This is an optimization exercise on Yosys and OpenROAD, whose aim is small area, a short achievable clock period and few clock cycles, not a production implementation. Where RTL was checked, it was by simulation tests only, not by an equivalence proof against the original. Some runs may be left out. An edit can pass the tests and still lose a function that they never use. No functional check of the RTL was part of runs 3 and 16 to 18. Power and IR drop assume default switching activity.

### flow/design.v
module finder(clk,rst_n,wr,din,find,dfind,full,is,location);
	input clk;
	input rst_n;
	input wr;
	input [7:0] din;
	input find;
	input [7:0] dfind;
	output reg full;
	output reg is;
	output reg [5:0] location;
	reg [7:0] mem [0:62];
	reg [5:0] pointer;
	always @(posedge clk or negedge rst_n)
		if (!rst_n) begin
			pointer <= 6'd0;
			full <= 1'b0;
		end else if (wr) begin
			if (pointer != 6'd63) begin
				pointer <= pointer + 6'd1;
				full <= 1'b0;
			end else begin
				pointer <= 6'd0;
				full <= 1'b1;
			end
		end
	genvar i;
	generate
		for (i = 0; i < 63; i = i + 1) begin : g_mem
			always @(posedge clk)
				if (wr && pointer == i)
					mem[i] <= din;
		end
	endgenerate
	wire [63:0] m;
	wire [63:0] h;
	generate
		for (i = 0; i < 63; i = i + 1) begin : g_cmp
			assign m[i] = (mem[i] == dfind);
			assign h[i] = m[i] & (location <= i);
		end
	endgenerate
	assign m[63] = 1'b0;
	assign h[63] = 1'b0;
	function [6:0] first64(input [63:0] v);
		reg [5:0] idx;
		integer k;
		begin
			idx = 6'd0;
			for (k = 63; k >= 0; k = k - 1)
				if (v[k]) idx = k;
			first64 = {|v, idx};
		end
	endfunction
	wire [6:0] fh = first64(h);
	wire [6:0] fm = first64(m);
	wire [5:0] loc = fh[6] ? fh[5:0] : fm[5:0];
	always @(posedge clk or negedge rst_n)
		if (!rst_n) begin
			is <= 1'b0;
			location <= 6'd0;
		end else if (find) begin
			is <= fm[6];
			if (fm[6])
				location <= loc;
		end
endmodule
### flow/run.sh
#!/bin/bash
# synth_recipe.tcl (not shown) runs the flow's synth.tcl, then flattens the netlist and writes it again
# the make line also repeats each setting of config.mk as NAME=value (left out here)
make -C /OpenROAD-flow-scripts/flow DESIGN_CONFIG=/design/flow/config.mk WORK_HOME=/design/flow/orfs CLKGATE_MAP_FILE= SYNTH_SCRIPT=/design/flow/synth_recipe.tcl finish
### flow/config.mk
export PLATFORM = sky130hd
export DESIGN_NAME = finder
export DESIGN_NICKNAME = finder
export VERILOG_FILES = /design/flow/design.v
export SDC_FILE = /design/flow/constraint.sdc
export NUM_CORES = 4
export LEC_CHECK = 0
export CAP_MARGIN = 20
export CORE_MARGIN = 2
export CORE_UTILIZATION = 40
export SLEW_MARGIN = 20
### flow/constraint.sdc
create_clock -name core_clock -period 8.0 [get_ports {clk}]
set_input_delay 1.6000 -clock core_clock [delete_from_list [all_inputs] [get_ports {clk}]]
set_output_delay 1.6000 -clock core_clock [all_outputs]
set_load 0.01 [all_outputs]
run_1/sizes.png
(2 px per um)
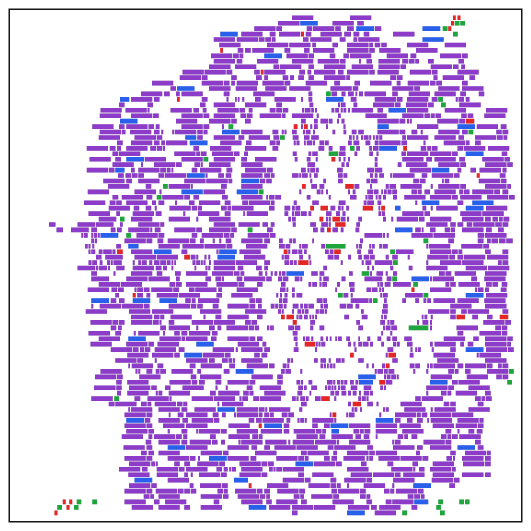
| color | size | cells | share |
|---|---|---|---|
| green | _3 and _4 cells | 43 | 2.2% |
| red | _2 cells | 50 | 2.6% |
| blue | _6 and larger | 65 | 3.3% |
| purple | _0 and _1 cells | 1,785 | 92% |

run_1/flops_by_reg.png
(2 px per um) Other sequential cells in the stronger gray, the rest of the logic in the fainter gray.
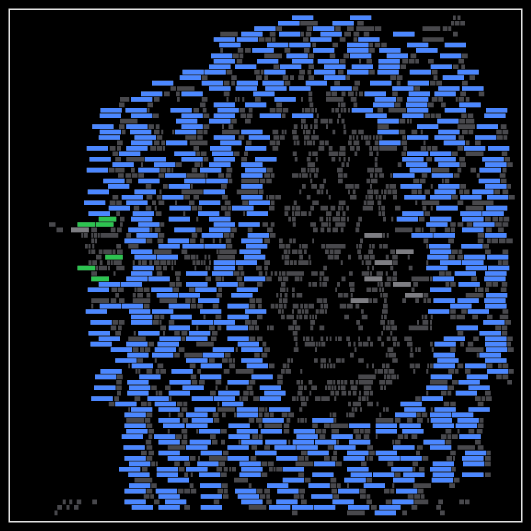
| color | signal | flops | where |
|---|---|---|---|
| blue | `mem` | 504 | spread over the die |
| green | `pointer` | 6 | left middle |
not colored: 8

==> results.sh, run 1 <==
export IMPL_syn_area_per_cell_um2=13.5
export IMPL_synth_async_sr_flop_share=0.0270
export IMPL_root_buffer="clkbuf_16"
export IMPL_outcome="timing/DRC/antenna clean"
export IMPL_nNetsFinal=1925
export IMPL_insertion_delay_ns=0.61
export IMPL_fill_cells=5690
export IMPL_ir_worst_vdd_mv=0.154
export IMPL_slowest_delay_ns=0.83
export IMPL_timing_hold_ws_ns=0.547
export IMPL_first_pass_iters=6
export IMPL_finalSetupViolCount=0
export IMPL_grt_pass1_wl_um=104000
export IMPL_antenna_cells=0
export IMPL_rows=92
export IMPL_synth_area_um2=25300
export IMPL_die_w_um=255
export IMPL_cts_sinks=518
export IMPL_hp_class="reg -> reg"
export IMPL_period_share=0.644
export IMPL_syn_inst=1879
export IMPL_cp_max_fo=42
export IMPL_multiInputGateArea_um2=8920
export IMPL_critPathLaunchType="primary input"
export IMPL_ctsHoldBuffers=0
export IMPL_total_leakage_power_nw=8.84
export IMPL_cap_violations=0
export IMPL_wirelength_um=70400
export IMPL_design_core_area_um2=62900
export IMPL_synth_fp_nets=1903
export IMPL_overflow=0
export IMPL_crit_path_top_delay_cell="o41ai_4"
Testbench counts for the RTL of run 1, summed over its fixed seeds: cycles 2,400.
run_1/layer_met1.png
(3 px per um) Cells faint in the background.
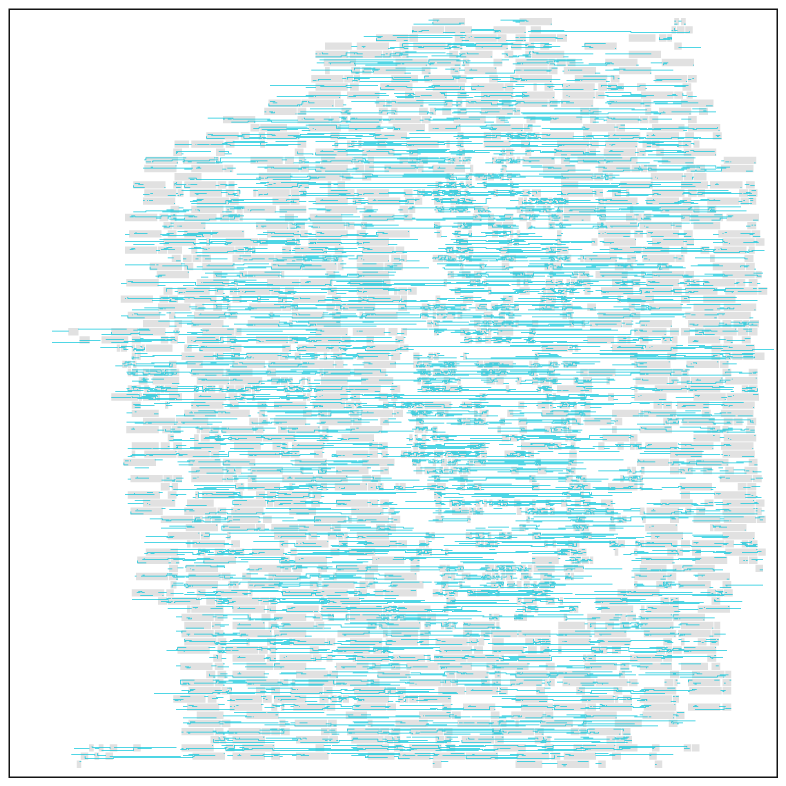
wire length on this layer: 31.0 mm
share of all routed wire: 44%

run 1: sequential cells by signal, summed over array words and instances (netlist names):
register	flops
is	1
full	1
location	6
mem	504
pointer	6
run 1: cell usage in the layout, fill, tap and decap left out, drive strengths merged, types with 24 or more instances in the layout:
cell type    n
buf         49
xor2       248
nand3       24
nor2       144
nor4        77
nand4       77
xnor2      258
a21oi       31
o21ai       38
nand2       87
edfxtp     504
clkbuf      65
and2        30
run 1: worst max-delay path: cells and delay by family:
kind / cells / cell delay [ns]
buf+inv: 2 / 1.07
xor+xnor: 1 / 0.20
simple gates: 5 / 1.43
compound gates: 3 / 1.24
run 1: path summary, 6_finish.rpt:
path | from | end | slack [ns] | cells after the start
min reg2reg | full | full | 0.55 | 2
min in group asynchronous | rst_n | location[3] | 1.55 | 1
min | full | full | 0.55 | 2
max | dfind[5] | location[0] | 2.85 | 11
max reg2reg | location[1] | location[0] | 4.07 | 9
max in group asynchronous | rst_n | pointer[1] | 5.84 | 1
run 1: per-stage QoR:
step	cell area [um^2]	total power, mW	cells
global placement	26000	4.26	2693
CTS	27600	6.60	2788
global route	27600	6.80	2789
floorplan	25300	3.85	1879
finish	27600	6.58	2789
detailed placement	26000	4.26	2693
run 1: synth_stat cells, types with 9 or more instances:
library cell | n | area, um^2
xnor2_1 | 258 | 2260
and2_1 | 29 | 181
nor3_1 | 23 | 115
dfrtp_1 | 14 | 350
a21oi_1 | 31 | 155
nor2_1 | 144 | 541
a211oi_1 | 15 | 113
o211ai_1 | 14 | 105
o21ai_0 | 38 | 190
buf_6 | 33 | 372
clkbuf_1 | 24 | 90.1
buf_4 | 9 | 67.6
nand4_1 | 76 | 475
nand3_1 | 24 | 120
o21a_1 | 9 | 67.6
nor4_1 | 72 | 450
xor2_1 | 248 | 2170
buf_12 | 10 | 200
or2_2 | 15 | 93.8
a31oi_1 | 10 | 62.6
nand2_1 | 87 | 327
inv_1 | 12 | 45.0
edfxtp_1 | 504 | 15100
run 1: cell families (layout without fill, tap and decap cells):
| family | after synthesis | in the layout | synth area share |
|---|---|---|---|
| compound gates | 217 | 217 | 0.0642 |
| simple gates | 531 | 531 | 0.111 |
| flops | 518 | 518 | 0.612 |
| fa+ha+maj | 4 | 4 | 0.00198 |
| xor+xnor | 506 | 506 | 0.175 |
| buf+inv | 103 | 167 | 0.0355 |
run 1: power breakdown:
group          switching (mW)  total (mW)  leakage, nW  internal (mW)
sequential             0.0881        3.17         4.71           3.09
clock                    1.02        2.35        0.800           1.33
combinational           0.756        1.05         3.33          0.295
run 1: metal layers:
metal	part of all wire	vias up
li1	-	7010
met1	0.44	7863
met5	0	-
met2	0.48	494
met3	0.056	85
met4	0.023	0
run 1: layout make-up:
type	count	area share
clock buffers	65	0.0488
clock inverters	30	0.0104
inverters	12	0.00163
multi-input cells	1258	0.323
flip-flops and latches	518	0.560
well taps	846	0.0383
repair buffers	60	0.0178
==> run 1 -> run 2 <==
--- a/flow/config.mk
+++ b/flow/config.mk
@@ -10,2 +10,3 @@
 export CORE_UTILIZATION = 40
+export SETUP_SLACK_MARGIN = 4.5
 export SLEW_MARGIN = 20
run_2/layer_met1.png
(3 px per um) Cells faint in the background.
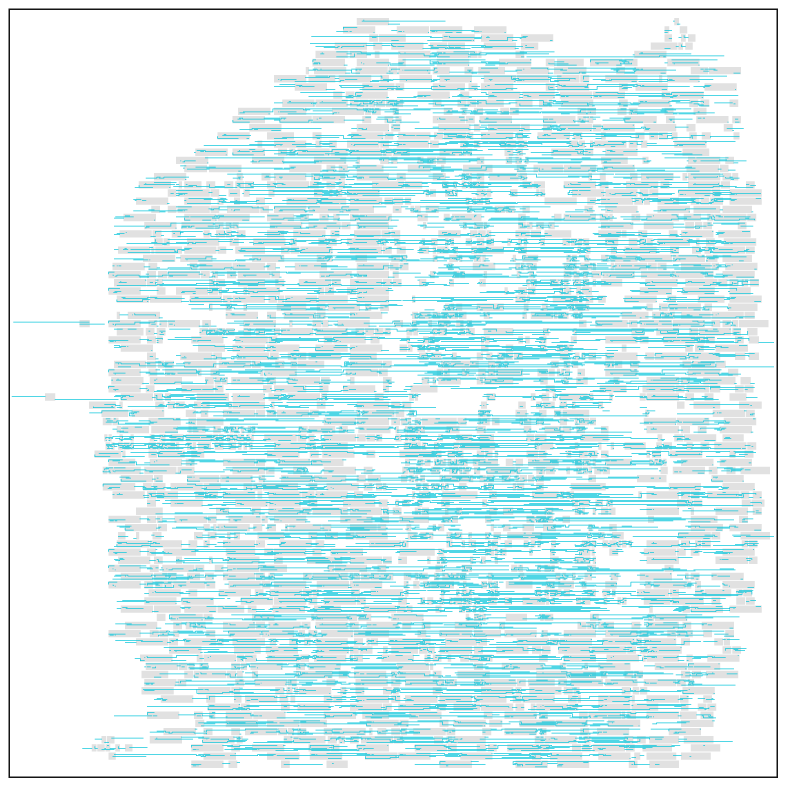
wire length on this layer: 34.9 mm
share of all routed wire: 43%

==> results.sh, run 2 <==
export IMPL_ir_worst_vdd_mv=0.137
export IMPL_first_pass_iters=6
export IMPL_top_register="mem"
export IMPL_design_core_area_um2=62900
export IMPL_cts_sinks=518
export IMPL_switching_share=0.290
export IMPL_cp_max_fo=11
export IMPL_nNetsFinal=2015
export IMPL_cap_violations=0
export IMPL_root_buffer="clkbuf_16"
export IMPL_synth_top_area_cell="edfxtp_1"
export IMPL_hp_class="reg -> reg"
export IMPL_largest_reg_flops=504
export IMPL_synth_area_um2=25300
export IMPL_rows=92
export IMPL_synth_top_area_frac=0.598
export IMPL_outcome="timing/DRC/antenna clean"
export IMPL_grt_pass1_wl_um=115000
export IMPL_crit_path_top_delay_cell="nor4_1"
export IMPL_slowest_delay_ns=0.46
export IMPL_instances_no_fill=2882
export IMPL_syn_inst=1879
export IMPL_wirelength_um=80900
export IMPL_dp_cells=2691
export IMPL_yosys_top_cells_count="504 x edfxtp_1, 258 x xnor2_1, 248 x xor2_1"
export IMPL_overflow=0
export IMPL_layout_commonest_cell="edfxtp_1"
export IMPL_mostFrequentLayoutCells="504 x edfxtp_1, 255 x xnor2_1, 234 x xor2_1"
export IMPL_synth_async_sr_flop_share=0.0270
export IMPL_synthTopCellsByArea="edfxtp_1 60%, xnor2_1 8.9%, xor2_1 8.6%"
export IMPL_seqPwrFrac=0.452
export IMPL_die_w_um=255
run_2/congestion.png
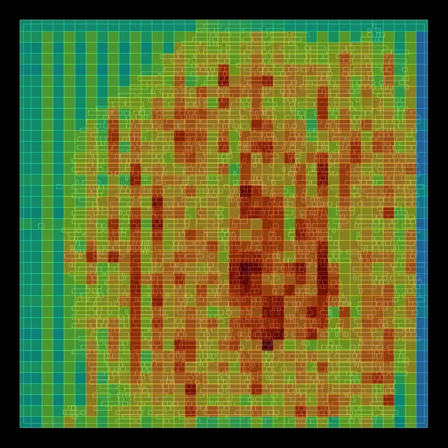
Core Util, Final: 0.482
Top Usage Layer GRT: met2
met2 usage: 0.404
met3 Usage GRT: 0.0301

run 2: worst paths after layout:
| check | start | to | slack (ns) | depth (start not counted) |
|---|---|---|---|---|
| min | full | full | 0.57 | 2 |
| min reg2reg | full | full | 0.57 | 2 |
| max reg2reg | location[2] | location[3] | 4.49 | 11 |
| max | dfind[1] | location[0] | 4.19 | 10 |
| min in group asynchronous | rst_n | location[4] | 1.52 | 1 |
| max in group asynchronous | rst_n | location[3] | 5.76 | 1 |
run 2: cell families (layout without fill, tap and decap cells):
family | count (synthesis) | count (layout) | synth area share
xor+xnor | 506 | 506 | 0.175
flops | 518 | 518 | 0.612
simple gates | 531 | 531 | 0.111
compound gates | 217 | 217 | 0.0642
fa+ha+maj | 4 | 4 | 0.00198
buf+inv | 103 | 260 | 0.0355
run 2: power by group through the flow:
stage / registers (mW) / clock network, mW / logic [mW]
5_1_grt: 3.18 / 2.67 / 1.35
4_1_cts: 3.17 / 2.57 / 1.22
3_5_place_dp: 3.24 / 0 / 1.02
3_3_place_gp: 3.24 / 0 / 1.02
6_report: 3.17 / 2.55 / 1.29
2_1_floorplan: 3.19 / 0 / 0.667
run 2: worst reg2reg max path: cells and delay by family (launching register included):
| kind | cells | cell delay [ns] |
|---|---|---|
| simple gates | 6 | 1.93 |
| compound gates | 3 | 0.55 |
| buf+inv | 2 | 0.49 |
| flops | 1 | 0.48 |
run 2: stage by stage:
stage	power (mW)	area (um^2)
6_report	7.01	30300
5_1_grt	7.20	30300
4_1_cts	6.96	29800
3_5_place_dp	4.26	26000
3_3_place_gp	4.26	26000
2_1_floorplan	3.86	25500
run 2: repair_timing:
action | 4_1_cts | 5_1_grt
hold buffers | 0 | 0
endpoints found under the hold margin | 0 | 0
pin swaps | 35 | 18
gates resized for setup | 186 | 65
gates cloned | 21 | 2
setup buffers | 53 | 15
setup endpoints to repair | 252 | 177
run 2: metal layers:
layer / share of wire / vias to the layer above
met1: 0.43 / 8375
met4: 0.028 / 0
met5: 0 / -
li1: - / 7217
met2: 0.48 / 662
met3: 0.061 / 126
run 2: layout make-up:
class	count	area, um^2	area share
clock buffer	58	1350	0.0444
sequential	518	15500	0.512
clock inverter	42	449	0.0148
tap	846	1060	0.0350
inverter	12	45.0	0.00149
multi-input combinational	1258	9780	0.323
timing repair buffer	148	2110	0.0696
==> run 2 -> run 3 <==
--- a/flow/design.v
+++ b/flow/design.v
@@ -62,4 +62,3 @@
 			is <= fm[6];
-			if (fm[6])
-				location <= loc;
+			location <= loc;
 		end
run_3/routing.png
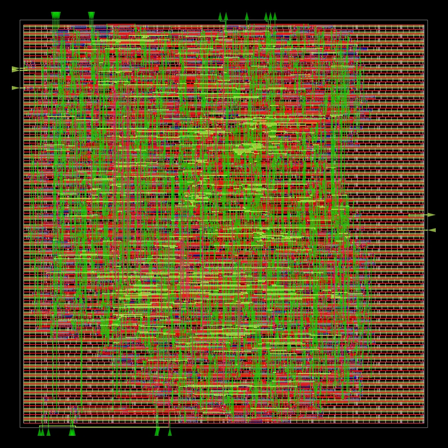
Top Metal Used: met4
routed via count: 16,058
All-Layer GR Usage: 0.240

==> results.sh, run 3 <==
export IMPL_syn_inst=1860
export IMPL_synthTopCellsByArea="edfxtp_1 61%, xnor2_1 9.1%, xor2_1 8.7%"
export IMPL_switching_share=0.271
export IMPL_ir_worst_vdd_mv=0.152
export IMPL_comb_power_share=0.146
export IMPL_synth_top_area_cell="edfxtp_1"
export IMPL_seqPwrFrac=0.489
export IMPL_met1_length_um=31400
export IMPL_nNetsFinal=1981
export IMPL_layout_commonest_cell="edfxtp_1"
export IMPL_slowest_delay_ns=0.57
export IMPL_wl_met2_um=37500
export IMPL_cp_max_fo=8
export IMPL_root_buffer="clkbuf_16"
export IMPL_design_core_area_um2=61600
export IMPL_period_share=0.479
export IMPL_grt_pass1_wl_um=110000
export IMPL_antenna_cells=0
export IMPL_first_pass_iters=5
export IMPL_outcome="timing/DRC/antenna clean"
export IMPL_path_buf_inv=2
export IMPL_p_clk_frac=0.365
export IMPL_p_sw_mw=1.77
export IMPL_yosys_top_cells_count="504 x edfxtp_1, 258 x xnor2_1, 247 x xor2_1"
export IMPL_clockBufferDepth=3
export IMPL_total_leakage_power_nw=9.45
export IMPL_synth_area_um2=24900
export IMPL_mostFrequentLayoutCells="504 x edfxtp_1, 258 x xnor2_1, 238 x xor2_1"
export IMPL_final_util=0.473
export IMPL_rows=91
export IMPL_yosys_cell_count_top_type="edfxtp_1"
export IMPL_path_class="in -> reg"
export IMPL_crit_path_top_delay_cell="or4_4"
export IMPL_wl_met3_um=5590
export IMPL_synth_fp_nets=1884
export IMPL_top_register="mem"
export IMPL_overflow=0
export IMPL_finalSetupViolCount=0
export IMPL_instances_no_fill=2835
export IMPL_dp_cells=2671
export IMPL_cts_sinks=518
export IMPL_syn_area_per_cell_um2=13.4
export IMPL_p_int_mw=4.75
export IMPL_cp_top_family="simple AND/OR/NAND/NOR gates"
export IMPL_wirelength_um=76800
export IMPL_insertion_delay_ns=0.62
run_3/sizes.png
(2 px per um)
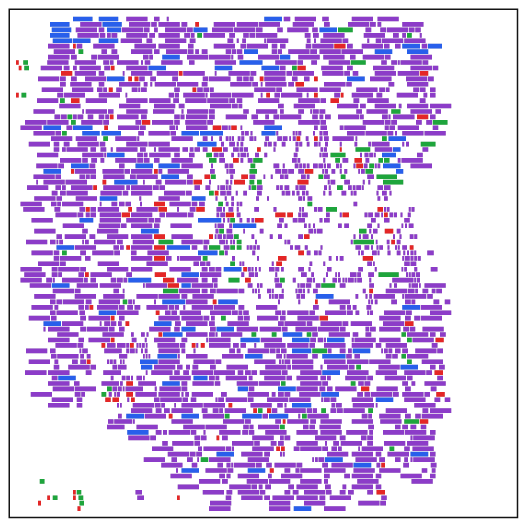
| color | size | cells | share |
|---|---|---|---|
| blue | _6 and larger | 104 | 5.2% |
| red | _2 cells | 123 | 6.2% |
| purple | _0 and _1 cells | 1,680 | 84% |
| green | _3 and _4 cells | 91 | 4.6% |

[run 3: changes by cell type after synthesis, sizes merged, moves of 7 or more]
cell | before | now
and2 | 30 | 13
o21ai | 38 | 49
nand2 | 87 | 105
buf | 67 | 60
a21oi | 31 | 51
nor4 | 77 | 66
nor2 | 144 | 152
[run 3: stage by stage]
step / hold slack (ns) / total power [mW] / instance area, um^2 / worst slack [ns]
2_1_floorplan: 0.554 / 3.73 / 25000 / 4.06
3_5_place_dp: 0.565 / 4.04 / 25700 / 2.60
5_1_grt: 0.622 / 6.71 / 29200 / 4.10
4_1_cts: 0.573 / 6.50 / 28800 / 4.18
6_report: 0.564 / 6.52 / 29200 / 4.17
3_3_place_gp: 0.567 / 4.03 / 25700 / 2.66
[run 3: path summary, 6_finish.rpt]
path / depth (start not counted) / from / slack, ns / to
min reg2reg: 2 / full / 0.56 / full
max reg2reg: 9 / location[1] / 4.47 / location[4]
min in group asynchronous: 1 / rst_n / 0.98 / pointer[2]
max in group asynchronous: 1 / rst_n / 6.58 / location[3]
min: 2 / full / 0.56 / full
max: 12 / dfind[4] / 4.17 / location[4]
[run 3: power groups by stage]
stage	combinational, mW	clock, mW	sequential (mW)
finish	0.952	2.38	3.19
global route	1.00	2.50	3.20
floorplan	0.533	0	3.19
global placement	0.794	0	3.24
detailed placement	0.800	0	3.24
CTS	0.908	2.40	3.19
[run 3: layout make-up]
type,instances,area (um^2)
Sequential cell,518,15500
Multi-Input combinational cell,1245,9180
Fill cell,5408,32400
Timing Repair Buffer,124,1730
Clock buffer,71,1430
Clock inverter,25,218
Inverter,15,60.1
Tap cell,837,1050
[run 3: cells by family (layout without fill, tap and decap cells)]
logic type,count (synthesis),count (layout),share of synthesized area
buffers and inverters,97,235,0.0313
DFF,518,518,0.623
adders and majority gates,4,4,0.00201
xor gates and xnor gates,506,506,0.178
and+or+nand+nor,508,508,0.104
AOI/OAI and AO/OA,227,227,0.0616
[run 3: layer usage]
layer  GRT usage  up-vias
met2       0.403      712
met5           0        -
met4      0.0786        0
li1            -     7028
met1       0.319     8195
met3      0.0351      123
[run 3: timing repair]
item | CTS | global route
setup buffers | 44 | 9
resized for setup | 126 | 73
pin swaps | 16 | 18
hold buffers | 0 | 0
cloned | 14 | 1
setup endpoints to repair | 382 | 195
[run 3: worst reg2reg max path, delay by kind of cell, from the launching register on]
| family | cells | cell delay [ns] |
|---|---|---|
| AOI/OAI and AO/OA | 2 | 0.56 |
| DFF | 1 | 0.59 |
| and+or+nand+nor | 7 | 2.27 |
==> run 3 -> run 4 <==
--- a/flow/design.v
+++ b/flow/design.v
@@ -62,3 +62,4 @@
 			is <= fm[6];
-			location <= loc;
+			if (fm[6])
+				location <= loc;
 		end
--- a/flow/config.mk
+++ b/flow/config.mk
@@ -7,5 +7,6 @@
 export LEC_CHECK = 0
+export ABC_CLOCK_PERIOD_IN_PS = 3000
 export CAP_MARGIN = 20
 export CORE_MARGIN = 2
-export CORE_UTILIZATION = 40
+export CORE_UTILIZATION = 60
 export SETUP_SLACK_MARGIN = 4.5
run_4/layer_met1.png
(4 px per um) Cells faint in the background.
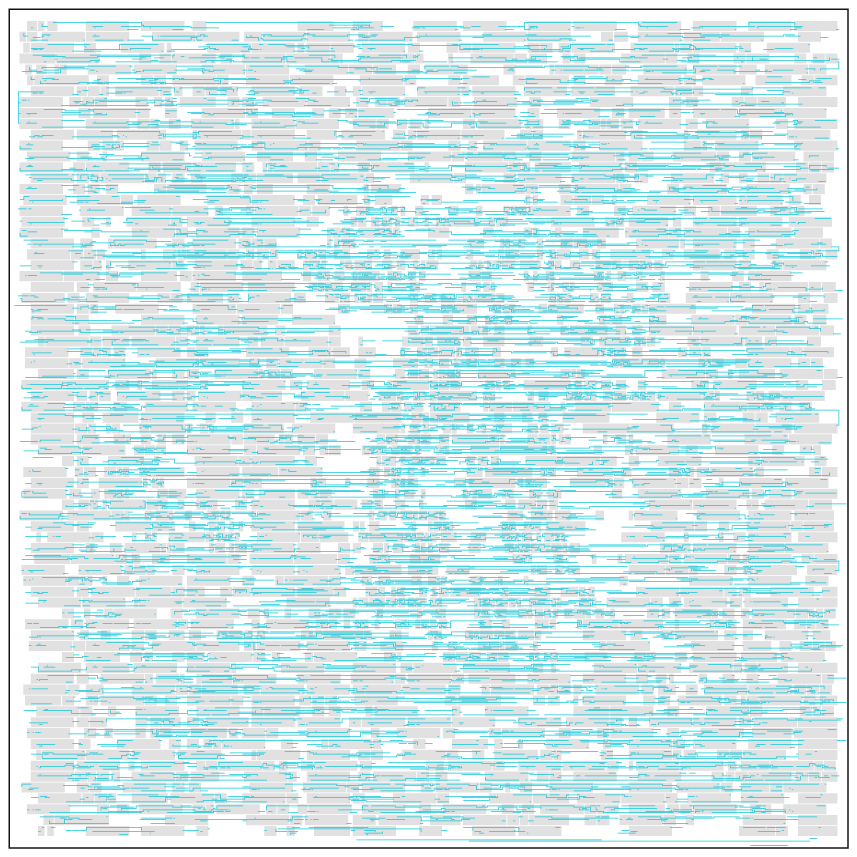
wire length on this layer: 31.3 mm
longest straight run: 85.1 um
nets with wire on the layer: 1,939
share of all routed wire: 39%

==> results.sh, run 4 <==
export IMPL_multiInputGateArea_um2=10000
export IMPL_cp_endpoint="location[0]"
export IMPL_slowest_delay_ns=0.48
export IMPL_layout_commonest_cell="edfxtp_1"
export IMPL_synth_fa_ha_area_frac=0.00198
export IMPL_crit_path_top_delay_cell="nor4_2"
export IMPL_largest_reg_flops=504
export IMPL_path_buf_inv=3
export IMPL_yosys_cell_count_top_type="edfxtp_1"
export IMPL_cp_top_family="compound AO/OA/AOI/OAI gates"
export IMPL_insertion_delay_ns=0.62
export IMPL_root_buffer="clkbuf_16"
export IMPL_busiest_layer="met2"
export IMPL_ir_worst_vdd_mv=0.277
export IMPL_mostFrequentLayoutCells="504 x edfxtp_1, 256 x xnor2_1, 219 x xor2_1"
export IMPL_synth_top_area_frac=0.598
export IMPL_ctsHoldBuffers=0
export IMPL_wirelength_um=79800
export IMPL_nNetsFinal=2014
export IMPL_pre_cts_ws_ns=2.18
export IMPL_syn_inst=1879
export IMPL_grt_pass1_wl_um=114000
export IMPL_fin_ws_ns=4.12
export IMPL_synth_async_sr_flop_share=0.0270
export IMPL_synth_area_mux_share=0
export IMPL_rows=75
export IMPL_ff_latch_area_um2=15500
export IMPL_path_class="in -> reg"
export IMPL_outcome="timing/DRC/antenna clean"
export IMPL_synthTopCellsByArea="edfxtp_1 60%, xnor2_1 8.9%, xor2_1 8.6%"
export IMPL_die_w_um=209
export IMPL_cts_sinks=518
export IMPL_met3_usage=0.0658
export IMPL_reg2reg_to="location[0]"
export IMPL_antenna_cells=0
export IMPL_reg2reg_from="location[2]"
export IMPL_gr_usage_met1=0.514
export IMPL_hp_class="reg -> reg"
export IMPL_cap_violations=0
export IMPL_synth_xor_area_share=0.175
export IMPL_final_util=0.717
export IMPL_period_share=0.485
export IMPL_synth_fp_nets=1903
export IMPL_crit_start="dfind[7]"
export IMPL_total_leakage_power_nw=9.91
export IMPL_synth_top_family_by_area="XOR/XNOR gates"
export IMPL_synth_compound_area_frac=0.0642
export IMPL_cp_max_fo=9
export IMPL_finalSetupViolCount=0
export IMPL_fill_cells=2782
export IMPL_synth_simple_area_share=0.111
Testbench counts for the RTL of run 4, summed over its fixed seeds: cycles 2,400.
run_4/sizes.png
(3 px per um)
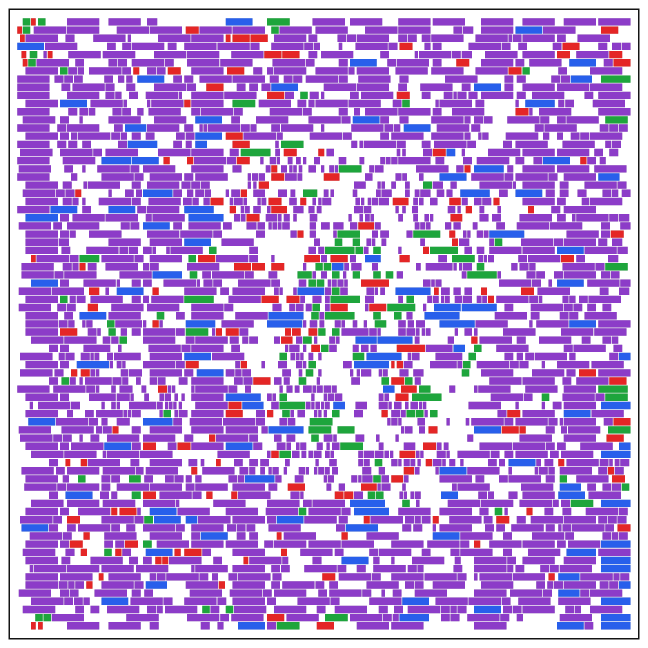
| color | size | cells | share |
|---|---|---|---|
| red | _2 cells | 173 | 8.5% |
| blue | _6 and larger | 114 | 5.6% |
| purple | _0 and _1 cells | 1,623 | 80% |
| green | _3 and _4 cells | 120 | 5.9% |

## run 4: cell count changes in the layout (fill, tap and decap cells not counted), moves of 12 or more
cell | previous run | this run
xor2_2 | 10 | 26
nor4_2 | 19 | 31
nand2_1 | 98 | 81
buf_4 | 61 | 74
and2_1 | 12 | 25
xor2_1 | 238 | 219
a21oi_1 | 46 | 26
## run 4: per-stage QoR
step / power [mW] / hold slack (ns) / cells / area [um^2]
floorplan: 3.86 / 0.540 / 1879 / 25500
global placement: 4.25 / 0.561 / 2381 / 25600
detailed placement: 4.25 / 0.571 / 2381 / 25600
CTS: 6.67 / 0.581 / 2548 / 29300
global route: 6.93 / 0.617 / 2569 / 29900
finish: 6.76 / 0.589 / 2569 / 29900
## run 4: where the power goes
| group | total [mW] | internal, mW | switching, mW | leakage, nW |
|---|---|---|---|---|
| Combinational | 1.29 | 0.417 | 0.877 | 4.43 |
| Sequential | 3.17 | 3.09 | 0.0855 | 4.71 |
| Clock | 2.30 | 1.29 | 1.01 | 0.771 |
| Total | 6.76 | 4.79 | 1.97 | 9.91 |
## run 4: layer usage
layer | vias up | share of wire
met4 | 2 | 0.039
met3 | 189 | 0.10
met2 | 964 | 0.47
li1 | 7179 | -
met5 | - | 0.00023
met1 | 8477 | 0.39
## run 4: logic make-up (layout without fill, tap and decap cells)
kind of cell	count (synthesis)	after routing
xor gates and xnor gates	506	506
AOI/OAI and AO/OA	217	217
adders and majority gates	4	4
DFF	518	518
buffers and inverters	103	254
and+or+nand+nor	531	531
## run 4: worst register-to-register path, cell delays in order (launching register included)
cell,delay [ns]
dfrtp_1,0.34
buf_4,0.33
and2_1,0.56
o21ai_0,0.20
nor3b_2,0.22
or4b_4,0.56
nor4_4,0.19
nand4_1,0.17
or3_4,0.46
and4_1,0.16
a221o_1,0.26
## run 4: what timing repair did
item / in CTS / in global routing
cloned: 21 / 1
endpoints found under the setup margin: 259 / 175
pin swaps: 34 / 10
gates resized for setup: 201 / 91
buffers inserted: 53 / 20
hold endpoints to repair: 0 / 0
## run 4: worst min-delay path by stage
stage          cells past startpoint  slack [ns]  startpoint  to
2_1_floorplan                      2        0.54          is  is
3_3_place_gp                       2        0.56          is  is
3_5_place_dp                       2        0.57          is  is
4_1_cts                            2        0.58          is  is
5_1_grt                            2        0.62          is  is
6_report                           2        0.59          is  is
## run 4: cell type report
cell class / instances / area share
timing repair buffer: 149 / 0.0705
clock buffer: 64 / 0.0450
tap: 539 / 0.0225
inverter: 12 / 0.00150
multi-input combinational: 1258 / 0.335
clock inverter: 29 / 0.00773
sequential: 518 / 0.517
==> run 4 -> run 5 <==
--- a/flow/design.v
+++ b/flow/design.v
@@ -9,3 +9,3 @@
 	output reg is;
-	output reg [5:0] location;
+	output [5:0] location;
 	reg [7:0] mem [0:62];
@@ -55,3 +55,4 @@
 	wire [6:0] fm = first64(m);
-	wire [5:0] loc = fh[6] ? fh[5:0] : fm[5:0];
+	reg [5:0] fh_r, fm_r;
+	reg anyh_r;
 	always @(posedge clk or negedge rst_n)
@@ -59,8 +60,12 @@
 			is <= 1'b0;
-			location <= 6'd0;
+			anyh_r <= 1'b0;
+			fh_r <= 6'd0;
+			fm_r <= 6'd0;
 		end else if (find) begin
 			is <= fm[6];
-			if (fm[6])
-				location <= loc;
+			anyh_r <= fh[6];
+			fh_r <= fh[5:0];
+			fm_r <= fm[5:0];
 		end
+	assign location = anyh_r ? fh_r : fm_r;
 endmodule
--- a/flow/config.mk
+++ b/flow/config.mk
@@ -7,6 +7,5 @@
 export LEC_CHECK = 0
-export ABC_CLOCK_PERIOD_IN_PS = 3000
 export CAP_MARGIN = 20
 export CORE_MARGIN = 2
-export CORE_UTILIZATION = 60
+export CORE_UTILIZATION = 40
 export SETUP_SLACK_MARGIN = 4.5
run_5/routing.png
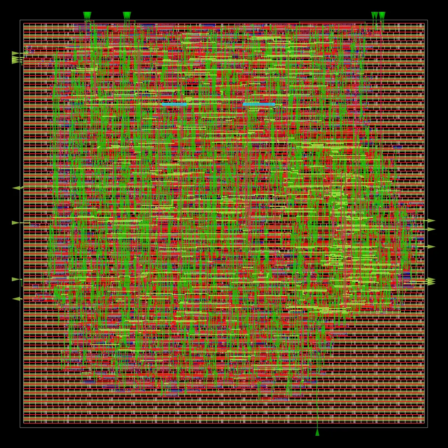
routed via count: 16,630
DR WL/cell: 27.3 um
met3 wire length: 5740 um
met1 WL: 34,200 um
All-Layer GR Usage: 0.240

==> results.sh, run 5 <==
export IMPL_largest_reg_flops=504
export IMPL_r2r_slack_ns=4.68
export IMPL_overflow=0
export IMPL_outcome="timing/DRC/antenna clean"
export IMPL_top_register="mem"
export IMPL_cp_max_fo=11
export IMPL_numCtsBuffers=56
export IMPL_slowest_delay_ns=0.34
export IMPL_fill_cells=5406
export IMPL_finalSetupViolCount=0
export IMPL_syn_area_per_cell_um2=13.3
export IMPL_dpl_cell_area_um2=26200
export IMPL_syn_inst=1894
export IMPL_die_w_um=255
export IMPL_cts_sinks=525
export IMPL_yosys_top_cells_count="504 x edfxtp_1, 304 x xor2_1, 202 x xnor2_1"
export IMPL_synth_async_sr_flop_share=0.0400
export IMPL_crit_path_top_delay_cell="a211oi_2"
export IMPL_p_clk_frac=0.388
export IMPL_reg2reg_from="anyh_r"
export IMPL_period_share=0.441
export IMPL_insertion_delay_ns=0.64
export IMPL_rr_worst_depth=12
export IMPL_cap_violations=0
export IMPL_root_buffer="clkbuf_16"
export IMPL_synth_top_area_frac=0.600
export IMPL_comb_power_share=0.133
export IMPL_synth_fp_nets=1918
export IMPL_clockBufferDepth=3
export IMPL_highest_layer="met5"
export IMPL_antenna_found_initial=2
export IMPL_path_buf_inv=3
export IMPL_synth_top_area_cell="edfxtp_1"
export IMPL_grt_pass1_wl_um=112000
export IMPL_worstHoldStart="full"
export IMPL_synthTopCellsByArea="edfxtp_1 60%, xor2_1 11%, xnor2_1 7.0%"
export IMPL_synth_area_um2=25200
export IMPL_total_leakage_power_nw=10.3
export IMPL_ir_worst_vdd_mv=0.207
export IMPL_cp_top_family="compound AO/OA/AOI/OAI gates"
export IMPL_design_core_area_um2=62700
export IMPL_critPathLaunchType="primary input"
export IMPL_rows=92
export IMPL_p_int_mw=4.90
export IMPL_timing_hold_ws_ns=0.512
export IMPL_first_pass_iters=6
export IMPL_nNetsFinal=2064
export IMPL_holdPathEnd="full"
export IMPL_switching_share=0.263
export IMPL_hp_class="reg -> reg"
export IMPL_cts_tree="done"
export IMPL_holdPathStages=1
export IMPL_layout_commonest_cell="edfxtp_1"
export IMPL_mostFrequentLayoutCells="504 x edfxtp_1, 294 x xor2_1, 200 x xnor2_1"
export IMPL_reg2reg_to="fh_r[0]"
export IMPL_design_area_um2=30700
export IMPL_grt_max_degree=64
Testbench counts for the RTL of run 5, summed over its fixed seeds: cycles 2,400.
run_5/wires.png
(2 px per um)
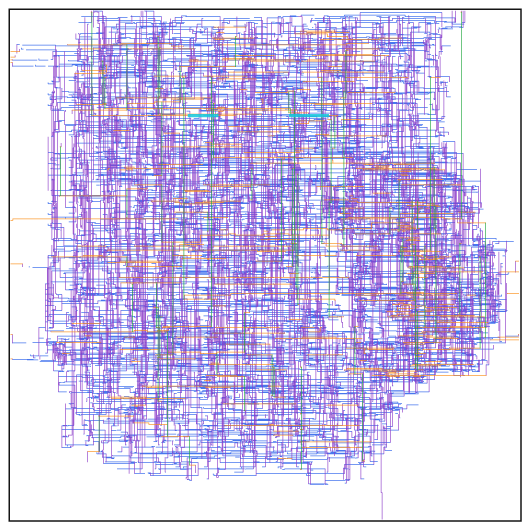
| color | layer | wire length |
|---|---|---|
| blue | metal 1 | 34.2 mm |
| cyan | metal 5 | 32.2 um |
| green | metal 4 | 2,370 um |
| purple | metal 2 | 37.8 mm |
| orange | metal 3 | 5,740 um |

-- run 5: worst max path at each step --
stage,cells after the start,endpoint,startpoint,slack (ns)
after detailed placement,10,fm_r[0],dfind[4],2.81
after floorplan,11,fh_r[0],dfind[4],4.37
after CTS,6,location[5],anyh_r,4.34
after global routing,13,fh_r[2],dfind[3],4.36
after global placement,10,fm_r[0],dfind[2],2.72
final,12,fh_r[1],dfind[7],4.47
-- run 5: layout make-up --
class,count,area (um^2),share of cell area
repair buffers,174,2240,0.0731
clock inverters,32,314,0.0102
clock buffers,72,1510,0.0494
multi-input cells,1267,9770,0.319
inverters,16,85.1,0.00278
flip-flops and latches,525,15700,0.511
well taps,846,1060,0.0345
diodes,2,5.00,0.000163
-- run 5: logic make-up after synthesis --
logic type	after synthesis	share of synthesized area
buffers and inverters	102	0.0292
multiplexers	4	0.00198
XOR/XNOR	506	0.176
AO/OA/AOI/OAI	260	0.0704
adder cells (fa/ha/maj)	4	0.00198
flip-flops	525	0.621
AND/OR/NAND/NOR	493	0.0995
-- run 5: per-layer routing --
layer | up-vias | GRT usage
met1 | 8484 | 0.338
li1 | 7276 | -
met4 | 4 | 0.0790
met5 | - | 0
met2 | 719 | 0.385
met3 | 147 | 0.0342
-- run 5: timing repair --
action / in CTS / in global routing
pin swaps: 9 / 43
setup endpoints to repair: 28 / 64
setup buffers: 17 / 76
hold buffers: 0 / 0
gates cloned: 15 / 4
gates resized for setup: 150 / 119
-- run 5: power groups by stage --
stage | Clock (mW) | Combinational, mW | Sequential (mW)
after floorplan | 0 | 0.487 | 3.20
after global placement | 0 | 0.699 | 3.23
after global routing | 2.72 | 0.936 | 3.19
after detailed placement | 0 | 0.705 | 3.23
after CTS | 2.61 | 0.812 | 3.18
final | 2.58 | 0.887 | 3.18
-- run 5: per-stage QoR --
stage                     instances  setup WS (ns)  total power, mW  utilization
after floorplan                1894           4.37             3.68            -
after global placement         2715           2.72             3.93        0.418
after detailed placement       2715           2.81             3.94        0.418
after CTS                      2851           4.34             6.60        0.467
after global routing           2932           4.36             6.84        0.488
final                          2934           4.47             6.65        0.489
==> run 5 -> run 6 <==
--- a/flow/config.mk
+++ b/flow/config.mk
@@ -10,3 +10,3 @@
 export CORE_UTILIZATION = 40
-export SETUP_SLACK_MARGIN = 4.5
+export SETUP_SLACK_MARGIN = 5.0
 export SLEW_MARGIN = 20
run_6/routing.png
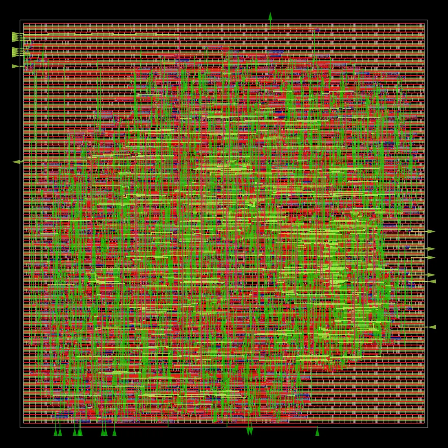
WL final: 84,800 um
All-Layer GR Usage: 0.259

==> results.sh, run 6 <==
export IMPL_grt_max_degree=64
export IMPL_yosys_top_cells_count="504 x edfxtp_1, 304 x xor2_1, 202 x xnor2_1"
export IMPL_cts_tree="done"
export IMPL_start_util=0.402
export IMPL_largest_reg_flops=504
export IMPL_cp_max_fo=7
export IMPL_final_util=0.517
export IMPL_syn_inst=1894
export IMPL_insertion_delay_ns=0.63
export IMPL_synth_xor_area_share=0.176
export IMPL_yosys_cell_count_top_type="edfxtp_1"
export IMPL_synth_top_family_by_area="XOR/XNOR gates"
export IMPL_cp_top_family="compound AO/OA/AOI/OAI gates"
export IMPL_rows=92
export IMPL_first_pass_iters=6
export IMPL_slowest_delay_ns=0.37
export IMPL_synth_fa_ha_area_frac=0.00198
export IMPL_synth_simple_area_share=0.0995
export IMPL_critPathLaunchType="primary input"
export IMPL_path_buf_inv=3
export IMPL_path_class="in -> reg"
export IMPL_vias=17266
export IMPL_detailed_place_hpwl_um=45800
export IMPL_ctsHoldBuffers=0
export IMPL_synth_top_area_cell="edfxtp_1"
export IMPL_routedWlPerCell_um=27.9
export IMPL_mostFrequentLayoutCells="504 x edfxtp_1, 286 x xor2_1, 192 x xnor2_1"
export IMPL_syn_area_per_cell_um2=13.3
export IMPL_grt_pass1_wl_um=119000
export IMPL_fill_cells=5222
export IMPL_design_core_area_um2=62700
export IMPL_synthTopCellsByArea="edfxtp_1 60%, xor2_1 11%, xnor2_1 7.0%"
export IMPL_synth_area_um2=25200
export IMPL_outcome="timing/DRC/antenna clean"
export IMPL_period_share=0.458
export IMPL_synth_fp_nets=1918
export IMPL_antenna_found_initial=2
export IMPL_ir_worst_vdd_mv=0.177
export IMPL_cts_sinks=525
export IMPL_overflow=0
export IMPL_synth_compound_area_frac=0.0704
export IMPL_synth_area_mux_share=0.00198
export IMPL_cap_violations=0
export IMPL_layout_commonest_cell="edfxtp_1"
export IMPL_die_w_um=255
export IMPL_hp_class="reg -> reg"
export IMPL_synth_async_sr_flop_share=0.0400
export IMPL_root_buffer="clkbuf_16"
export IMPL_numCtsBuffers=55
export IMPL_finalSetupViolCount=0
export IMPL_multiInputGateArea_um2=10600
export IMPL_crit_path_top_delay_cell="a211oi_2"
export IMPL_drtAntennaViolNets=0
export IMPL_tightest_slew_ns=1.05
export IMPL_top_register="mem"
run_6/wires.png
(2 px per um)
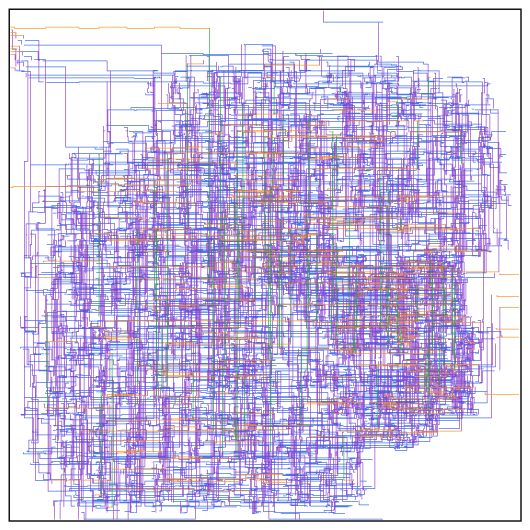
| color | layer | wire length |
|---|---|---|
| orange | metal 3 | 6,530 um |
| green | metal 4 | 3,170 um |
| purple | metal 2 | 39.5 mm |
| blue | metal 1 | 35.6 mm |

-- run 6: final timing paths --
path / start / end / slack (ns) / cells after the start
worst max-delay path: dfind[5] / fh_r[0] / 4.34 / 12
worst min-delay path: pointer[5] / pointer[5] / 0.61 / 1
worst max register to register: anyh_r / fh_r[4] / 4.63 / 12
worst min register to register: pointer[5] / pointer[5] / 0.61 / 1
max in group asynchronous: rst_n / fm_r[1] / 6.61 / 1
min in group asynchronous: rst_n / pointer[5] / 0.96 / 1
-- run 6: cell families after synthesis --
group / count (synthesis)
DFF: 525
xor gates and xnor gates: 506
and+or+nand+nor: 493
AOI/OAI and AO/OA: 260
buffers and inverters: 102
muxes: 4
adders and majority gates: 4
-- run 6: metal layers --
metal / global-route usage / wire (um)
met1: 0.359 / 35600
met2: 0.413 / 39500
met3: 0.0384 / 6530
met4: 0.0954 / 3170
met5: 0 / 0
-- run 6: where the power goes --
group          total [mW]  switching (mW)  leakage (nW)  internal, mW
clock network        2.44            1.08         0.825          1.35
registers            3.18          0.0721          4.81          3.11
logic                1.05           0.653          5.46         0.395
total                6.67            1.81          11.1          4.86
-- run 6: cell type report --
class / count / share of cell area
multi-input cells: 1267 / 0.326
clock inverters: 34 / 0.00834
flip-flops and latches: 525 / 0.483
clock buffers: 64 / 0.0435
inverters: 16 / 0.00286
diodes: 1 / 0.0000772
repair buffers: 283 / 0.103
repair inverters: 1 / 0.000347
well taps: 846 / 0.0327
-- run 6: repair_timing --
item | in CTS | in global routing
gates resized for setup | 310 | 113
setup buffers | 121 | 84
endpoints found under the setup margin | 358 | 28
pin swaps | 86 | 64
cloned | 21 | 3
-- run 6: per-stage QoR --
step                      setup slack, ns  area, um^2  power (mW)  hold WS (ns)  std cells
final                                4.34       32400        6.67         0.607       3037
after global placement               3.02       26400        3.98         0.577       2709
after CTS                            4.45       31000        6.61         0.600       2949
after floorplan                      4.37       25800        3.72         0.512       1894
after detailed placement             2.94       26400        3.98         0.584       2709
after global routing                 4.34       32400        6.85         0.612       3037
==> run 6 -> run 7 <==
--- a/flow/config.mk
+++ b/flow/config.mk
@@ -10,3 +10,6 @@
 export CORE_UTILIZATION = 40
-export SETUP_SLACK_MARGIN = 5.0
+export CTS_BUF_LIST = sky130_fd_sc_hd__clkbuf_16
+export CTS_CLUSTER_DIAMETER = 100
+export CTS_CLUSTER_SIZE = 30
+export SETUP_SLACK_MARGIN = 4.5
 export SLEW_MARGIN = 20
run_7/flops_by_reg.png
(2 px per um) Other sequential cells in the stronger gray, the rest of the logic in the fainter gray.
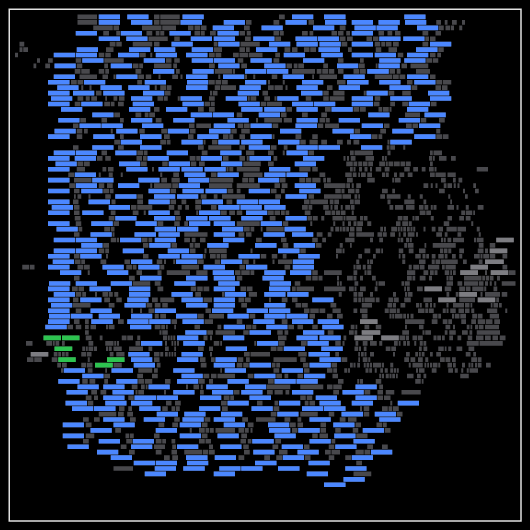
| color | signal | flops |
|---|---|---|
| green | `pointer` | 6 |
| blue | `mem` | 504 |

==> results.sh, run 7 <==
export IMPL_period_share=0.441
export IMPL_rr_worst_depth=10
export IMPL_first_pass_iters=6
export IMPL_start_util=0.402
export IMPL_holdPathStages=1
export IMPL_yosys_cell_count_top_type="edfxtp_1"
export IMPL_worstHoldStart="full"
export IMPL_cts_tree="done"
export IMPL_dp_cells=2715
export IMPL_outcome="timing/DRC/antenna clean"
export IMPL_synth_top_area_frac=0.600
export IMPL_r2r_slack_ns=4.57
export IMPL_synth_area_mux_share=0.00198
export IMPL_pre_cts_ws_ns=2.81
export IMPL_drtAntennaViolNets=0
export IMPL_tightest_slew_ns=1.04
export IMPL_finalSetupViolCount=0
export IMPL_overflow=0
export IMPL_timing_hold_ws_ns=0.524
export IMPL_ir_worst_vdd_mv=0.148
export IMPL_grt_pass1_wl_um=110000
export IMPL_synth_fa_ha_area_frac=0.00198
export IMPL_yosys_top_cells_count="504 x edfxtp_1, 304 x xor2_1, 202 x xnor2_1"
export IMPL_rows=92
export IMPL_synth_area_um2=25200
export IMPL_design_core_area_um2=62700
export IMPL_cts_sinks=525
export IMPL_syn_inst=1894
export IMPL_synth_top_area_cell="edfxtp_1"
export IMPL_synth_compound_area_frac=0.0704
export IMPL_syn_area_per_cell_um2=13.3
export IMPL_clockBufferDepth=3
export IMPL_antenna_found_initial=1
export IMPL_detailed_place_hpwl_um=45600
export IMPL_total_leakage_power_nw=9.52
export IMPL_synth_async_sr_flop_share=0.0400
export IMPL_synth_fp_nets=1918
export IMPL_path_class="in -> reg"
export IMPL_insertion_delay_ns=0.62
export IMPL_synth_top_family_by_area="XOR/XNOR gates"
export IMPL_routedWlPerCell_um=27.6
export IMPL_wirelength_um=77800
export IMPL_vias=15981
export IMPL_synthTopCellsByArea="edfxtp_1 60%, xor2_1 11%, xnor2_1 7.0%"
export IMPL_holdPathEnd="full"
export IMPL_die_w_um=255
run_7/wires.png
(2 px per um)
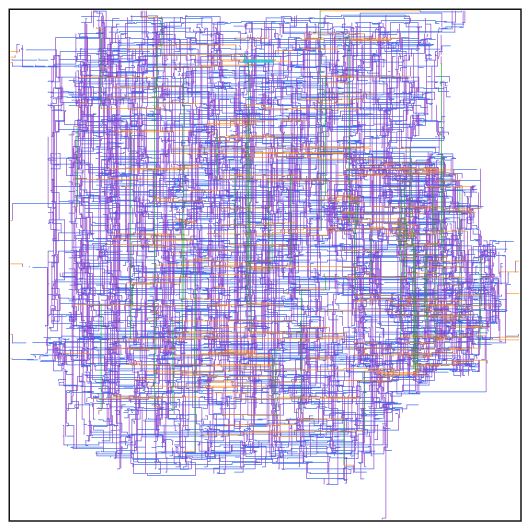
| color | layer | wire length |
|---|---|---|
| blue | metal 1 | 33.2 mm |
| cyan | metal 5 | 13.8 um |
| green | metal 4 | 2,510 um |
| orange | metal 3 | 5,850 um |
| purple | metal 2 | 36.2 mm |

==> run 7: worst max-delay path by stage <==
stage / endpoint
after floorplan: fh_r[0]
after global placement: fm_r[0]
after detailed placement: fm_r[0]
after CTS: location[5]
after global routing: fh_r[1]
final: fh_r[1]
==> run 7: power by group <==
part	total [mW]	leakage (nW)	internal, mW	switching (mW)
combinational	0.857	4.28	0.299	0.558
clock	1.56	0.438	0.618	0.938
sequential	3.17	4.81	3.10	0.0697
==> run 7: cell families after synthesis <==
logic type,after synthesis
buf+inv,102
fa+ha+maj,4
simple gates,493
xor+xnor,506
compound gates,260
flops,525
mux,4
==> run 7: repair_timing <==
item                                   CTS  global route
hold buffers                             0             0
pin swaps                                9            24
cloned                                  17             1
endpoints found under the hold margin    0             0
buffers inserted                        26            14
setup endpoints to repair               32            65
resized for setup                      155            81
==> run 7: cell type report <==
class / count / area [um^2]
clock buffer: 25 / 626
clock inverter: 21 / 204
timing repair buffer: 119 / 1750
inverter: 16 / 85.1
sequential: 525 / 15700
antenna: 1 / 2.50
multi-input combinational: 1267 / 9560
fill: 5534 / 33800
tap: 846 / 1060
==> run 7: through the flow <==
step | area, um^2 | power [mW]
after global placement | 26200 | 3.93
after CTS | 28500 | 5.57
after detailed placement | 26200 | 3.94
final | 28900 | 5.59
after floorplan | 25500 | 3.68
after global routing | 28900 | 5.75
==> run 7: routing by layer <==
| metal | global-route usage | part of all wire | routed length, um |
|---|---|---|---|
| met1 | 0.331 | 0.43 | 33200 |
| met2 | 0.379 | 0.47 | 36200 |
| met3 | 0.0429 | 0.075 | 5850 |
| met4 | 0.0702 | 0.032 | 2510 |
| met5 | 0 | 0.00017 | 13 |
==> run 7: worst max-delay path, cell delays in order <==
cell and delay (ns):
buf_16 0.17, buf_12 0.19, xor2_1 0.17, nor4_4 0.41, nand2_2 0.13, a2bb2o_4 0.25
and3b_1 0.18, o311a_1 0.30, nor4b_2 0.33, o31ai_1 0.13, a21oi_1 0.14
==> run 7 -> run 8 <==
--- a/flow/config.mk
+++ b/flow/config.mk
@@ -9,6 +9,6 @@
 export CORE_MARGIN = 2
-export CORE_UTILIZATION = 40
-export CTS_BUF_LIST = sky130_fd_sc_hd__clkbuf_16
-export CTS_CLUSTER_DIAMETER = 100
-export CTS_CLUSTER_SIZE = 30
+export CORE_UTILIZATION = 65
+export CTS_BUF_LIST = sky130_fd_sc_hd__clkbuf_8
+export CTS_CLUSTER_DIAMETER = 60
+export CTS_CLUSTER_SIZE = 18
 export SETUP_SLACK_MARGIN = 4.5
run_8/wires.png
(3 px per um)
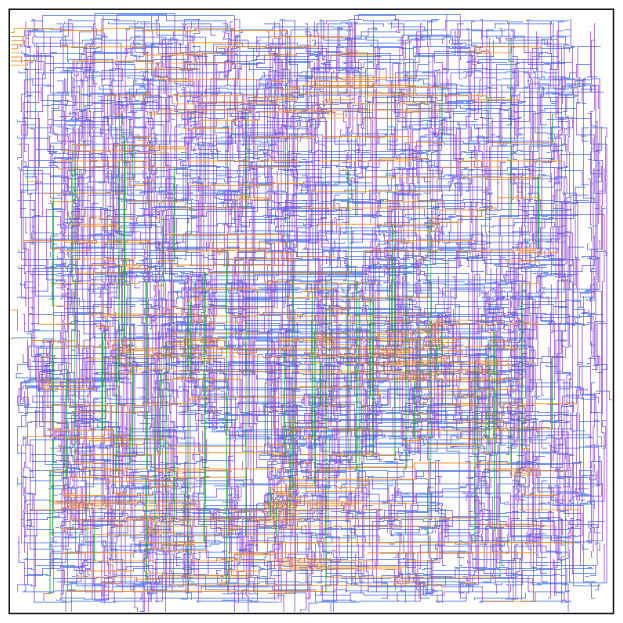
| color | layer | wire length |
|---|---|---|
| orange | metal 3 | 7,650 um |
| green | metal 4 | 3,850 um |
| blue | metal 1 | 28.6 mm |
| purple | metal 2 | 35.0 mm |

==> results.sh, run 8 <==
export IMPL_outcome="timing/DRC/antenna clean"
export IMPL_top_register="mem"
export IMPL_cts_sinks=525
export IMPL_path_class="in -> reg"
export IMPL_crit_path_top_delay_cell="a311oi_2"
export IMPL_die_w_um=201
export IMPL_synth_top_area_frac=0.600
export IMPL_antenna_found_initial=0
export IMPL_root_buffer="clkbuf_8"
export IMPL_synth_compound_area_frac=0.0704
export IMPL_nNetsFinal=2005
export IMPL_synth_simple_area_share=0.0995
export IMPL_yosys_top_cells_count="504 x edfxtp_1, 304 x xor2_1, 202 x xnor2_1"
export IMPL_synth_fa_ha_area_frac=0.00198
export IMPL_path_buf_inv=2
export IMPL_largest_reg_flops=504
export IMPL_overflow=0
export IMPL_total_leakage_power_nw=9.46
export IMPL_fill_cells=2513
export IMPL_clockBufferDepth=3
export IMPL_synth_area_um2=25200
export IMPL_fin_ws_ns=4.41
export IMPL_tightest_slew_ns=1.11
export IMPL_first_pass_iters=9
export IMPL_r2r_slack_ns=4.56
export IMPL_synth_fp_nets=1918
export IMPL_slowest_delay_ns=0.57
export IMPL_layout_commonest_cell="edfxtp_1"
export IMPL_antenna_cells=0
export IMPL_period_share=0.449
export IMPL_vias=16595
export IMPL_synthTopCellsByArea="edfxtp_1 60%, xor2_1 11%, xnor2_1 7.0%"
run_8/sizes.png
(3 px per um)
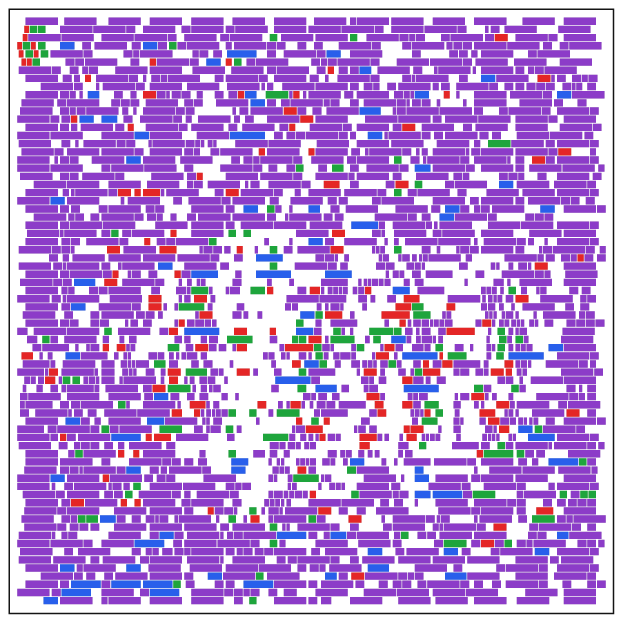
| color | size | cells | share |
|---|---|---|---|
| purple | _0 and _1 cells | 1,670 | 83% |
| red | _2 cells | 137 | 6.8% |
| green | _3 and _4 cells | 110 | 5.5% |
| blue | _6 and larger | 87 | 4.3% |

-- run 8: cell counts after synthesis --
No cell type changed its count.
-- run 8: kinds of logic after synthesis --
group | count (synthesis)
flip-flops | 525
XOR/XNOR | 506
AND/OR/NAND/NOR | 493
AO/OA/AOI/OAI | 260
buffers and inverters | 102
multiplexers | 4
adder cells (fa/ha/maj) | 4
-- run 8: timing repair --
item | in CTS | in global routing
setup endpoints to repair | 284 | 97
gates cloned | 7 | 5
setup buffers | 17 | 43
pin swaps | 11 | 19
gates resized for setup | 142 | 73
hold buffers | 0 | 0
-- run 8: path summary, 6_finish.rpt --
path                                end  depth (start not counted)
worst max register to register  fh_r[0]                         11
min in group asynchronous       fm_r[2]                          2
worst min register to register     full                          1
worst min-delay path               full                          1
max in group asynchronous        anyh_r                          2
worst max-delay path            fh_r[0]                         11
-- run 8: power breakdown --
part | switching [mW] | total (mW) | internal [mW]
Clock | 0.904 | 1.41 | 0.511
Combinational | 0.582 | 0.872 | 0.289
Sequential | 0.0743 | 3.18 | 3.10
Total | 1.56 | 5.47 | 3.90
-- run 8: through the flow --
step                       util  cell area (um^2)  cells
final                     0.736             28300   2522
after global routing      0.736             28300   2522
after CTS                 0.715             27500   2474
after detailed placement  0.671             25800   2386
after global placement    0.671             25800   2386
after floorplan               -             25500   1894
-- run 8: layer usage --
layer	up-vias	global-route usage	wire length, um
met3	218	0.0698	7650
met1	8260	0.489	28600
met4	0	0.156	3850
met5	-	0	0
met2	1009	0.583	35000
li1	7108	-	-
-- run 8: area by class of cell --
class                           count  area [um^2]  share of cell area
Inverter                           16         71.3             0.00252
Multi-Input combinational cell   1267         9570               0.338
Timing Repair Buffer              132         1610              0.0570
Tap cell                          518          648              0.0229
Sequential cell                   525        15700               0.553
Clock inverter                     22          161             0.00570
Clock buffer                       42          578              0.0204
-- run 8: worst register-to-register path, delay by kind of cell, from the launching register on --
| kind | cells | cell delay [ns] |
|---|---|---|
| and+or+nand+nor | 2 | 0.68 |
| buffers and inverters | 2 | 0.29 |
| DFF | 1 | 0.41 |
| AOI/OAI and AO/OA | 7 | 2.04 |
==> run 8 -> run 9 <==
--- a/flow/config.mk
+++ b/flow/config.mk
@@ -7,5 +7,6 @@
 export LEC_CHECK = 0
+export ABC_CLOCK_PERIOD_IN_PS = 1500
 export CAP_MARGIN = 20
 export CORE_MARGIN = 2
-export CORE_UTILIZATION = 65
+export CORE_UTILIZATION = 40
 export CTS_BUF_LIST = sky130_fd_sc_hd__clkbuf_8
run_9/layer_met1.png
(3 px per um) Cells faint in the background.
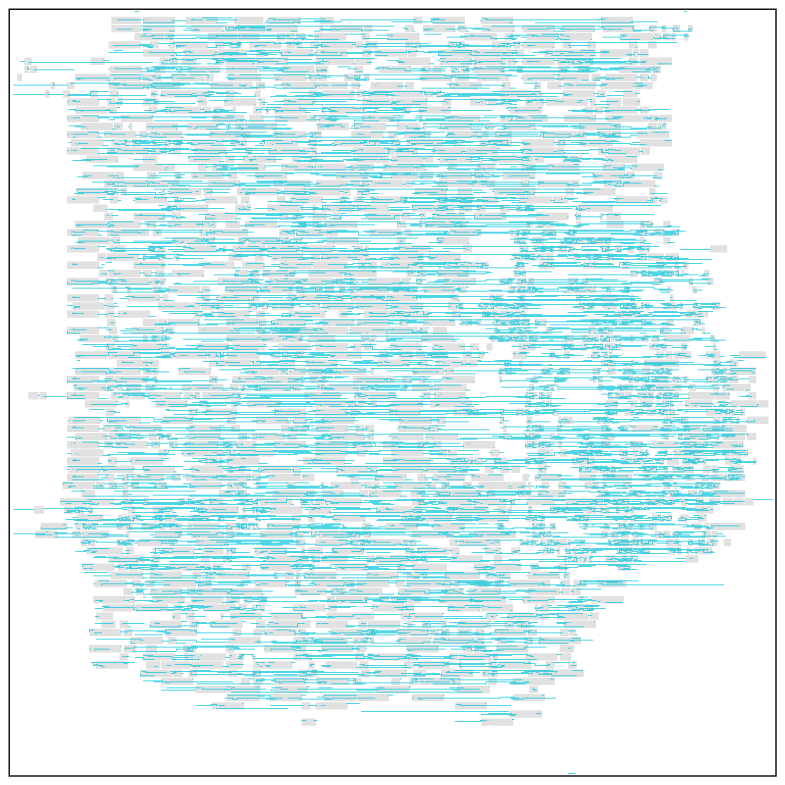
share of all routed wire: 43%
wire length on this layer: 33.9 mm
main direction: horizontal

==> results.sh, run 9 <==
export IMPL_outcome="timing/DRC/antenna clean"
export IMPL_largest_reg_flops=504
export IMPL_reg2reg_to="fh_r[0]"
export IMPL_drtAntennaViolNets=0
export IMPL_portBuffers=27
export IMPL_root_buffer="clkbuf_8"
export IMPL_hp_class="reg -> reg"
export IMPL_synth_top_area_cell="edfxtp_1"
export IMPL_rows=92
export IMPL_h_tree_depth=2
export IMPL_yosys_top_cells_count="504 x edfxtp_1, 304 x xor2_1, 202 x xnor2_1"
export IMPL_grt_util_all_layers=0.234
export IMPL_dpl_cell_area_um2=26200
export IMPL_cap_violations=0
export IMPL_die_w_um=255
export IMPL_r2r_slack_ns=4.64
export IMPL_synth_area_um2=25200
export IMPL_holdPathStages=1
export IMPL_fill_cells=5563
export IMPL_vias=16147
export IMPL_tightest_slew_ns=1.00
export IMPL_cts_tree="done"
export IMPL_critPathLaunchType="register"
export IMPL_numCtsBuffers=43
export IMPL_finalSetupViolCount=0
export IMPL_period_share=0.438
export IMPL_antenna_found_initial=0
export IMPL_fin_skew_ns=0.0688
export IMPL_insertion_delay_ns=0.68
export IMPL_synthFlopType="edfxtp_1"
export IMPL_wirelength_um=77900
export IMPL_overflow=0
export IMPL_syn_inst=1894
export IMPL_total_leakage_power_nw=9.47
export IMPL_routedWlPerCell_um=27.5
export IMPL_nNetsFinal=1985
export IMPL_ir_worst_vdd_mv=0.149
export IMPL_synthTopCellsByArea="edfxtp_1 60%, xor2_1 11%, xnor2_1 7.0%"
export IMPL_first_pass_iters=6
export IMPL_cts_sinks=525
export IMPL_synth_fp_nets=1918
export IMPL_holdPathEnd="full"
export IMPL_layout_commonest_cell="edfxtp_1"
export IMPL_yosys_cell_count_top_type="edfxtp_1"
export IMPL_ctsHoldBuffers=0
export IMPL_worstHoldStart="full"
export IMPL_ys_seq_area_frac=0.621
export IMPL_ys_ff_latch=525
export IMPL_clockBufferDepth=3
export IMPL_reg2reg_from="anyh_r"
export IMPL_path_class="reg -> out"
export IMPL_rr_worst_depth=12
export IMPL_start_util=0.402
export IMPL_design_core_area_um2=62700
export IMPL_synth_top_area_frac=0.600
export IMPL_grt_pass1_wl_um=108000
export IMPL_design_area_um2=28800
export IMPL_synth_async_sr_flop_share=0.0400
export IMPL_detailed_place_hpwl_um=45600
export IMPL_syn_area_per_cell_um2=13.3
run_9/flops_by_reg.png
(2 px per um) Other sequential cells in the stronger gray, the rest of the logic in the fainter gray.
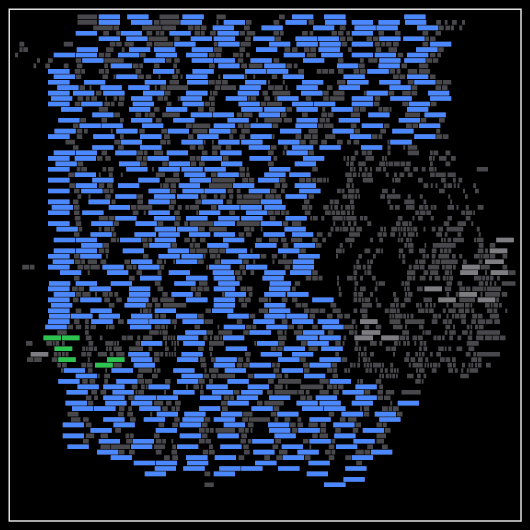
| color | signal | flops |
|---|---|---|
| blue | `mem` | 504 |
| green | `pointer` | 6 |
not colored: 15

run 9: what timing repair did:
item / CTS / global route
endpoints found under the setup margin: 22 / 55
buffers inserted: 13 / 16
pin swaps: 6 / 14
endpoints found under the hold margin: 0 / 0
gates resized for setup: 133 / 82
cloned: 12 / 6
run 9: metrics by stage:
step	setup slack, ns	hold WS (ns)	instances	utilization	power, mW
finish	4.50	0.521	2837	0.460	5.64
global route	4.45	0.545	2835	0.459	5.81
CTS	4.26	0.529	2813	0.449	5.61
detailed placement	2.81	0.500	2715	0.418	3.94
global placement	2.72	0.502	2715	0.418	3.93
floorplan	4.37	0.512	1894	-	3.68
run 9: final cells by class:
type	count	area [um^2]	share of cell area
Tap cell	846	1060	0.0367
Multi-Input combinational cell	1267	9500	0.329
Inverter	16	87.6	0.00304
Antenna cell	2	5.00	0.000174
Timing Repair Buffer	108	1610	0.0558
Clock inverter	27	274	0.00951
Sequential cell	525	15700	0.543
Clock buffer	46	633	0.0220
run 9: cell families (layout without fill, tap and decap cells):
group                      after synthesis  after routing  synth area share
AOI/OAI and AO/OA                      260            260            0.0704
xor gates and xnor gates               506            506             0.176
adders and majority gates                4              4           0.00198
buffers and inverters                  102            197            0.0292
DFF                                    525            525             0.621
muxes                                    4              4           0.00198
other                                    0              2                 0
and+or+nand+nor                        493            493            0.0995
run 9: power breakdown:
part | internal [mW] | switching [mW]
Clock | 0.639 | 0.981
Sequential | 3.10 | 0.0712
Combinational | 0.293 | 0.554
Total | 4.04 | 1.61
run 9: critical path, cell delays in order, from the launching register on:
cell and delay, ns:
dfrtp_2 0.43, buf_12 0.15, o21a_2 0.24, buf_12 0.15, clkinv_8 0.10, clkbuf_2 0.15
run 9: routing by layer:
| layer | vias to the layer above | wire length (um) | part of all wire | global-route usage |
|---|---|---|---|---|
| met4 | 0 | 2380 | 0.030 | 0.0782 |
| met1 | 8203 | 33900 | 0.43 | 0.332 |
| li1 | 7099 | - | - | - |
| met2 | 721 | 35900 | 0.46 | 0.370 |
| met5 | - | 0 | 0 | 0 |
| met3 | 124 | 5790 | 0.074 | 0.0350 |
run 9: worst max path at each step:
stage / cells after the start / to / startpoint / slack [ns]
finish: 5 / location[5] / anyh_r / 4.50
global route: 13 / fh_r[2] / dfind[3] / 4.45
CTS: 6 / location[5] / anyh_r / 4.26
detailed placement: 10 / fm_r[0] / dfind[4] / 2.81
global placement: 10 / fm_r[0] / dfind[2] / 2.72
floorplan: 11 / fh_r[0] / dfind[4] / 4.37
==> run 9 -> run 10 <==
--- a/flow/config.mk
+++ b/flow/config.mk
@@ -7,3 +7,3 @@
 export LEC_CHECK = 0
-export ABC_CLOCK_PERIOD_IN_PS = 1500
+export ABC_CLOCK_PERIOD_IN_PS = 2500
 export CAP_MARGIN = 20
run_10/congestion.png
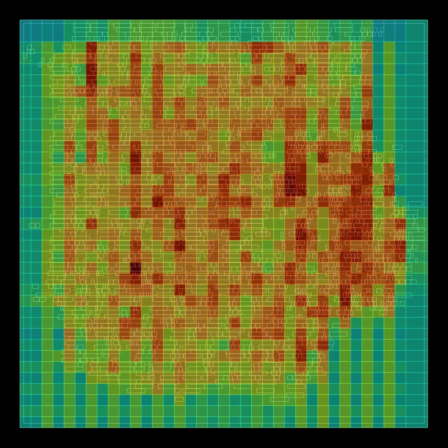
met2 usage: 0.370
Core Util, Final: 0.460

==> results.sh, run 10 <==
export IMPL_largest_reg_flops=504
export IMPL_period_share=0.438
export IMPL_drtAntennaViolNets=0
export IMPL_cap_violations=0
export IMPL_routedWlPerCell_um=27.5
export IMPL_clockBufferDepth=3
export IMPL_synth_top_area_cell="edfxtp_1"
export IMPL_wl_met3_um=5790
export IMPL_synth_async_sr_flop_share=0.0400
export IMPL_design_area_um2=28800
export IMPL_hp_class="reg -> reg"
export IMPL_rows=92
export IMPL_dp_cells=2715
export IMPL_die_w_um=255
export IMPL_wl_met2_um=35900
export IMPL_h_tree_depth=2
export IMPL_overflow=0
export IMPL_cp_cell_sequence="buf_12 -> o21a_2 -> buf_12 -> clkinv_8 -> clkbuf_2"
export IMPL_cp_max_fo=18
export IMPL_total_leakage_power_nw=9.47
export IMPL_grt_max_degree=64
export IMPL_design_core_area_um2=62700
export IMPL_fin_skew_ns=0.0688
export IMPL_ys_seq_area_frac=0.621
export IMPL_ctsHoldBuffers=0
export IMPL_critPathLaunchType="register"
export IMPL_portBuffers=27
export IMPL_cts_tree="done"
export IMPL_ir_worst_vdd_mv=0.149
export IMPL_start_util=0.402
export IMPL_synthTopCellsByArea="edfxtp_1 60%, xor2_1 11%, xnor2_1 7.0%"
export IMPL_grt_pass1_wl_um=108000
export IMPL_instances_no_fill=2837
export IMPL_grt_util_all_layers=0.234
export IMPL_crit_path_top_delay_cell="dfrtp_2"
export IMPL_top_register="mem"
export IMPL_first_pass_iters=6
export IMPL_synth_area_um2=25200
export IMPL_layout_commonest_cell="edfxtp_1"
export IMPL_antenna_found_initial=0
export IMPL_insertion_delay_ns=0.68
export IMPL_syn_inst=1894
export IMPL_fin_total_pwr_mw=5.64
export IMPL_vias=16147
export IMPL_finalSetupViolCount=0
export IMPL_outcome="timing/DRC/antenna clean"
export IMPL_met1_length_um=33900
export IMPL_pre_cts_ws_ns=2.81
export IMPL_synth_fp_nets=1918
export IMPL_mostFrequentLayoutCells="504 x edfxtp_1, 302 x xor2_1, 201 x xnor2_1"
export IMPL_cts_sinks=525
export IMPL_yosys_cell_count_top_type="edfxtp_1"
export IMPL_ys_ff_latch=525
export IMPL_numCtsBuffers=43
export IMPL_synthFlopType="edfxtp_1"
export IMPL_slowest_delay_ns=0.43
run_10/wires.png
(2 px per um)
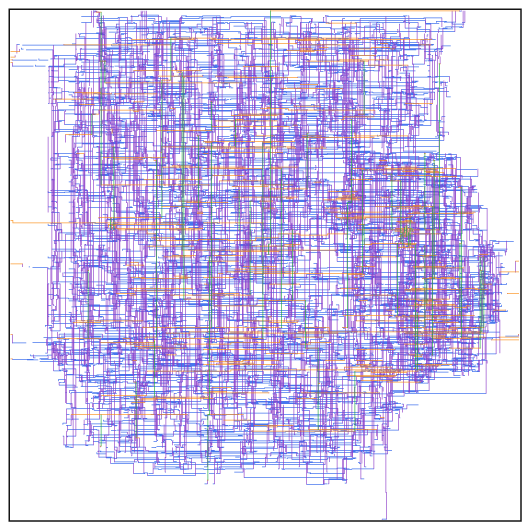
| color | layer | wire length |
|---|---|---|
| blue | metal 1 | 33.9 mm |
| orange | metal 3 | 5,790 um |
| green | metal 4 | 2,380 um |
| purple | metal 2 | 35.9 mm |

run 10: final cells by class:
cell class | instances | area (um^2)
repair buffers | 108 | 1610
clock inverters | 27 | 274
well taps | 846 | 1060
multi-input cells | 1267 | 9500
diodes | 2 | 5.00
fillers | 5563 | 33900
flip-flops and latches | 525 | 15700
inverters | 16 | 87.6
clock buffers | 46 | 633
run 10: logic make-up after synthesis:
logic type | synth area share
flip-flops | 0.621
adder cells (fa/ha/maj) | 0.00198
AND/OR/NAND/NOR | 0.0995
multiplexers | 0.00198
buffers and inverters | 0.0292
AO/OA/AOI/OAI | 0.0704
XOR/XNOR | 0.176
run 10: per-stage QoR:
step                      utilization  hold WS, ns
after floorplan                     -        0.512
after global placement          0.418        0.502
after detailed placement        0.418        0.500
after CTS                       0.449        0.529
after global routing            0.459        0.545
final                           0.460        0.521
run 10: per-layer routing:
metal | vias up | GRT usage
li1 | 7099 | -
met1 | 8203 | 0.332
met2 | 721 | 0.370
met3 | 124 | 0.0350
met4 | 0 | 0.0782
met5 | - | 0
run 10: path summary, 6_finish.rpt:
kind / to / from / slack [ns] / depth (start not counted)
min: full / full / 0.52 / 1
max reg2reg: fh_r[0] / anyh_r / 4.64 / 12
max: location[5] / anyh_r / 4.50 / 5
max in group asynchronous: anyh_r / rst_n / 6.36 / 2
min reg2reg: full / full / 0.52 / 1
min in group asynchronous: pointer[0] / rst_n / 1.28 / 2
run 10: timing repair:
| item | 4_1_cts | 5_1_grt |
|---|---|---|
| pin swaps | 6 | 14 |
| setup endpoints to repair | 22 | 55 |
| setup buffers | 13 | 16 |
| gates resized for setup | 133 | 82 |
| gates cloned | 12 | 6 |
run 10: power breakdown:
group | switching (mW) | internal, mW
clock | 0.981 | 0.639
combinational | 0.554 | 0.293
sequential | 0.0712 | 3.10
run 10: critical path: cells and delay by family, from the launching register on:
kind                   cells  cell delay [ns]
buffers and inverters      4             0.55
DFF                        1             0.43
AOI/OAI and AO/OA          1             0.24
==> run 10 -> run 11 <==
--- a/flow/config.mk
+++ b/flow/config.mk
@@ -7,3 +7,3 @@
 export LEC_CHECK = 0
-export ABC_CLOCK_PERIOD_IN_PS = 2500
+export ABC_AREA = 1
 export CAP_MARGIN = 20
run_11/layer_met1.png
(3 px per um) Cells faint in the background.
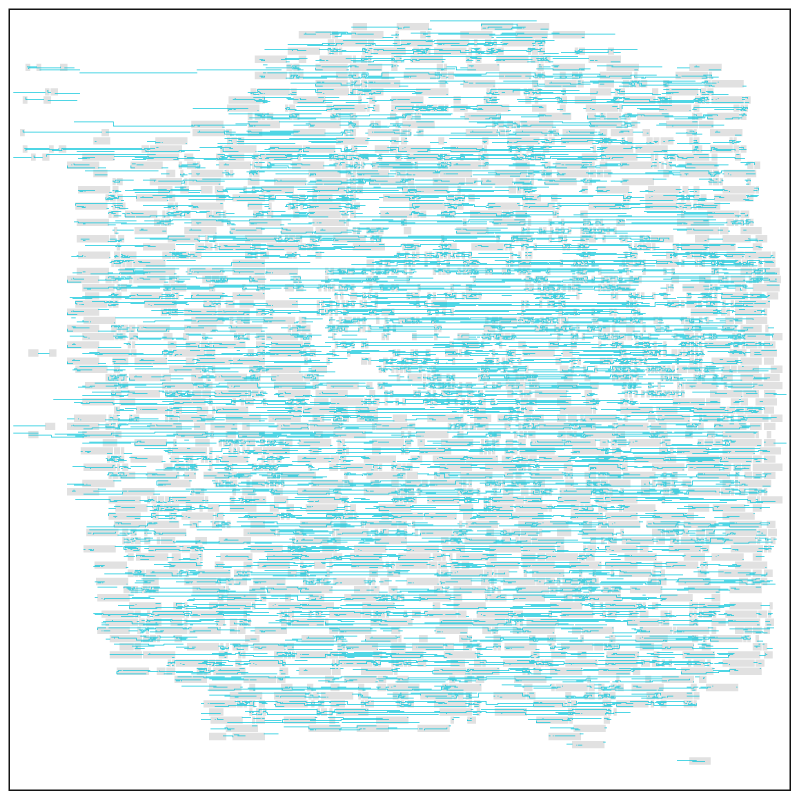
main direction: horizontal
nets with wire on the layer: 2,547
longest straight run: 129 um
share of all routed wire: 45%

==> results.sh, run 11 <==
export IMPL_outcome="timing/DRC/antenna clean"
export IMPL_fill_cells=5874
export IMPL_top_register="mem"
export IMPL_grt_max_degree=64
export IMPL_cap_violations=0
export IMPL_syn_inst=2574
export IMPL_drtAntennaViolNets=0
export IMPL_numCtsBuffers=43
export IMPL_start_util=0.405
export IMPL_path_class="in -> reg"
export IMPL_dp_cells=3397
export IMPL_detailed_place_hpwl_um=46600
export IMPL_worstHoldStart="fh_r[0]"
export IMPL_total_leakage_power_nw=11.2
export IMPL_synth_top_area_cell="edfxtp_1"
export IMPL_ys_ff_latch=525
export IMPL_pre_cts_ws_ns=1.26
export IMPL_synth_area_um2=26200
export IMPL_portBuffers=27
export IMPL_first_pass_iters=6
export IMPL_tightest_slew_ns=1.01
export IMPL_fin_ws_ns=2.68
export IMPL_root_buffer="clkbuf_8"
export IMPL_vias=18960
export IMPL_mostFrequentLayoutCells="627 x nand2_1, 504 x edfxtp_1, 266 x nor2_1"
export IMPL_crit_top_cell="nand2_1"
export IMPL_wirelength_um=79900
export IMPL_synth_top_area_frac=0.578
export IMPL_nNetsFinal=2699
export IMPL_yosys_top_cells_count="641 x nand2_1, 504 x edfxtp_1, 288 x nor2_1"
export IMPL_io_pins=28
export IMPL_design_core_area_um2=64600
export IMPL_overflow=0
export IMPL_fin_skew_ns=0.0648
export IMPL_crit_path_top_delay_cell="nor2_4"
export IMPL_antenna_found_initial=3
export IMPL_syn_area_per_cell_um2=10.2
export IMPL_cts_tree="done"
export IMPL_cp_max_fo=7
export IMPL_crit_start="dfind[0]"
export IMPL_insertion_delay_ns=0.70
export IMPL_synthFlopType="edfxtp_1"
export IMPL_clockBufferDepth=3
export IMPL_layout_commonest_cell="nand2_1"
export IMPL_synth_async_sr_flop_share=0.0400
export IMPL_rows=93
export IMPL_routedWlPerCell_um=22.4
export IMPL_yosys_cell_count_top_type="nand2_1"
export IMPL_finalSetupViolCount=0
export IMPL_period_share=0.666
export IMPL_synthTopCellsByArea="edfxtp_1 58%, nand2_1 9.2%, or2_2 6.1%"
export IMPL_instances_no_fill=3561
export IMPL_h_tree_depth=2
export IMPL_reg2reg_from="anyh_r"
export IMPL_timing_hold_ws_ns=0.493
export IMPL_critPathLaunchType="primary input"
export IMPL_ys_seq_area_frac=0.598
export IMPL_hp_class="reg -> reg"
run_11/congestion.png
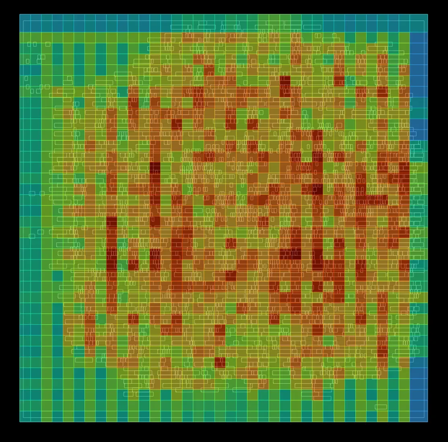
met1 Usage GRT: 0.340
All-Layer GR Usage: 0.238
Core Util, Final: 0.468

-- run 11: cell count changes in the layout (fill, tap and decap cells not counted), sizes merged, moves of 30 or more --
cell,previous run,this run
a21oi,65,24
and3,3,33
and3b,2,37
buf,80,134
inv,28,187
nand2,98,653
nand4,59,108
nor2,144,291
nor3b,2,37
nor4,83,25
or2,5,259
xnor2,202,90
xor2,304,72
-- run 11: power by group --
part           total, mW  internal (mW)  switching [mW]
Clock               1.67          0.672           0.995
Combinational       1.05          0.322           0.729
Sequential          3.18           3.12          0.0521
-- run 11: cell families (layout without fill, tap and decap cells) --
kind of cell | after synthesis | in the layout | share of synthesized area
DFF | 525 | 525 | 0.598
buffers and inverters | 274 | 405 | 0.0440
xor gates and xnor gates | 162 | 162 | 0.0542
other | 0 | 1 | 0
AOI/OAI and AO/OA | 123 | 123 | 0.0310
adders and majority gates | 4 | 4 | 0.00191
and+or+nand+nor | 1486 | 1486 | 0.271
-- run 11: area by class of cell --
class                   count  area (um^2)  area share
flip-flops and latches    525        15700       0.518
multi-input cells        1775        10100       0.333
repair buffers            149         1700      0.0563
well taps                 855         1070      0.0354
inverters                 176          773      0.0256
clock buffers              43          592      0.0196
clock inverters            32          335      0.0111
repair inverters            5         42.5     0.00141
diodes                      1         2.50   0.0000827
-- run 11: stage by stage --
stage / total power, mW / util / instance area [um^2]
after detailed placement: 4.11 / 0.424 / 27400
after floorplan: 3.78 / - / 26700
final: 5.89 / 0.468 / 30200
after global routing: 6.10 / 0.468 / 30200
after CTS: 5.88 / 0.463 / 29900
after global placement: 4.10 / 0.424 / 27400
-- run 11: routing by layer --
metal	share of wire	GRT usage	wire length [um]
met5	0	0	0
met4	0.028	0.0610	2280
met3	0.072	0.0393	5760
met2	0.45	0.378	36000
met1	0.45	0.340	35900
-- run 11: critical path: cells and delay by family --
family / cells / cell delay (ns)
buf+inv: 13 / 1.64
compound gates: 3 / 0.36
simple gates: 32 / 2.09
xor+xnor: 1 / 0.11
-- run 11: what timing repair did --
| item | 4_1_cts | 5_1_grt |
|---|---|---|
| buffers inserted | 66 | 11 |
| pin swaps | 59 | 51 |
| endpoints found under the setup margin | 154 | 52 |
| gates resized for setup | 244 | 67 |
| cloned | 11 | 0 |
| hold buffers | 0 | 0 |
-- run 11: path summary, 6_finish.rpt --
| kind | to | slack (ns) | depth (start not counted) |
|---|---|---|---|
| setup / recovery | fm_r[1] | 2.68 | 49 |
| hold / removal | fh_r[0] | 0.49 | 2 |
| setup reg to reg | fh_r[0] | 3.21 | 59 |
| hold reg to reg | fh_r[0] | 0.49 | 2 |
| max in group asynchronous | anyh_r | 6.31 | 2 |
| min in group asynchronous | full | 1.29 | 2 |
==> run 11 -> run 12 <==
--- a/flow/config.mk
+++ b/flow/config.mk
@@ -7,3 +7,2 @@
 export LEC_CHECK = 0
-export ABC_AREA = 1
 export CAP_MARGIN = 20
run_12/sizes.png
(2 px per um)
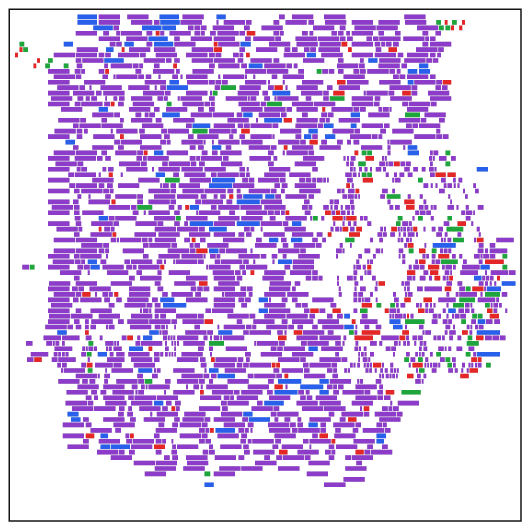
| color | size | cells | share |
|---|---|---|---|
| green | _3 and _4 cells | 73 | 3.7% |
| red | _2 cells | 133 | 6.7% |
| purple | _0 and _1 cells | 1,677 | 84% |
| blue | _6 and larger | 106 | 5.3% |

==> results.sh, run 12 <==
export IMPL_numCtsBuffers=43
export IMPL_reg2reg_from="anyh_r"
export IMPL_synth_fp_nets=1918
export IMPL_nNetsFinal=1985
export IMPL_layout_commonest_cell="edfxtp_1"
export IMPL_overflow=0
export IMPL_start_util=0.402
export IMPL_mostFrequentLayoutCells="504 x edfxtp_1, 302 x xor2_1, 201 x xnor2_1"
export IMPL_ctsHoldBuffers=0
export IMPL_finalSetupViolCount=0
export IMPL_largest_reg_flops=504
export IMPL_first_pass_iters=6
export IMPL_busiest_layer="met2"
export IMPL_cp_endpoint="location[5]"
export IMPL_cp_max_fo=18
export IMPL_crit_top_cell="buf_12"
export IMPL_portBuffers=27
export IMPL_crit_path_top_delay_cell="dfrtp_2"
export IMPL_met3_usage=0.0350
export IMPL_cts_sinks=525
export IMPL_syn_inst=1894
export IMPL_reg2reg_to="fh_r[0]"
export IMPL_r2r_slack_ns=4.64
export IMPL_fin_skew_ns=0.0688
export IMPL_gr_usage_met1=0.332
export IMPL_drtAntennaViolNets=0
export IMPL_root_buffer="clkbuf_8"
export IMPL_synth_top_area_cell="edfxtp_1"
export IMPL_ys_seq_area_frac=0.621
export IMPL_clockBufferDepth=3
export IMPL_detailed_place_hpwl_um=45600
export IMPL_syn_area_per_cell_um2=13.3
export IMPL_hp_class="reg -> reg"
export IMPL_ys_ff_latch=525
export IMPL_cts_tree="done"
export IMPL_met2_usage=0.370
export IMPL_dpl_cell_area_um2=26200
export IMPL_antenna_found_initial=0
export IMPL_path_class="reg -> out"
export IMPL_rows=92
export IMPL_cap_violations=0
export IMPL_critPathLaunchType="register"
export IMPL_ir_worst_vdd_mv=0.149
export IMPL_die_w_um=255
export IMPL_grt_max_degree=64
export IMPL_synthFlopType="edfxtp_1"
export IMPL_insertion_delay_ns=0.68
export IMPL_design_core_area_um2=62700
export IMPL_top_register="mem"
export IMPL_tightest_slew_ns=1.00
export IMPL_slowest_delay_ns=0.43
export IMPL_outcome="timing/DRC/antenna clean"
export IMPL_design_area_um2=28800
export IMPL_final_util=0.460
export IMPL_synth_top_area_frac=0.600
export IMPL_crit_start="anyh_r"
export IMPL_yosys_top_cells_count="504 x edfxtp_1, 304 x xor2_1, 202 x xnor2_1"
export IMPL_h_tree_depth=2
run_12/routing.png
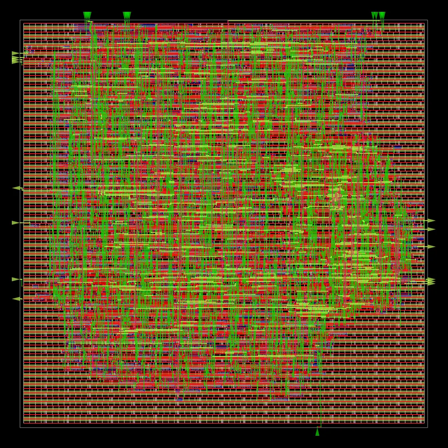
met3 wire length: 5790 um
All-Layer GR Usage: 0.234
WL final: 77,900 um
met1 WL: 33,900 um
DR WL/cell: 27.5 um

[run 12: changes by cell type after synthesis, sizes merged, moves of 30 or more]
cell and delta:
nand4 -49, inv -160, nand2 -555, xor2 +232, nor3b -35, and3b -35
nor2 -147, nor4 +58, xnor2 +112, or2 -254, a21oi +41, and3 -30
[run 12: through the flow]
| step | setup WS (ns) | cells | power, mW | hold slack, ns |
|---|---|---|---|---|
| after floorplan | 4.37 | 1894 | 3.68 | 0.512 |
| after global placement | 2.72 | 2715 | 3.93 | 0.502 |
| after detailed placement | 2.81 | 2715 | 3.94 | 0.500 |
| after CTS | 4.26 | 2813 | 5.61 | 0.529 |
| after global routing | 4.45 | 2835 | 5.81 | 0.545 |
| final | 4.50 | 2837 | 5.64 | 0.521 |
[run 12: final cells by class]
class	instances	area, um^2
repair buffers	108	1610
clock buffers	46	633
flip-flops and latches	525	15700
multi-input cells	1267	9500
diodes	2	5.00
well taps	846	1060
inverters	16	87.6
fillers	5563	33900
clock inverters	27	274
[run 12: routing by layer]
metal	vias to the layer above	wire length, um
met3	124	5790
met2	721	35900
met5	-	0
met1	8203	33900
met4	0	2380
li1	7099	-
[run 12: worst min-delay path by stage]
stage	depth (start not counted)	end	slack (ns)	start
floorplan	1	fh_r[5]	0.51	fh_r[5]
global placement	1	full	0.50	full
detailed placement	1	full	0.50	full
CTS	1	full	0.53	full
global route	1	full	0.54	full
finish	1	full	0.52	full
[run 12: worst max-delay path, delay by kind of cell, from the launching register on]
| kind | cells | cell delay [ns] |
|---|---|---|
| AO/OA/AOI/OAI | 1 | 0.24 |
| flip-flops | 1 | 0.43 |
| buffers and inverters | 4 | 0.55 |
[run 12: repair_timing]
item / CTS / global route
buffers inserted: 13 / 16
pin swaps: 6 / 14
gates cloned: 12 / 6
setup endpoints to repair: 22 / 55
gates resized for setup: 133 / 82
[run 12: power by group]
| part | switching (mW) | internal (mW) | leakage (nW) |
|---|---|---|---|
| combinational | 0.554 | 0.293 | 4.18 |
| clock | 0.981 | 0.639 | 0.483 |
| sequential | 0.0712 | 3.10 | 4.81 |
| total | 1.61 | 4.04 | 9.47 |
[run 12: kinds of logic (layout without fill, tap and decap cells)]
| group | Yosys count | count (layout) | share of synthesized area |
|---|---|---|---|
| flops | 525 | 525 | 0.621 |
| simple gates | 493 | 493 | 0.0995 |
| compound gates | 260 | 260 | 0.0704 |
| fa+ha+maj | 4 | 4 | 0.00198 |
| xor+xnor | 506 | 506 | 0.176 |
| mux | 4 | 4 | 0.00198 |
| other cells | 0 | 2 | 0 |
| buf+inv | 102 | 197 | 0.0292 |
==> run 12 -> run 13 <==
--- a/flow/config.mk
+++ b/flow/config.mk
@@ -13,2 +13,3 @@
 export CTS_CLUSTER_SIZE = 18
+export PLACE_DENSITY = 0.75
 export SETUP_SLACK_MARGIN = 4.5
run_13/wires.png
(2 px per um)
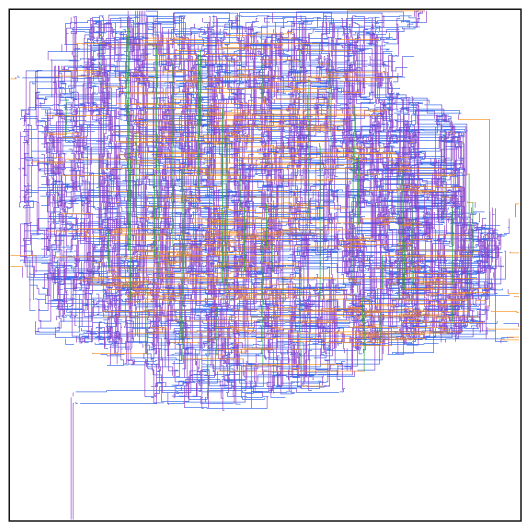
| color | layer | wire length |
|---|---|---|
| purple | metal 2 | 35.2 mm |
| blue | metal 1 | 30.2 mm |
| orange | metal 3 | 8,560 um |
| green | metal 4 | 3,100 um |

==> results.sh, run 13 <==
export IMPL_top_register="mem"
export IMPL_hp_class="reg -> reg"
export IMPL_first_pass_iters=8
export IMPL_dp_cells=2709
export IMPL_pre_cts_ws_ns=2.63
export IMPL_ir_worst_vdd_mv=0.150
export IMPL_grt_util_all_layers=0.228
export IMPL_io_pins=28
export IMPL_ys_ff_latch=525
export IMPL_wirelength_um=77000
export IMPL_worstHoldStart="is"
export IMPL_total_leakage_power_nw=9.58
export IMPL_grt_pass1_wl_um=108000
export IMPL_outcome="timing/DRC/antenna clean"
export IMPL_numCtsBuffers=39
export IMPL_cp_max_fo=15
export IMPL_instances_no_fill=2851
export IMPL_clockBufferDepth=3
export IMPL_layout_commonest_cell="edfxtp_1"
export IMPL_largest_reg_flops=504
export IMPL_fill_cells=5371
export IMPL_portBuffers=27
export IMPL_fin_ws_ns=4.43
export IMPL_synth_area_um2=25200
export IMPL_synth_top_area_frac=0.600
run_13/sizes.png
(2 px per um)
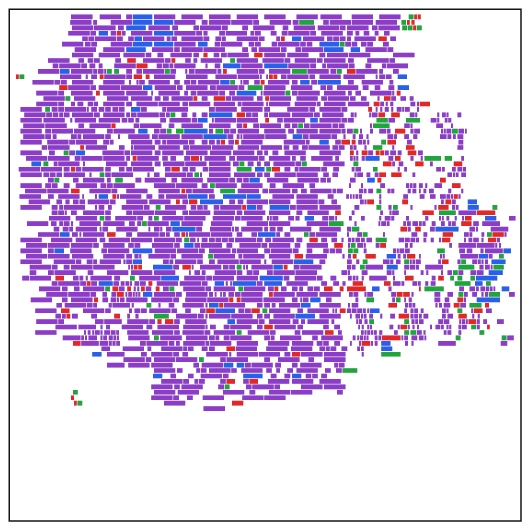
| color | size | cells | share |
|---|---|---|---|
| green | _3 and _4 cells | 112 | 5.6% |
| blue | _6 and larger | 96 | 4.8% |
| purple | _0 and _1 cells | 1,642 | 82% |
| red | _2 cells | 155 | 7.7% |

==> run 13: layout make-up <==
| cell class | instances | share of cell area |
|---|---|---|
| Clock buffer | 39 | 0.0185 |
| Clock inverter | 15 | 0.00486 |
| Inverter | 16 | 0.00318 |
| Multi-Input combinational cell | 1267 | 0.332 |
| Sequential cell | 525 | 0.539 |
| Tap cell | 846 | 0.0364 |
| Timing Repair Buffer | 143 | 0.0661 |
==> run 13: metrics by stage <==
step	hold WS, ns	power [mW]
3_5_place_dp	0.535	3.93
6_report	0.544	5.44
2_1_floorplan	0.512	3.68
4_1_cts	0.554	5.38
5_1_grt	0.591	5.59
3_3_place_gp	0.520	3.91
==> run 13: cells by family (layout without fill, tap and decap cells) <==
family	after synthesis	count (layout)	synth area share
AO/OA/AOI/OAI	260	260	0.0704
XOR/XNOR	506	506	0.176
adder cells (fa/ha/maj)	4	4	0.00198
buffers and inverters	102	213	0.0292
flip-flops	525	525	0.621
multiplexers	4	4	0.00198
AND/OR/NAND/NOR	493	493	0.0995
==> run 13: path summary, 6_finish.rpt <==
check	cells past startpoint	slack (ns)	endpoint
setup reg to reg	11	4.73	fh_r[1]
max in group asynchronous	2	6.32	anyh_r
min in group asynchronous	2	1.35	fm_r[1]
hold / removal	2	0.54	is
setup / recovery	3	4.43	mem[55][4]
hold reg to reg	2	0.54	is
==> run 13: worst max-delay path: stages <==
cell	delay (ns)
clkdlybuf4s50_1	0.80
nand3_2	0.65
nor2_1	0.80
==> run 13: layer usage <==
metal,share of wire,GRT usage,vias to the layer above
met4,0.040,0.0897,0
li1,-,-,7128
met3,0.11,0.0425,170
met5,0,0,-
met2,0.46,0.355,1088
met1,0.39,0.315,8360
==> run 13: what timing repair did <==
action                                  CTS  global route
gates cloned                             15             4
endpoints found under the hold margin     0             0
gates resized for setup                 169            91
endpoints found under the setup margin  148           178
pin swaps                                24            28
setup buffers                            45            24
==> run 13: report_power, final <==
part           switching, mW  internal (mW)
combinational          0.568          0.308
clock                  0.911          0.481
sequential            0.0707           3.10
==> run 13 -> run 14 <==
--- a/flow/config.mk
+++ b/flow/config.mk
@@ -13,4 +13,3 @@
 export CTS_CLUSTER_SIZE = 18
-export PLACE_DENSITY = 0.75
-export SETUP_SLACK_MARGIN = 4.5
+export SETUP_SLACK_MARGIN = 4.7
 export SLEW_MARGIN = 20
run_14/congestion.png
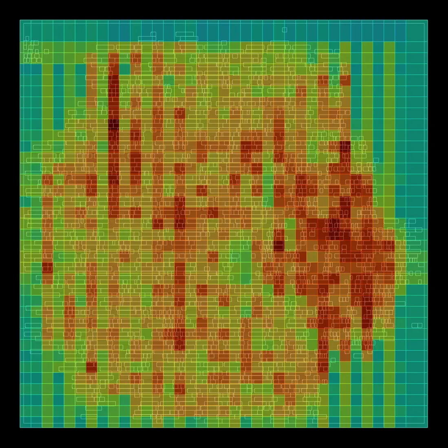
met1 Usage GRT: 0.355
All-Layer GR Usage: 0.248

==> results.sh, run 14 <==
export IMPL_reg2reg_from="anyh_r"
export IMPL_first_pass_iters=8
export IMPL_holdPathEnd="is"
export IMPL_hp_class="reg -> reg"
export IMPL_reg2reg_to="fh_r[1]"
export IMPL_fin_skew_ns=0.0515
export IMPL_switching_share=0.290
export IMPL_tightest_slew_ns=0.990
export IMPL_total_leakage_power_nw=10.1
export IMPL_p_clk_frac=0.282
export IMPL_synth_async_sr_flop_share=0.0400
export IMPL_cts_tree="done"
export IMPL_synth_top_area_cell="edfxtp_1"
export IMPL_start_util=0.402
export IMPL_synth_fp_nets=1918
export IMPL_ctsHoldBuffers=0
export IMPL_detailed_place_hpwl_um=46300
export IMPL_instances_no_fill=2917
export IMPL_mostFrequentLayoutCells="504 x edfxtp_1, 292 x xor2_1, 199 x xnor2_1"
export IMPL_root_buffer="clkbuf_8"
export IMPL_period_share=0.437
export IMPL_die_w_um=255
export IMPL_syn_inst=1894
export IMPL_clockBufferDepth=3
export IMPL_fin_ws_ns=4.50
export IMPL_portBuffers=27
export IMPL_final_util=0.484
export IMPL_yosys_top_cells_count="504 x edfxtp_1, 304 x xor2_1, 202 x xnor2_1"
export IMPL_numCtsBuffers=43
export IMPL_vias=16602
export IMPL_path_class="reg -> out"
export IMPL_io_pins=28
export IMPL_overflow=0
export IMPL_ff_latch_area_um2=15700
export IMPL_h_tree_depth=2
export IMPL_ys_seq_area_frac=0.621
export IMPL_synth_top_area_frac=0.600
export IMPL_ir_worst_vdd_mv=0.131
export IMPL_design_core_area_um2=62700
export IMPL_outcome="timing/DRC/antenna clean"
run_14/sizes.png
(2 px per um)
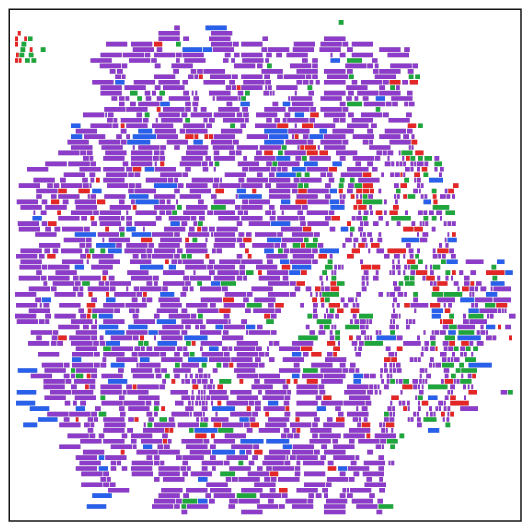
| color | size | cells | share |
|---|---|---|---|
| red | _2 cells | 200 | 9.7% |
| blue | _6 and larger | 125 | 6.0% |
| purple | _0 and _1 cells | 1,574 | 76% |
| green | _3 and _4 cells | 171 | 8.3% |

[run 14: changes by cell type in the layout (fill, tap and decap cells not counted), sizes merged]
cell,previous run,this run
clkinv,5,11
clkbuf,43,45
buf,119,166
dlymetal6s2s,0,1
clkinvlp,3,4
bufinv,0,2
bufbuf,12,15
dlygate4sd2,2,1
diode,0,1
inv,23,30
clkdlybuf4s15,1,0
clkdlybuf4s50,5,3
[run 14: what timing repair did]
action,in CTS,in global routing
setup endpoints to repair,504,269
pin swaps,60,38
buffers inserted,91,19
resized for setup,305,90
gates cloned,20,1
[run 14: metrics by stage]
step	power (mW)	hold slack, ns	area, um^2
after detailed placement	3.95	0.529	26200
final	5.74	0.542	30400
after floorplan	3.69	0.512	25600
after global placement	3.93	0.517	26200
after CTS	5.72	0.547	29700
after global routing	5.91	0.576	30400
[run 14: area by class of cell]
class                      count  share of cell area
clock buffer                  44              0.0199
clock inverter                31             0.00980
antenna                        1           0.0000824
tap                          846              0.0348
multi-input combinational   1267               0.334
sequential                   525               0.516
timing repair buffer         187              0.0830
inverter                      16             0.00272
[run 14: logic make-up after synthesis]
group,Yosys count,share of synthesized area
flip-flops,525,0.621
XOR/XNOR,506,0.176
AND/OR/NAND/NOR,493,0.0995
AO/OA/AOI/OAI,260,0.0704
buffers and inverters,102,0.0292
multiplexers,4,0.00198
adder cells (fa/ha/maj),4,0.00198
[run 14: critical path, cell delays in order (launching register included)]
cell	delay (ns)
dfrtp_2	0.43
buf_12	0.14
nand2_1	0.07
o21a_4	0.18
buf_12	0.19
inv_16	0.08
buf_4	0.15
[run 14: worst max-delay path by stage]
stage | endpoint | startpoint | cells past startpoint
after CTS | location[5] | anyh_r | 6
after global routing | location[5] | anyh_r | 6
after global placement | fm_r[1] | dfind[5] | 11
final | location[5] | anyh_r | 6
after floorplan | fh_r[0] | dfind[4] | 11
after detailed placement | fm_r[1] | dfind[0] | 11
[run 14: per-layer routing]
layer | global-route usage | vias to the layer above | share of wire
met4 | 0.0745 | 0 | 0.029
met3 | 0.0374 | 129 | 0.072
met1 | 0.355 | 8518 | 0.44
met2 | 0.390 | 710 | 0.46
li1 | - | 7245 | -
met5 | 0 | - | 0
[run 14: power groups by stage]
stage	Clock [mW]	Combinational, mW	Sequential, mW
after floorplan	0	0.491	3.20
after global placement	0	0.706	3.23
after detailed placement	0	0.715	3.23
after CTS	1.65	0.902	3.17
after global routing	1.74	0.993	3.19
final	1.62	0.945	3.17
==> run 14 -> run 15 <==
--- a/flow/config.mk
+++ b/flow/config.mk
@@ -13,3 +13,4 @@
 export CTS_CLUSTER_SIZE = 18
-export SETUP_SLACK_MARGIN = 4.7
+export SETUP_SLACK_MARGIN = 4.5
 export SLEW_MARGIN = 20
+export TNS_END_PERCENT = 10
run_15/routing.png
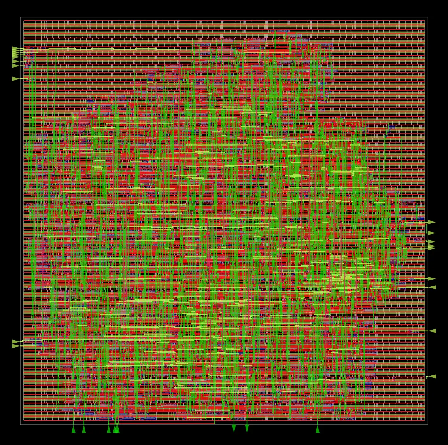
WL met2: 37,400 um
routed via count: 16,309
met3 wire length: 5450 um

==> results.sh, run 15 <==
export IMPL_outcome="timing/DRC/antenna clean"
export IMPL_yosys_top_cells_count="504 x edfxtp_1, 304 x xor2_1, 202 x xnor2_1"
export IMPL_rr_worst_depth=11
export IMPL_path_class="in -> reg"
export IMPL_detailed_place_hpwl_um=45700
export IMPL_cp_max_fo=18
export IMPL_dpl_cell_area_um2=26100
export IMPL_h_tree_depth=2
export IMPL_overflow=0
export IMPL_fin_skew_ns=0.0340
export IMPL_layout_commonest_cell="edfxtp_1"
export IMPL_critPathLaunchType="primary input"
export IMPL_grt_pass1_wl_um=114000
export IMPL_syn_area_per_cell_um2=13.3
export IMPL_synth_top_area_frac=0.600
export IMPL_synth_area_um2=25200
export IMPL_reg2reg_from="anyh_r"
export IMPL_hp_class="reg -> reg"
export IMPL_mostFrequentLayoutCells="504 x edfxtp_1, 304 x xor2_1, 202 x xnor2_1"
export IMPL_synth_async_sr_flop_share=0.0400
export IMPL_ys_seq_area_frac=0.621
export IMPL_cts_tree="done"
export IMPL_seqPwrFrac=0.555
export IMPL_start_util=0.402
export IMPL_synthTopCellsByArea="edfxtp_1 60%, xor2_1 11%, xnor2_1 7.0%"
export IMPL_top_register="mem"
export IMPL_synth_top_area_cell="edfxtp_1"
export IMPL_wirelength_um=79700
export IMPL_cts_sinks=525
export IMPL_drtAntennaViolNets=0
export IMPL_first_pass_iters=6
export IMPL_reg2reg_to="fh_r[1]"
export IMPL_ys_ff_latch=525
export IMPL_routedWlPerCell_um=28.2
export IMPL_io_pins=28
export IMPL_switching_share=0.287
export IMPL_finalSetupViolCount=0
export IMPL_p_int_mw=4.08
export IMPL_design_core_area_um2=62700
export IMPL_p_clk_frac=0.298
export IMPL_design_area_um2=28500
export IMPL_ir_worst_vdd_mv=0.143
export IMPL_yosys_cell_count_top_type="edfxtp_1"
export IMPL_cap_violations=0
run_15/flops_by_reg.png
(2 px per um) Other sequential cells in the stronger gray, the rest of the logic in the fainter gray.
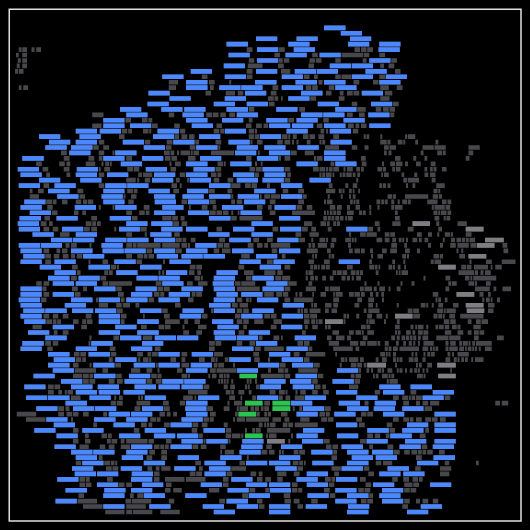
| color | signal | flops |
|---|---|---|
| blue | `mem` | 504 |
| green | `pointer` | 6 |

run 15: worst min path at each step:
stage / from / end / slack, ns
2_1_floorplan: fh_r[5] / fh_r[5] / 0.51
3_3_place_gp: full / full / 0.54
3_5_place_dp: full / full / 0.54
4_1_cts: full / full / 0.57
5_1_grt: full / full / 0.58
6_report: full / full / 0.56
run 15: what timing repair did:
action | CTS | global route
setup buffers | 21 | 1
gates resized for setup | 139 | 7
hold buffers | 0 | 0
gates cloned | 17 | 1
setup endpoints to repair | 156 | 114
pin swaps | 8 | 1
run 15: stage by stage:
step | util | worst slack (ns) | hold slack [ns] | instances | total power, mW
after floorplan | - | 4.35 | 0.512 | 1894 | 3.67
after global placement | 0.416 | 2.58 | 0.544 | 2707 | 3.94
after detailed placement | 0.416 | 2.64 | 0.544 | 2707 | 3.95
after CTS | 0.453 | 4.30 | 0.566 | 2820 | 5.73
after global routing | 0.454 | 4.28 | 0.585 | 2823 | 5.89
final | 0.454 | 4.32 | 0.559 | 2823 | 5.72
run 15: power by group through the flow:
stage                     Clock, mW  Sequential (mW)  Combinational [mW]
after detailed placement          0             3.23               0.711
final                          1.70             3.18               0.838
after floorplan                   0             3.20               0.474
after global routing           1.83             3.19               0.880
after global placement            0             3.23               0.708
after CTS                      1.72             3.17               0.829
run 15: worst max-delay path, stage by stage:
cell       delay (ns)
buf_16           0.17
bufbuf_16        0.38
xor2_1           0.16
nor4_1           0.07
nand2_1          0.24
nor3b_2          0.30
nand2_1          0.15
or4_1            0.69
o32ai_1          0.42
run 15: cell type report:
class / count / area (um^2)
well taps: 846 / 1060
fillers: 5609 / 34300
clock buffers: 46 / 633
diodes: 1 / 2.50
flip-flops and latches: 525 / 15700
multi-input cells: 1267 / 9200
inverters: 16 / 78.8
repair buffers: 93 / 1480
clock inverters: 29 / 340
run 15: kinds of logic (layout without fill, tap and decap cells):
| group | count (synthesis) | in the layout | synth area share |
|---|---|---|---|
| AO/OA/AOI/OAI | 260 | 260 | 0.0704 |
| XOR/XNOR | 506 | 506 | 0.176 |
| adder cells (fa/ha/maj) | 4 | 4 | 0.00198 |
| buffers and inverters | 102 | 184 | 0.0292 |
| flip-flops | 525 | 525 | 0.621 |
| multiplexers | 4 | 4 | 0.00198 |
| other | 0 | 1 | 0 |
| AND/OR/NAND/NOR | 493 | 493 | 0.0995 |
run 15: layer usage:
layer,wire (um),track usage,vias up
li1,-,-,7073
met2,37400,0.399,697
met3,5450,0.0331,108
met5,0,0,-
met4,2070,0.0713,0
met1,34700,0.346,8431
==> run 15 -> run 16 <==
--- a/flow/design.v
+++ b/flow/design.v
@@ -37,3 +37,3 @@
 		for (i = 0; i < 63; i = i + 1) begin : g_cmp
-			assign m[i] = (mem[i] == dfind);
+			eq8 u_eq (.a(mem[i]), .b(dfind), .y(m[i]));
 			assign h[i] = m[i] & (location <= i);
@@ -71 +71,7 @@
 endmodule
+module eq8(a, b, y);
+	input [7:0] a;
+	input [7:0] b;
+	output y;
+	assign y = (a == b);
+endmodule
--- a/flow/config.mk
+++ b/flow/config.mk
@@ -15,2 +15,2 @@
 export SLEW_MARGIN = 20
-export TNS_END_PERCENT = 10
+export SYNTH_HIERARCHICAL = 1
run_16/routing.png
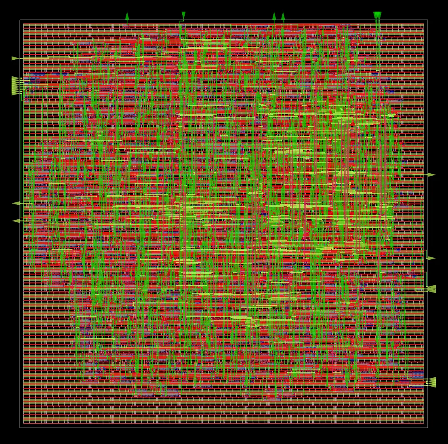
DR WL/cell: 26.7 um
routed via count: 16,280
met1 WL: 33,100 um
All-Layer GR Usage: 0.230
WL final: 75,500 um

==> results.sh, run 16 <==
export IMPL_ir_worst_vdd_mv=0.140
export IMPL_ctsHoldBuffers=0
export IMPL_synth_xor_area_share=0.179
export IMPL_reg2reg_to="fh_r[0]"
export IMPL_drtAntennaViolNets=0
export IMPL_synth_async_sr_flop_share=0.0400
export IMPL_syn_area_per_cell_um2=13.3
export IMPL_synth_top_family_by_area="XOR/XNOR gates"
export IMPL_root_buffer="clkbuf_8"
export IMPL_synth_fa_ha_area_frac=0.00202
export IMPL_portBuffers=27
export IMPL_mostFrequentLayoutCells="506 x xnor2_1, 504 x edfxtp_1, 130 x nand4_1"
export IMPL_overflow=0
export IMPL_critPathLaunchType="primary input"
export IMPL_grt_max_degree=64
export IMPL_synth_top_area_cell="edfxtp_1"
export IMPL_ys_ff_latch=525
export IMPL_dpl_cell_area_um2=26100
export IMPL_tightest_slew_ns=0.978
export IMPL_period_share=0.444
export IMPL_fill_cells=5407
export IMPL_first_pass_iters=6
export IMPL_top_register="mem"
export IMPL_worstHoldStart="is"
export IMPL_die_w_um=253
export IMPL_synth_simple_area_share=0.109
export IMPL_insertion_delay_ns=0.67
export IMPL_final_util=0.467
export IMPL_detailed_place_hpwl_um=46400
export IMPL_rows=91
export IMPL_reg2reg_from="anyh_r"
export IMPL_cts_tree="done"
export IMPL_cts_sinks=525
export IMPL_cp_max_fo=16
export IMPL_r2r_slack_ns=4.81
export IMPL_largest_reg_flops=504
export IMPL_io_pins=28
export IMPL_finalSetupViolCount=0
export IMPL_synthFlopType="edfxtp_1"
export IMPL_h_tree_depth=2
export IMPL_clockBufferDepth=3
export IMPL_start_util=0.403
export IMPL_hp_class="reg -> reg"
export IMPL_fin_skew_ns=0.0323
export IMPL_synth_area_um2=24700
export IMPL_synth_area_mux_share=0.00425
export IMPL_rr_worst_depth=12
export IMPL_syn_inst=1855
export IMPL_holdPathEnd="is"
export IMPL_path_class="in -> reg"
export IMPL_outcome="timing/DRC/antenna clean"
export IMPL_antenna_found_initial=2
export IMPL_synth_compound_area_frac=0.0619
export IMPL_numCtsBuffers=43
export IMPL_holdPathStages=2
export IMPL_design_area_um2=28600
export IMPL_ys_seq_area_frac=0.633
run_16/flops_by_reg.png
(3 px per um) Other sequential cells in the stronger gray, the rest of the logic in the fainter gray.
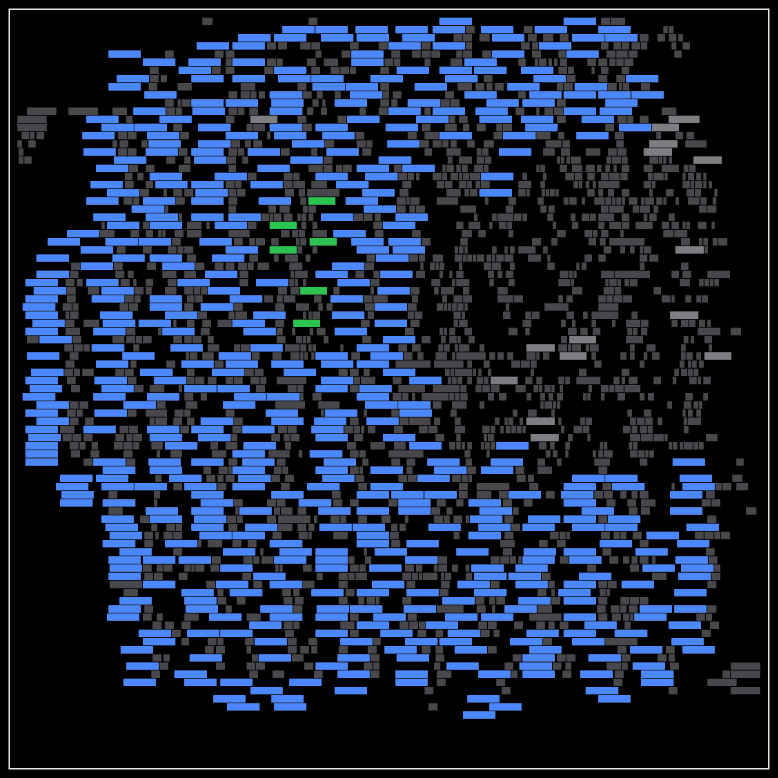
| color | signal | flops |
|---|---|---|
| green | `pointer` | 6 |
| blue | `mem` | 504 |
not colored: 15

==> run 16: cell types whose count changed after synthesis, sizes merged, moves of 10 or more <==
cell	change
nand4	+71
nor4	-59
nor3	+12
nor2	+51
xnor2	+304
inv	+12
a21oi	-25
buf	-50
a31oi	+13
a211oi	-10
nand2	-48
xor2	-304
==> run 16: power breakdown <==
| part | internal, mW | leakage, nW | switching [mW] | total, mW |
|---|---|---|---|---|
| combinational | 0.313 | 3.34 | 0.527 | 0.840 |
| clock | 0.754 | 0.515 | 0.976 | 1.73 |
| sequential | 3.11 | 4.80 | 0.0821 | 3.19 |
==> run 16: final cells by class <==
type / instances / area (um^2) / area share
Inverter: 28 / 125 / 0.00437
Multi-Input combinational cell: 1269 / 9240 / 0.323
Sequential cell: 525 / 15700 / 0.547
Clock inverter: 31 / 377 / 0.0132
Clock buffer: 45 / 619 / 0.0216
Timing Repair Buffer: 137 / 1610 / 0.0562
Tap cell: 790 / 988 / 0.0345
==> run 16: cell families (layout without fill, tap and decap cells) <==
logic type	Yosys count	in the layout
and+or+nand+nor	522	522
xor gates and xnor gates	506	506
AOI/OAI and AO/OA	227	227
adders and majority gates	4	4
DFF	525	525
muxes	10	10
buffers and inverters	61	241
==> run 16: per-module statistics from Yosys, one instance, submodules excluded <==
module,cell area (um^2),copies in the design
finder,19300,1
eq8,86.3,63
==> run 16: critical path: stages <==
cell	delay [ns]
clkdlybuf4s50_1	0.79
or3b_2	0.80
nor2_2	0.65
==> run 16: worst max-delay path by stage <==
stage / from / endpoint / slack, ns / cells past startpoint
floorplan: dfind[2] / fm_r[1] / 4.63 / 11
global placement: dfind[0] / fh_r[3] / 2.95 / 11
detailed placement: dfind[1] / fm_r[1] / 2.90 / 14
CTS: anyh_r / location[1] / 4.30 / 5
global route: wr / mem[3][3] / 4.41 / 3
finish: wr / mem[4][4] / 4.45 / 3
==> run 16: layer usage <==
layer  track usage  wire length [um]  part of all wire  vias up
li1              -                 -                 -     7183
met1         0.318             33100              0.44     8296
met2         0.370             34700              0.46      651
met3        0.0330              4860             0.064      150
met4        0.0862              2940             0.039        0
met5             0                 0                 0        -
==> run 16: what timing repair did <==
item,4_1_cts,5_1_grt
setup endpoints to repair,284,107
resized for setup,169,81
gates cloned,4,4
setup buffers,12,51
pin swaps,3,13
==> run 16: through the flow <==
step / hold slack (ns) / std cells / total power [mW] / setup WS [ns]
after floorplan: 0.551 / 1855 / 3.62 / 4.63
after global placement: 0.510 / 2677 / 3.95 / 2.95
after detailed placement: 0.552 / 2678 / 3.95 / 2.90
after CTS: 0.578 / 2770 / 5.73 / 4.30
after global routing: 0.618 / 2825 / 5.96 / 4.41
final: 0.571 / 2825 / 5.76 / 4.45
==> run 16 -> run 17 <==
--- a/flow/design.v
+++ b/flow/design.v
@@ -33,2 +33,3 @@
 	endgenerate
+	wire [5:0] p;
 	wire [63:0] m;
@@ -38,3 +39,3 @@
 			eq8 u_eq (.a(mem[i]), .b(dfind), .y(m[i]));
-			assign h[i] = m[i] & (location <= i);
+			assign h[i] = m[i] & (p <= i);
 		end
@@ -69,3 +70,4 @@
 		end
-	assign location = anyh_r ? fh_r : fm_r;
+	sel6 u_loc (.s(anyh_r), .a(fh_r), .b(fm_r), .y(location));
+	sel6 u_p (.s(anyh_r), .a(fh_r), .b(fm_r), .y(p));
 endmodule
@@ -77 +79,8 @@
 endmodule
+module sel6(s, a, b, y);
+	input s;
+	input [5:0] a;
+	input [5:0] b;
+	output [5:0] y;
+	assign y = s ? a : b;
+endmodule
run_17/wires.png
(2 px per um)
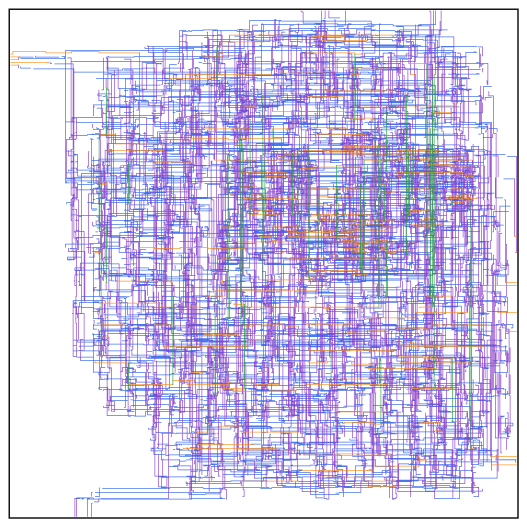
| color | layer | wire length |
|---|---|---|
| blue | metal 1 | 32.0 mm |
| orange | metal 3 | 4,710 um |
| purple | metal 2 | 34.9 mm |
| green | metal 4 | 3,040 um |

==> results.sh, run 17 <==
export IMPL_vias=15940
export IMPL_switching_share=0.278
export IMPL_period_share=0.451
export IMPL_synth_fp_nets=1894
export IMPL_yosys_top_cells_count="506 x xnor2_1, 504 x edfxtp_1, 186 x nor2_1"
export IMPL_r2r_slack_ns=4.59
export IMPL_dp_cells=2722
export IMPL_synth_top_area_frac=0.607
export IMPL_routedWlPerCell_um=26.3
export IMPL_rr_worst_depth=10
export IMPL_cts_tree="done"
export IMPL_clockBufferDepth=3
export IMPL_reg2reg_to="fh_r[1]"
export IMPL_finalSetupViolCount=0
export IMPL_holdPathStages=1
export IMPL_numCtsBuffers=41
export IMPL_top_register="mem"
export IMPL_total_leakage_power_nw=8.45
export IMPL_rows=91
export IMPL_layout_commonest_cell="xnor2_1"
export IMPL_outcome="timing/DRC/antenna clean"
export IMPL_portBuffers=27
export IMPL_detailed_place_hpwl_um=43200
export IMPL_antenna_found_initial=0
export IMPL_ctsHoldBuffers=0
export IMPL_synthTopCellsByArea="edfxtp_1 61%, xnor2_1 18%, nand4_1 3.4%"
export IMPL_h_tree_depth=2
export IMPL_insertion_delay_ns=0.65
export IMPL_io_pins=28
export IMPL_comb_power_share=0.152
export IMPL_design_area_um2=28300
export IMPL_syn_area_per_cell_um2=13.3
export IMPL_largest_reg_flops=504
export IMPL_reg2reg_from="anyh_r"
export IMPL_p_int_mw=4.01
run_17/routing.png
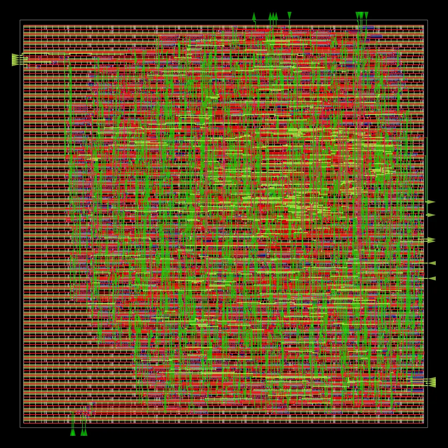
met1 WL: 32,000 um
All-Layer GR Usage: 0.230
WL final: 74,600 um
WL met2: 34,900 um

## run 17: cell count changes after synthesis, moves of 6 or more
cell | previous run | this run
a21oi_1 | 39 | 63
o21ai_1 | 0 | 16
nor3_1 | 30 | 15
o21ai_0 | 54 | 40
mux2_4 | 0 | 12
buf_4 | 1 | 11
nor4_1 | 22 | 13
inv_1 | 26 | 34
nor2_1 | 194 | 186
nand4_1 | 130 | 136
o31ai_1 | 14 | 8
## run 17: critical path: stages
cell and delay (ns):
clkdlybuf4s50_1 0.79, or3b_2 0.82, nor2_1 0.67
## run 17: what timing repair did
item                       CTS  global route
pin swaps                    0            13
gates cloned                 8             3
resized for setup          122            54
setup endpoints to repair  139           101
buffers inserted             5            29
## run 17: stage by stage
step	power [mW]	worst slack, ns	hold slack (ns)
2_1_floorplan	3.65	4.63	0.477
3_3_place_gp	3.98	2.70	0.502
3_5_place_dp	3.98	2.70	0.505
4_1_cts	5.55	4.42	0.531
5_1_grt	5.73	4.38	0.566
6_report	5.55	4.39	0.544
## run 17: layout make-up
cell class              instances  area, um^2
well taps                     837        1050
fillers                      5452       33300
flip-flops and latches        525       15700
clock buffers                  42         578
inverters                      34         128
multi-input cells            1273        9250
clock inverters                24         260
repair buffers                 98        1340
## run 17: per-layer routing
metal,global-route usage,up-vias,part of all wire
li1,-,7090,-
met1,0.311,8074,0.43
met2,0.374,630,0.47
met3,0.0356,146,0.063
met4,0.0855,0,0.041
met5,0,-,0
## run 17: Yosys stat by module, one instance, submodules excluded
module	cell area (um^2)	times used	cells
eq8	86.3	63	11
finder	19300	1	1163
sel6	101	2	7
## run 17: cells by family after synthesis
| logic type | share of synthesized area |
|---|---|
| compound gates | 0.0668 |
| xor+xnor | 0.178 |
| fa+ha+maj | 0.00241 |
| buf+inv | 0.0148 |
| flops | 0.628 |
| mux | 0.00808 |
| simple gates | 0.102 |
## run 17: power groups by stage
| stage | registers (mW) | logic, mW | clock network (mW) |
|---|---|---|---|
| final | 3.17 | 0.842 | 1.54 |
| after floorplan | 3.20 | 0.450 | 0 |
| after global placement | 3.23 | 0.742 | 0 |
| after CTS | 3.17 | 0.810 | 1.57 |
| after detailed placement | 3.24 | 0.747 | 0 |
| after global routing | 3.18 | 0.892 | 1.66 |
## run 17: worst max path at each step
stage,start,to
floorplan,dfind[2],fh_r[0]
global placement,dfind[3],fh_r[1]
detailed placement,dfind[3],fh_r[1]
CTS,anyh_r,location[4]
global route,wr,mem[8][5]
finish,wr,mem[11][4]
==> run 17 -> run 18 <==
--- a/flow/config.mk
+++ b/flow/config.mk
@@ -13,3 +13,3 @@
 export CTS_CLUSTER_SIZE = 18
-export SETUP_SLACK_MARGIN = 4.5
+export SETUP_SLACK_MARGIN = 4.8
 export SLEW_MARGIN = 20
run_18/wires.png
(2 px per um)
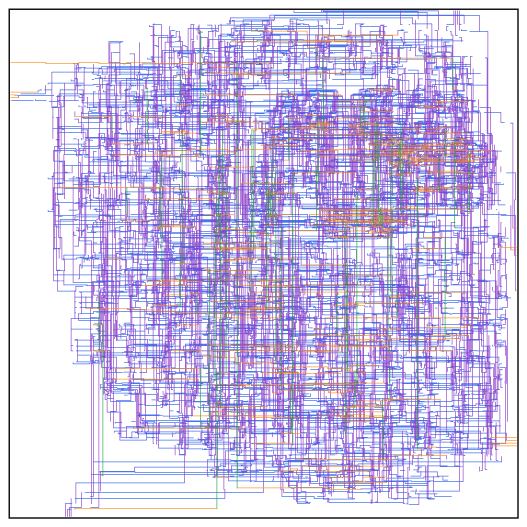
| color | layer | wire length |
|---|---|---|
| blue | metal 1 | 33.6 mm |
| purple | metal 2 | 38.2 mm |
| orange | metal 3 | 5,660 um |
| green | metal 4 | 2,960 um |

==> results.sh, run 18 <==
export IMPL_antenna_cells=0
export IMPL_design_core_area_um2=61600
export IMPL_vias=16761
export IMPL_die_w_um=254
export IMPL_synthFlopType="edfxtp_1"
export IMPL_numCtsBuffers=41
export IMPL_grt_pass1_wl_um=113000
export IMPL_fin_skew_ns=0.0290
export IMPL_cts_tree="done"
export IMPL_ys_seq_area_frac=0.628
export IMPL_start_util=0.405
export IMPL_rows=91
export IMPL_root_buffer="clkbuf_8"
export IMPL_r2r_slack_ns=4.65
export IMPL_cts_sinks=525
export IMPL_cap_violations=0
export IMPL_largest_reg_flops=504
export IMPL_reg2reg_to="fh_r[5]"
export IMPL_path_class="reg -> out"
export IMPL_critPathLaunchType="register"
export IMPL_clockBufferDepth=3
export IMPL_first_pass_iters=6
export IMPL_detailed_place_hpwl_um=43500
export IMPL_rr_worst_depth=12
export IMPL_synth_fp_nets=1894
export IMPL_synth_top_area_frac=0.607
export IMPL_total_leakage_power_nw=9.54
export IMPL_antenna_found_initial=0
export IMPL_top_register="mem"
export IMPL_hp_class="reg -> reg"
export IMPL_timing_hold_ws_ns=0.533
export IMPL_finalSetupViolCount=0
export IMPL_yosys_cell_count_top_type="xnor2_1"
export IMPL_overflow=0
export IMPL_portBuffers=27
export IMPL_design_area_um2=30600
export IMPL_synth_async_sr_flop_share=0.0400
export IMPL_outcome="timing/DRC/antenna clean"
export IMPL_ys_ff_latch=525
export IMPL_nNetsFinal=2096
export IMPL_syn_area_per_cell_um2=13.3
export IMPL_grt_max_degree=64
export IMPL_syn_inst=1870
export IMPL_cp_max_fo=4
export IMPL_cp_endpoint="location[4]"
export IMPL_period_share=0.431
export IMPL_crit_start="anyh_r"
export IMPL_dpl_cell_area_um2=26200
export IMPL_fin_total_pwr_mw=5.72
export IMPL_yosys_top_cells_count="506 x xnor2_1, 504 x edfxtp_1, 186 x nor2_1"
export IMPL_fill_cells=5206
export IMPL_h_tree_depth=2
export IMPL_tightest_slew_ns=1.01
export IMPL_synthTopCellsByArea="edfxtp_1 61%, xnor2_1 18%, nand4_1 3.4%"
run_18/routing.png
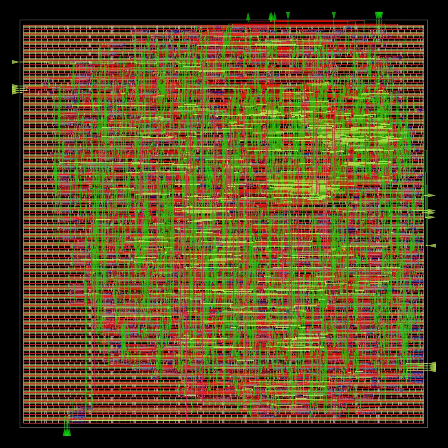
met1 WL: 33,600 um
DR WL/cell: 27.4 um
WL final: 80,400 um
met3 wire length: 5660 um

run 18: worst min-delay path by stage:
stage | start | end | slack (ns)
2_1_floorplan | fm_r[3] | fm_r[3] | 0.48
3_3_place_gp | fm_r[4] | fm_r[4] | 0.50
3_5_place_dp | fm_r[4] | fm_r[4] | 0.51
4_1_cts | fm_r[4] | fm_r[4] | 0.53
5_1_grt | fm_r[4] | fm_r[4] | 0.56
6_report | fm_r[4] | fm_r[4] | 0.53
run 18: layer usage:
| layer | global-route usage | vias up | share of wire |
|---|---|---|---|
| li1 | - | 7320 | - |
| met1 | 0.337 | 8554 | 0.42 |
| met2 | 0.410 | 732 | 0.47 |
| met3 | 0.0325 | 155 | 0.070 |
| met4 | 0.0693 | 0 | 0.037 |
| met5 | 0 | - | 0 |
run 18: repair_timing:
item,in CTS,in global routing
resized for setup,279,151
setup buffers,67,48
hold buffers,0,0
endpoints found under the setup margin,493,284
pin swaps,44,59
gates cloned,25,7
run 18: power breakdown:
group / switching (mW) / internal [mW] / leakage [nW]
Sequential: 0.0676 / 3.11 / 4.81
Clock: 0.945 / 0.608 / 0.446
Combinational: 0.613 / 0.381 / 4.29
Total: 1.63 / 4.09 / 9.54
run 18: critical path, cell delays in order (launching register included):
cell and delay, ns:
dfrtp_4 0.51, buf_6 0.14, buf_6 0.12, mux2_4 0.30
buf_6 0.13
run 18: final cells by class:
class | count | area [um^2] | area share
Multi-Input combinational cell | 1276 | 10300 | 0.336
Clock inverter | 28 | 272 | 0.00886
Inverter | 34 | 128 | 0.00417
Tap cell | 837 | 1050 | 0.0342
Timing Repair Buffer | 194 | 2660 | 0.0867
Clock buffer | 41 | 564 | 0.0184
Sequential cell | 525 | 15700 | 0.511
run 18: metrics by stage:
stage,setup slack (ns),cells,utilization
after floorplan,4.74,1870,-
after global placement,2.58,2718,0.426
after detailed placement,2.67,2719,0.426
after CTS,4.45,2880,0.478
after global routing,4.50,2935,0.497
final,4.55,2935,0.497
run 18: cells by family (layout without fill, tap and decap cells):
logic type	after synthesis	in the layout	share of synthesized area
multiplexers	14	17	0.00808
AND/OR/NAND/NOR	496	496	0.102
buffers and inverters	72	297	0.0148
adder cells (fa/ha/maj)	5	5	0.00241
XOR/XNOR	506	506	0.178
AO/OA/AOI/OAI	252	252	0.0668
flip-flops	525	525	0.628
run 18: Yosys stat by module (local to each module, per instance):
module	cells inside	copies in the design
sel6	7	2
finder	1163	1
eq8	11	63

==> what the ideal ports hide <==
In the flow no input, the clock included, has a driving cell. The finished layouts below were timed again as built, in two steps. Step 1 sets driving cells, clkbuf_16 on the clock port and buf_2 on the other inputs (assumed; they add their load-dependent delay and slew). Step 2 adds t to the input delays and takes it off the output delays; t is the mean of the earliest and latest rising clock arrival at the registers after step 1. Input paths then give back, and output paths get back, about the clock's delay inside the block. Three values: ideal, step 1, step 2; two values: the first two.
run	shift t [ns]	slack for setup (ns)	worst setup path after step 2	worst slew at a driven data input, ns
run 1	0.664	2.851 / 2.886 / 2.222	input to register	0.03
run 2	0.680	4.186 / 3.975 / 3.295	input to register	0.35
run 3	0.662	4.169 / 4.042 / 3.380	input to register	0.22
run 4	0.662	4.122 / 3.959 / 3.297	input to register	0.29
run 5	0.678	4.472 / 4.354 / 3.675	input to register	0.27
run 6	0.680	4.340 / 4.205 / 3.525	input to register	0.33
run 7	0.649	4.469 / 4.332 / 3.683	input to register	0.28
run 8	0.701	4.410 / 4.259 / 3.559	input to register	0.27
run 9	0.707	4.498 / 4.392 / 3.685	input to register	0.28
run 10	0.707	4.498 / 4.392 / 3.685	input to register	0.28
run 11	0.719	2.675 / 2.674 / 1.955	input to register	0.09
run 12	0.707	4.498 / 4.392 / 3.685	input to register	0.28
run 13	0.699	4.427 / 4.260 / 3.561	input to register	0.27
run 14	0.713	4.502 / 4.392 / 3.680	input to register	0.22
run 15	0.716	4.319 / 4.188 / 3.472	input to register	0.27
run 16	0.709	4.451 / 4.352 / 3.643	input to register	0.29
run 17	0.689	4.392 / 4.335 / 3.646	input to register	0.24
run 18	0.715	4.550 / 4.493 / 3.782	input to register	0.32
After both steps setup and hold are still met in every run listed. The setup slack of run 2, which loses most, moves by -0.211 ns with the drivers and by -0.891 ns with both steps.
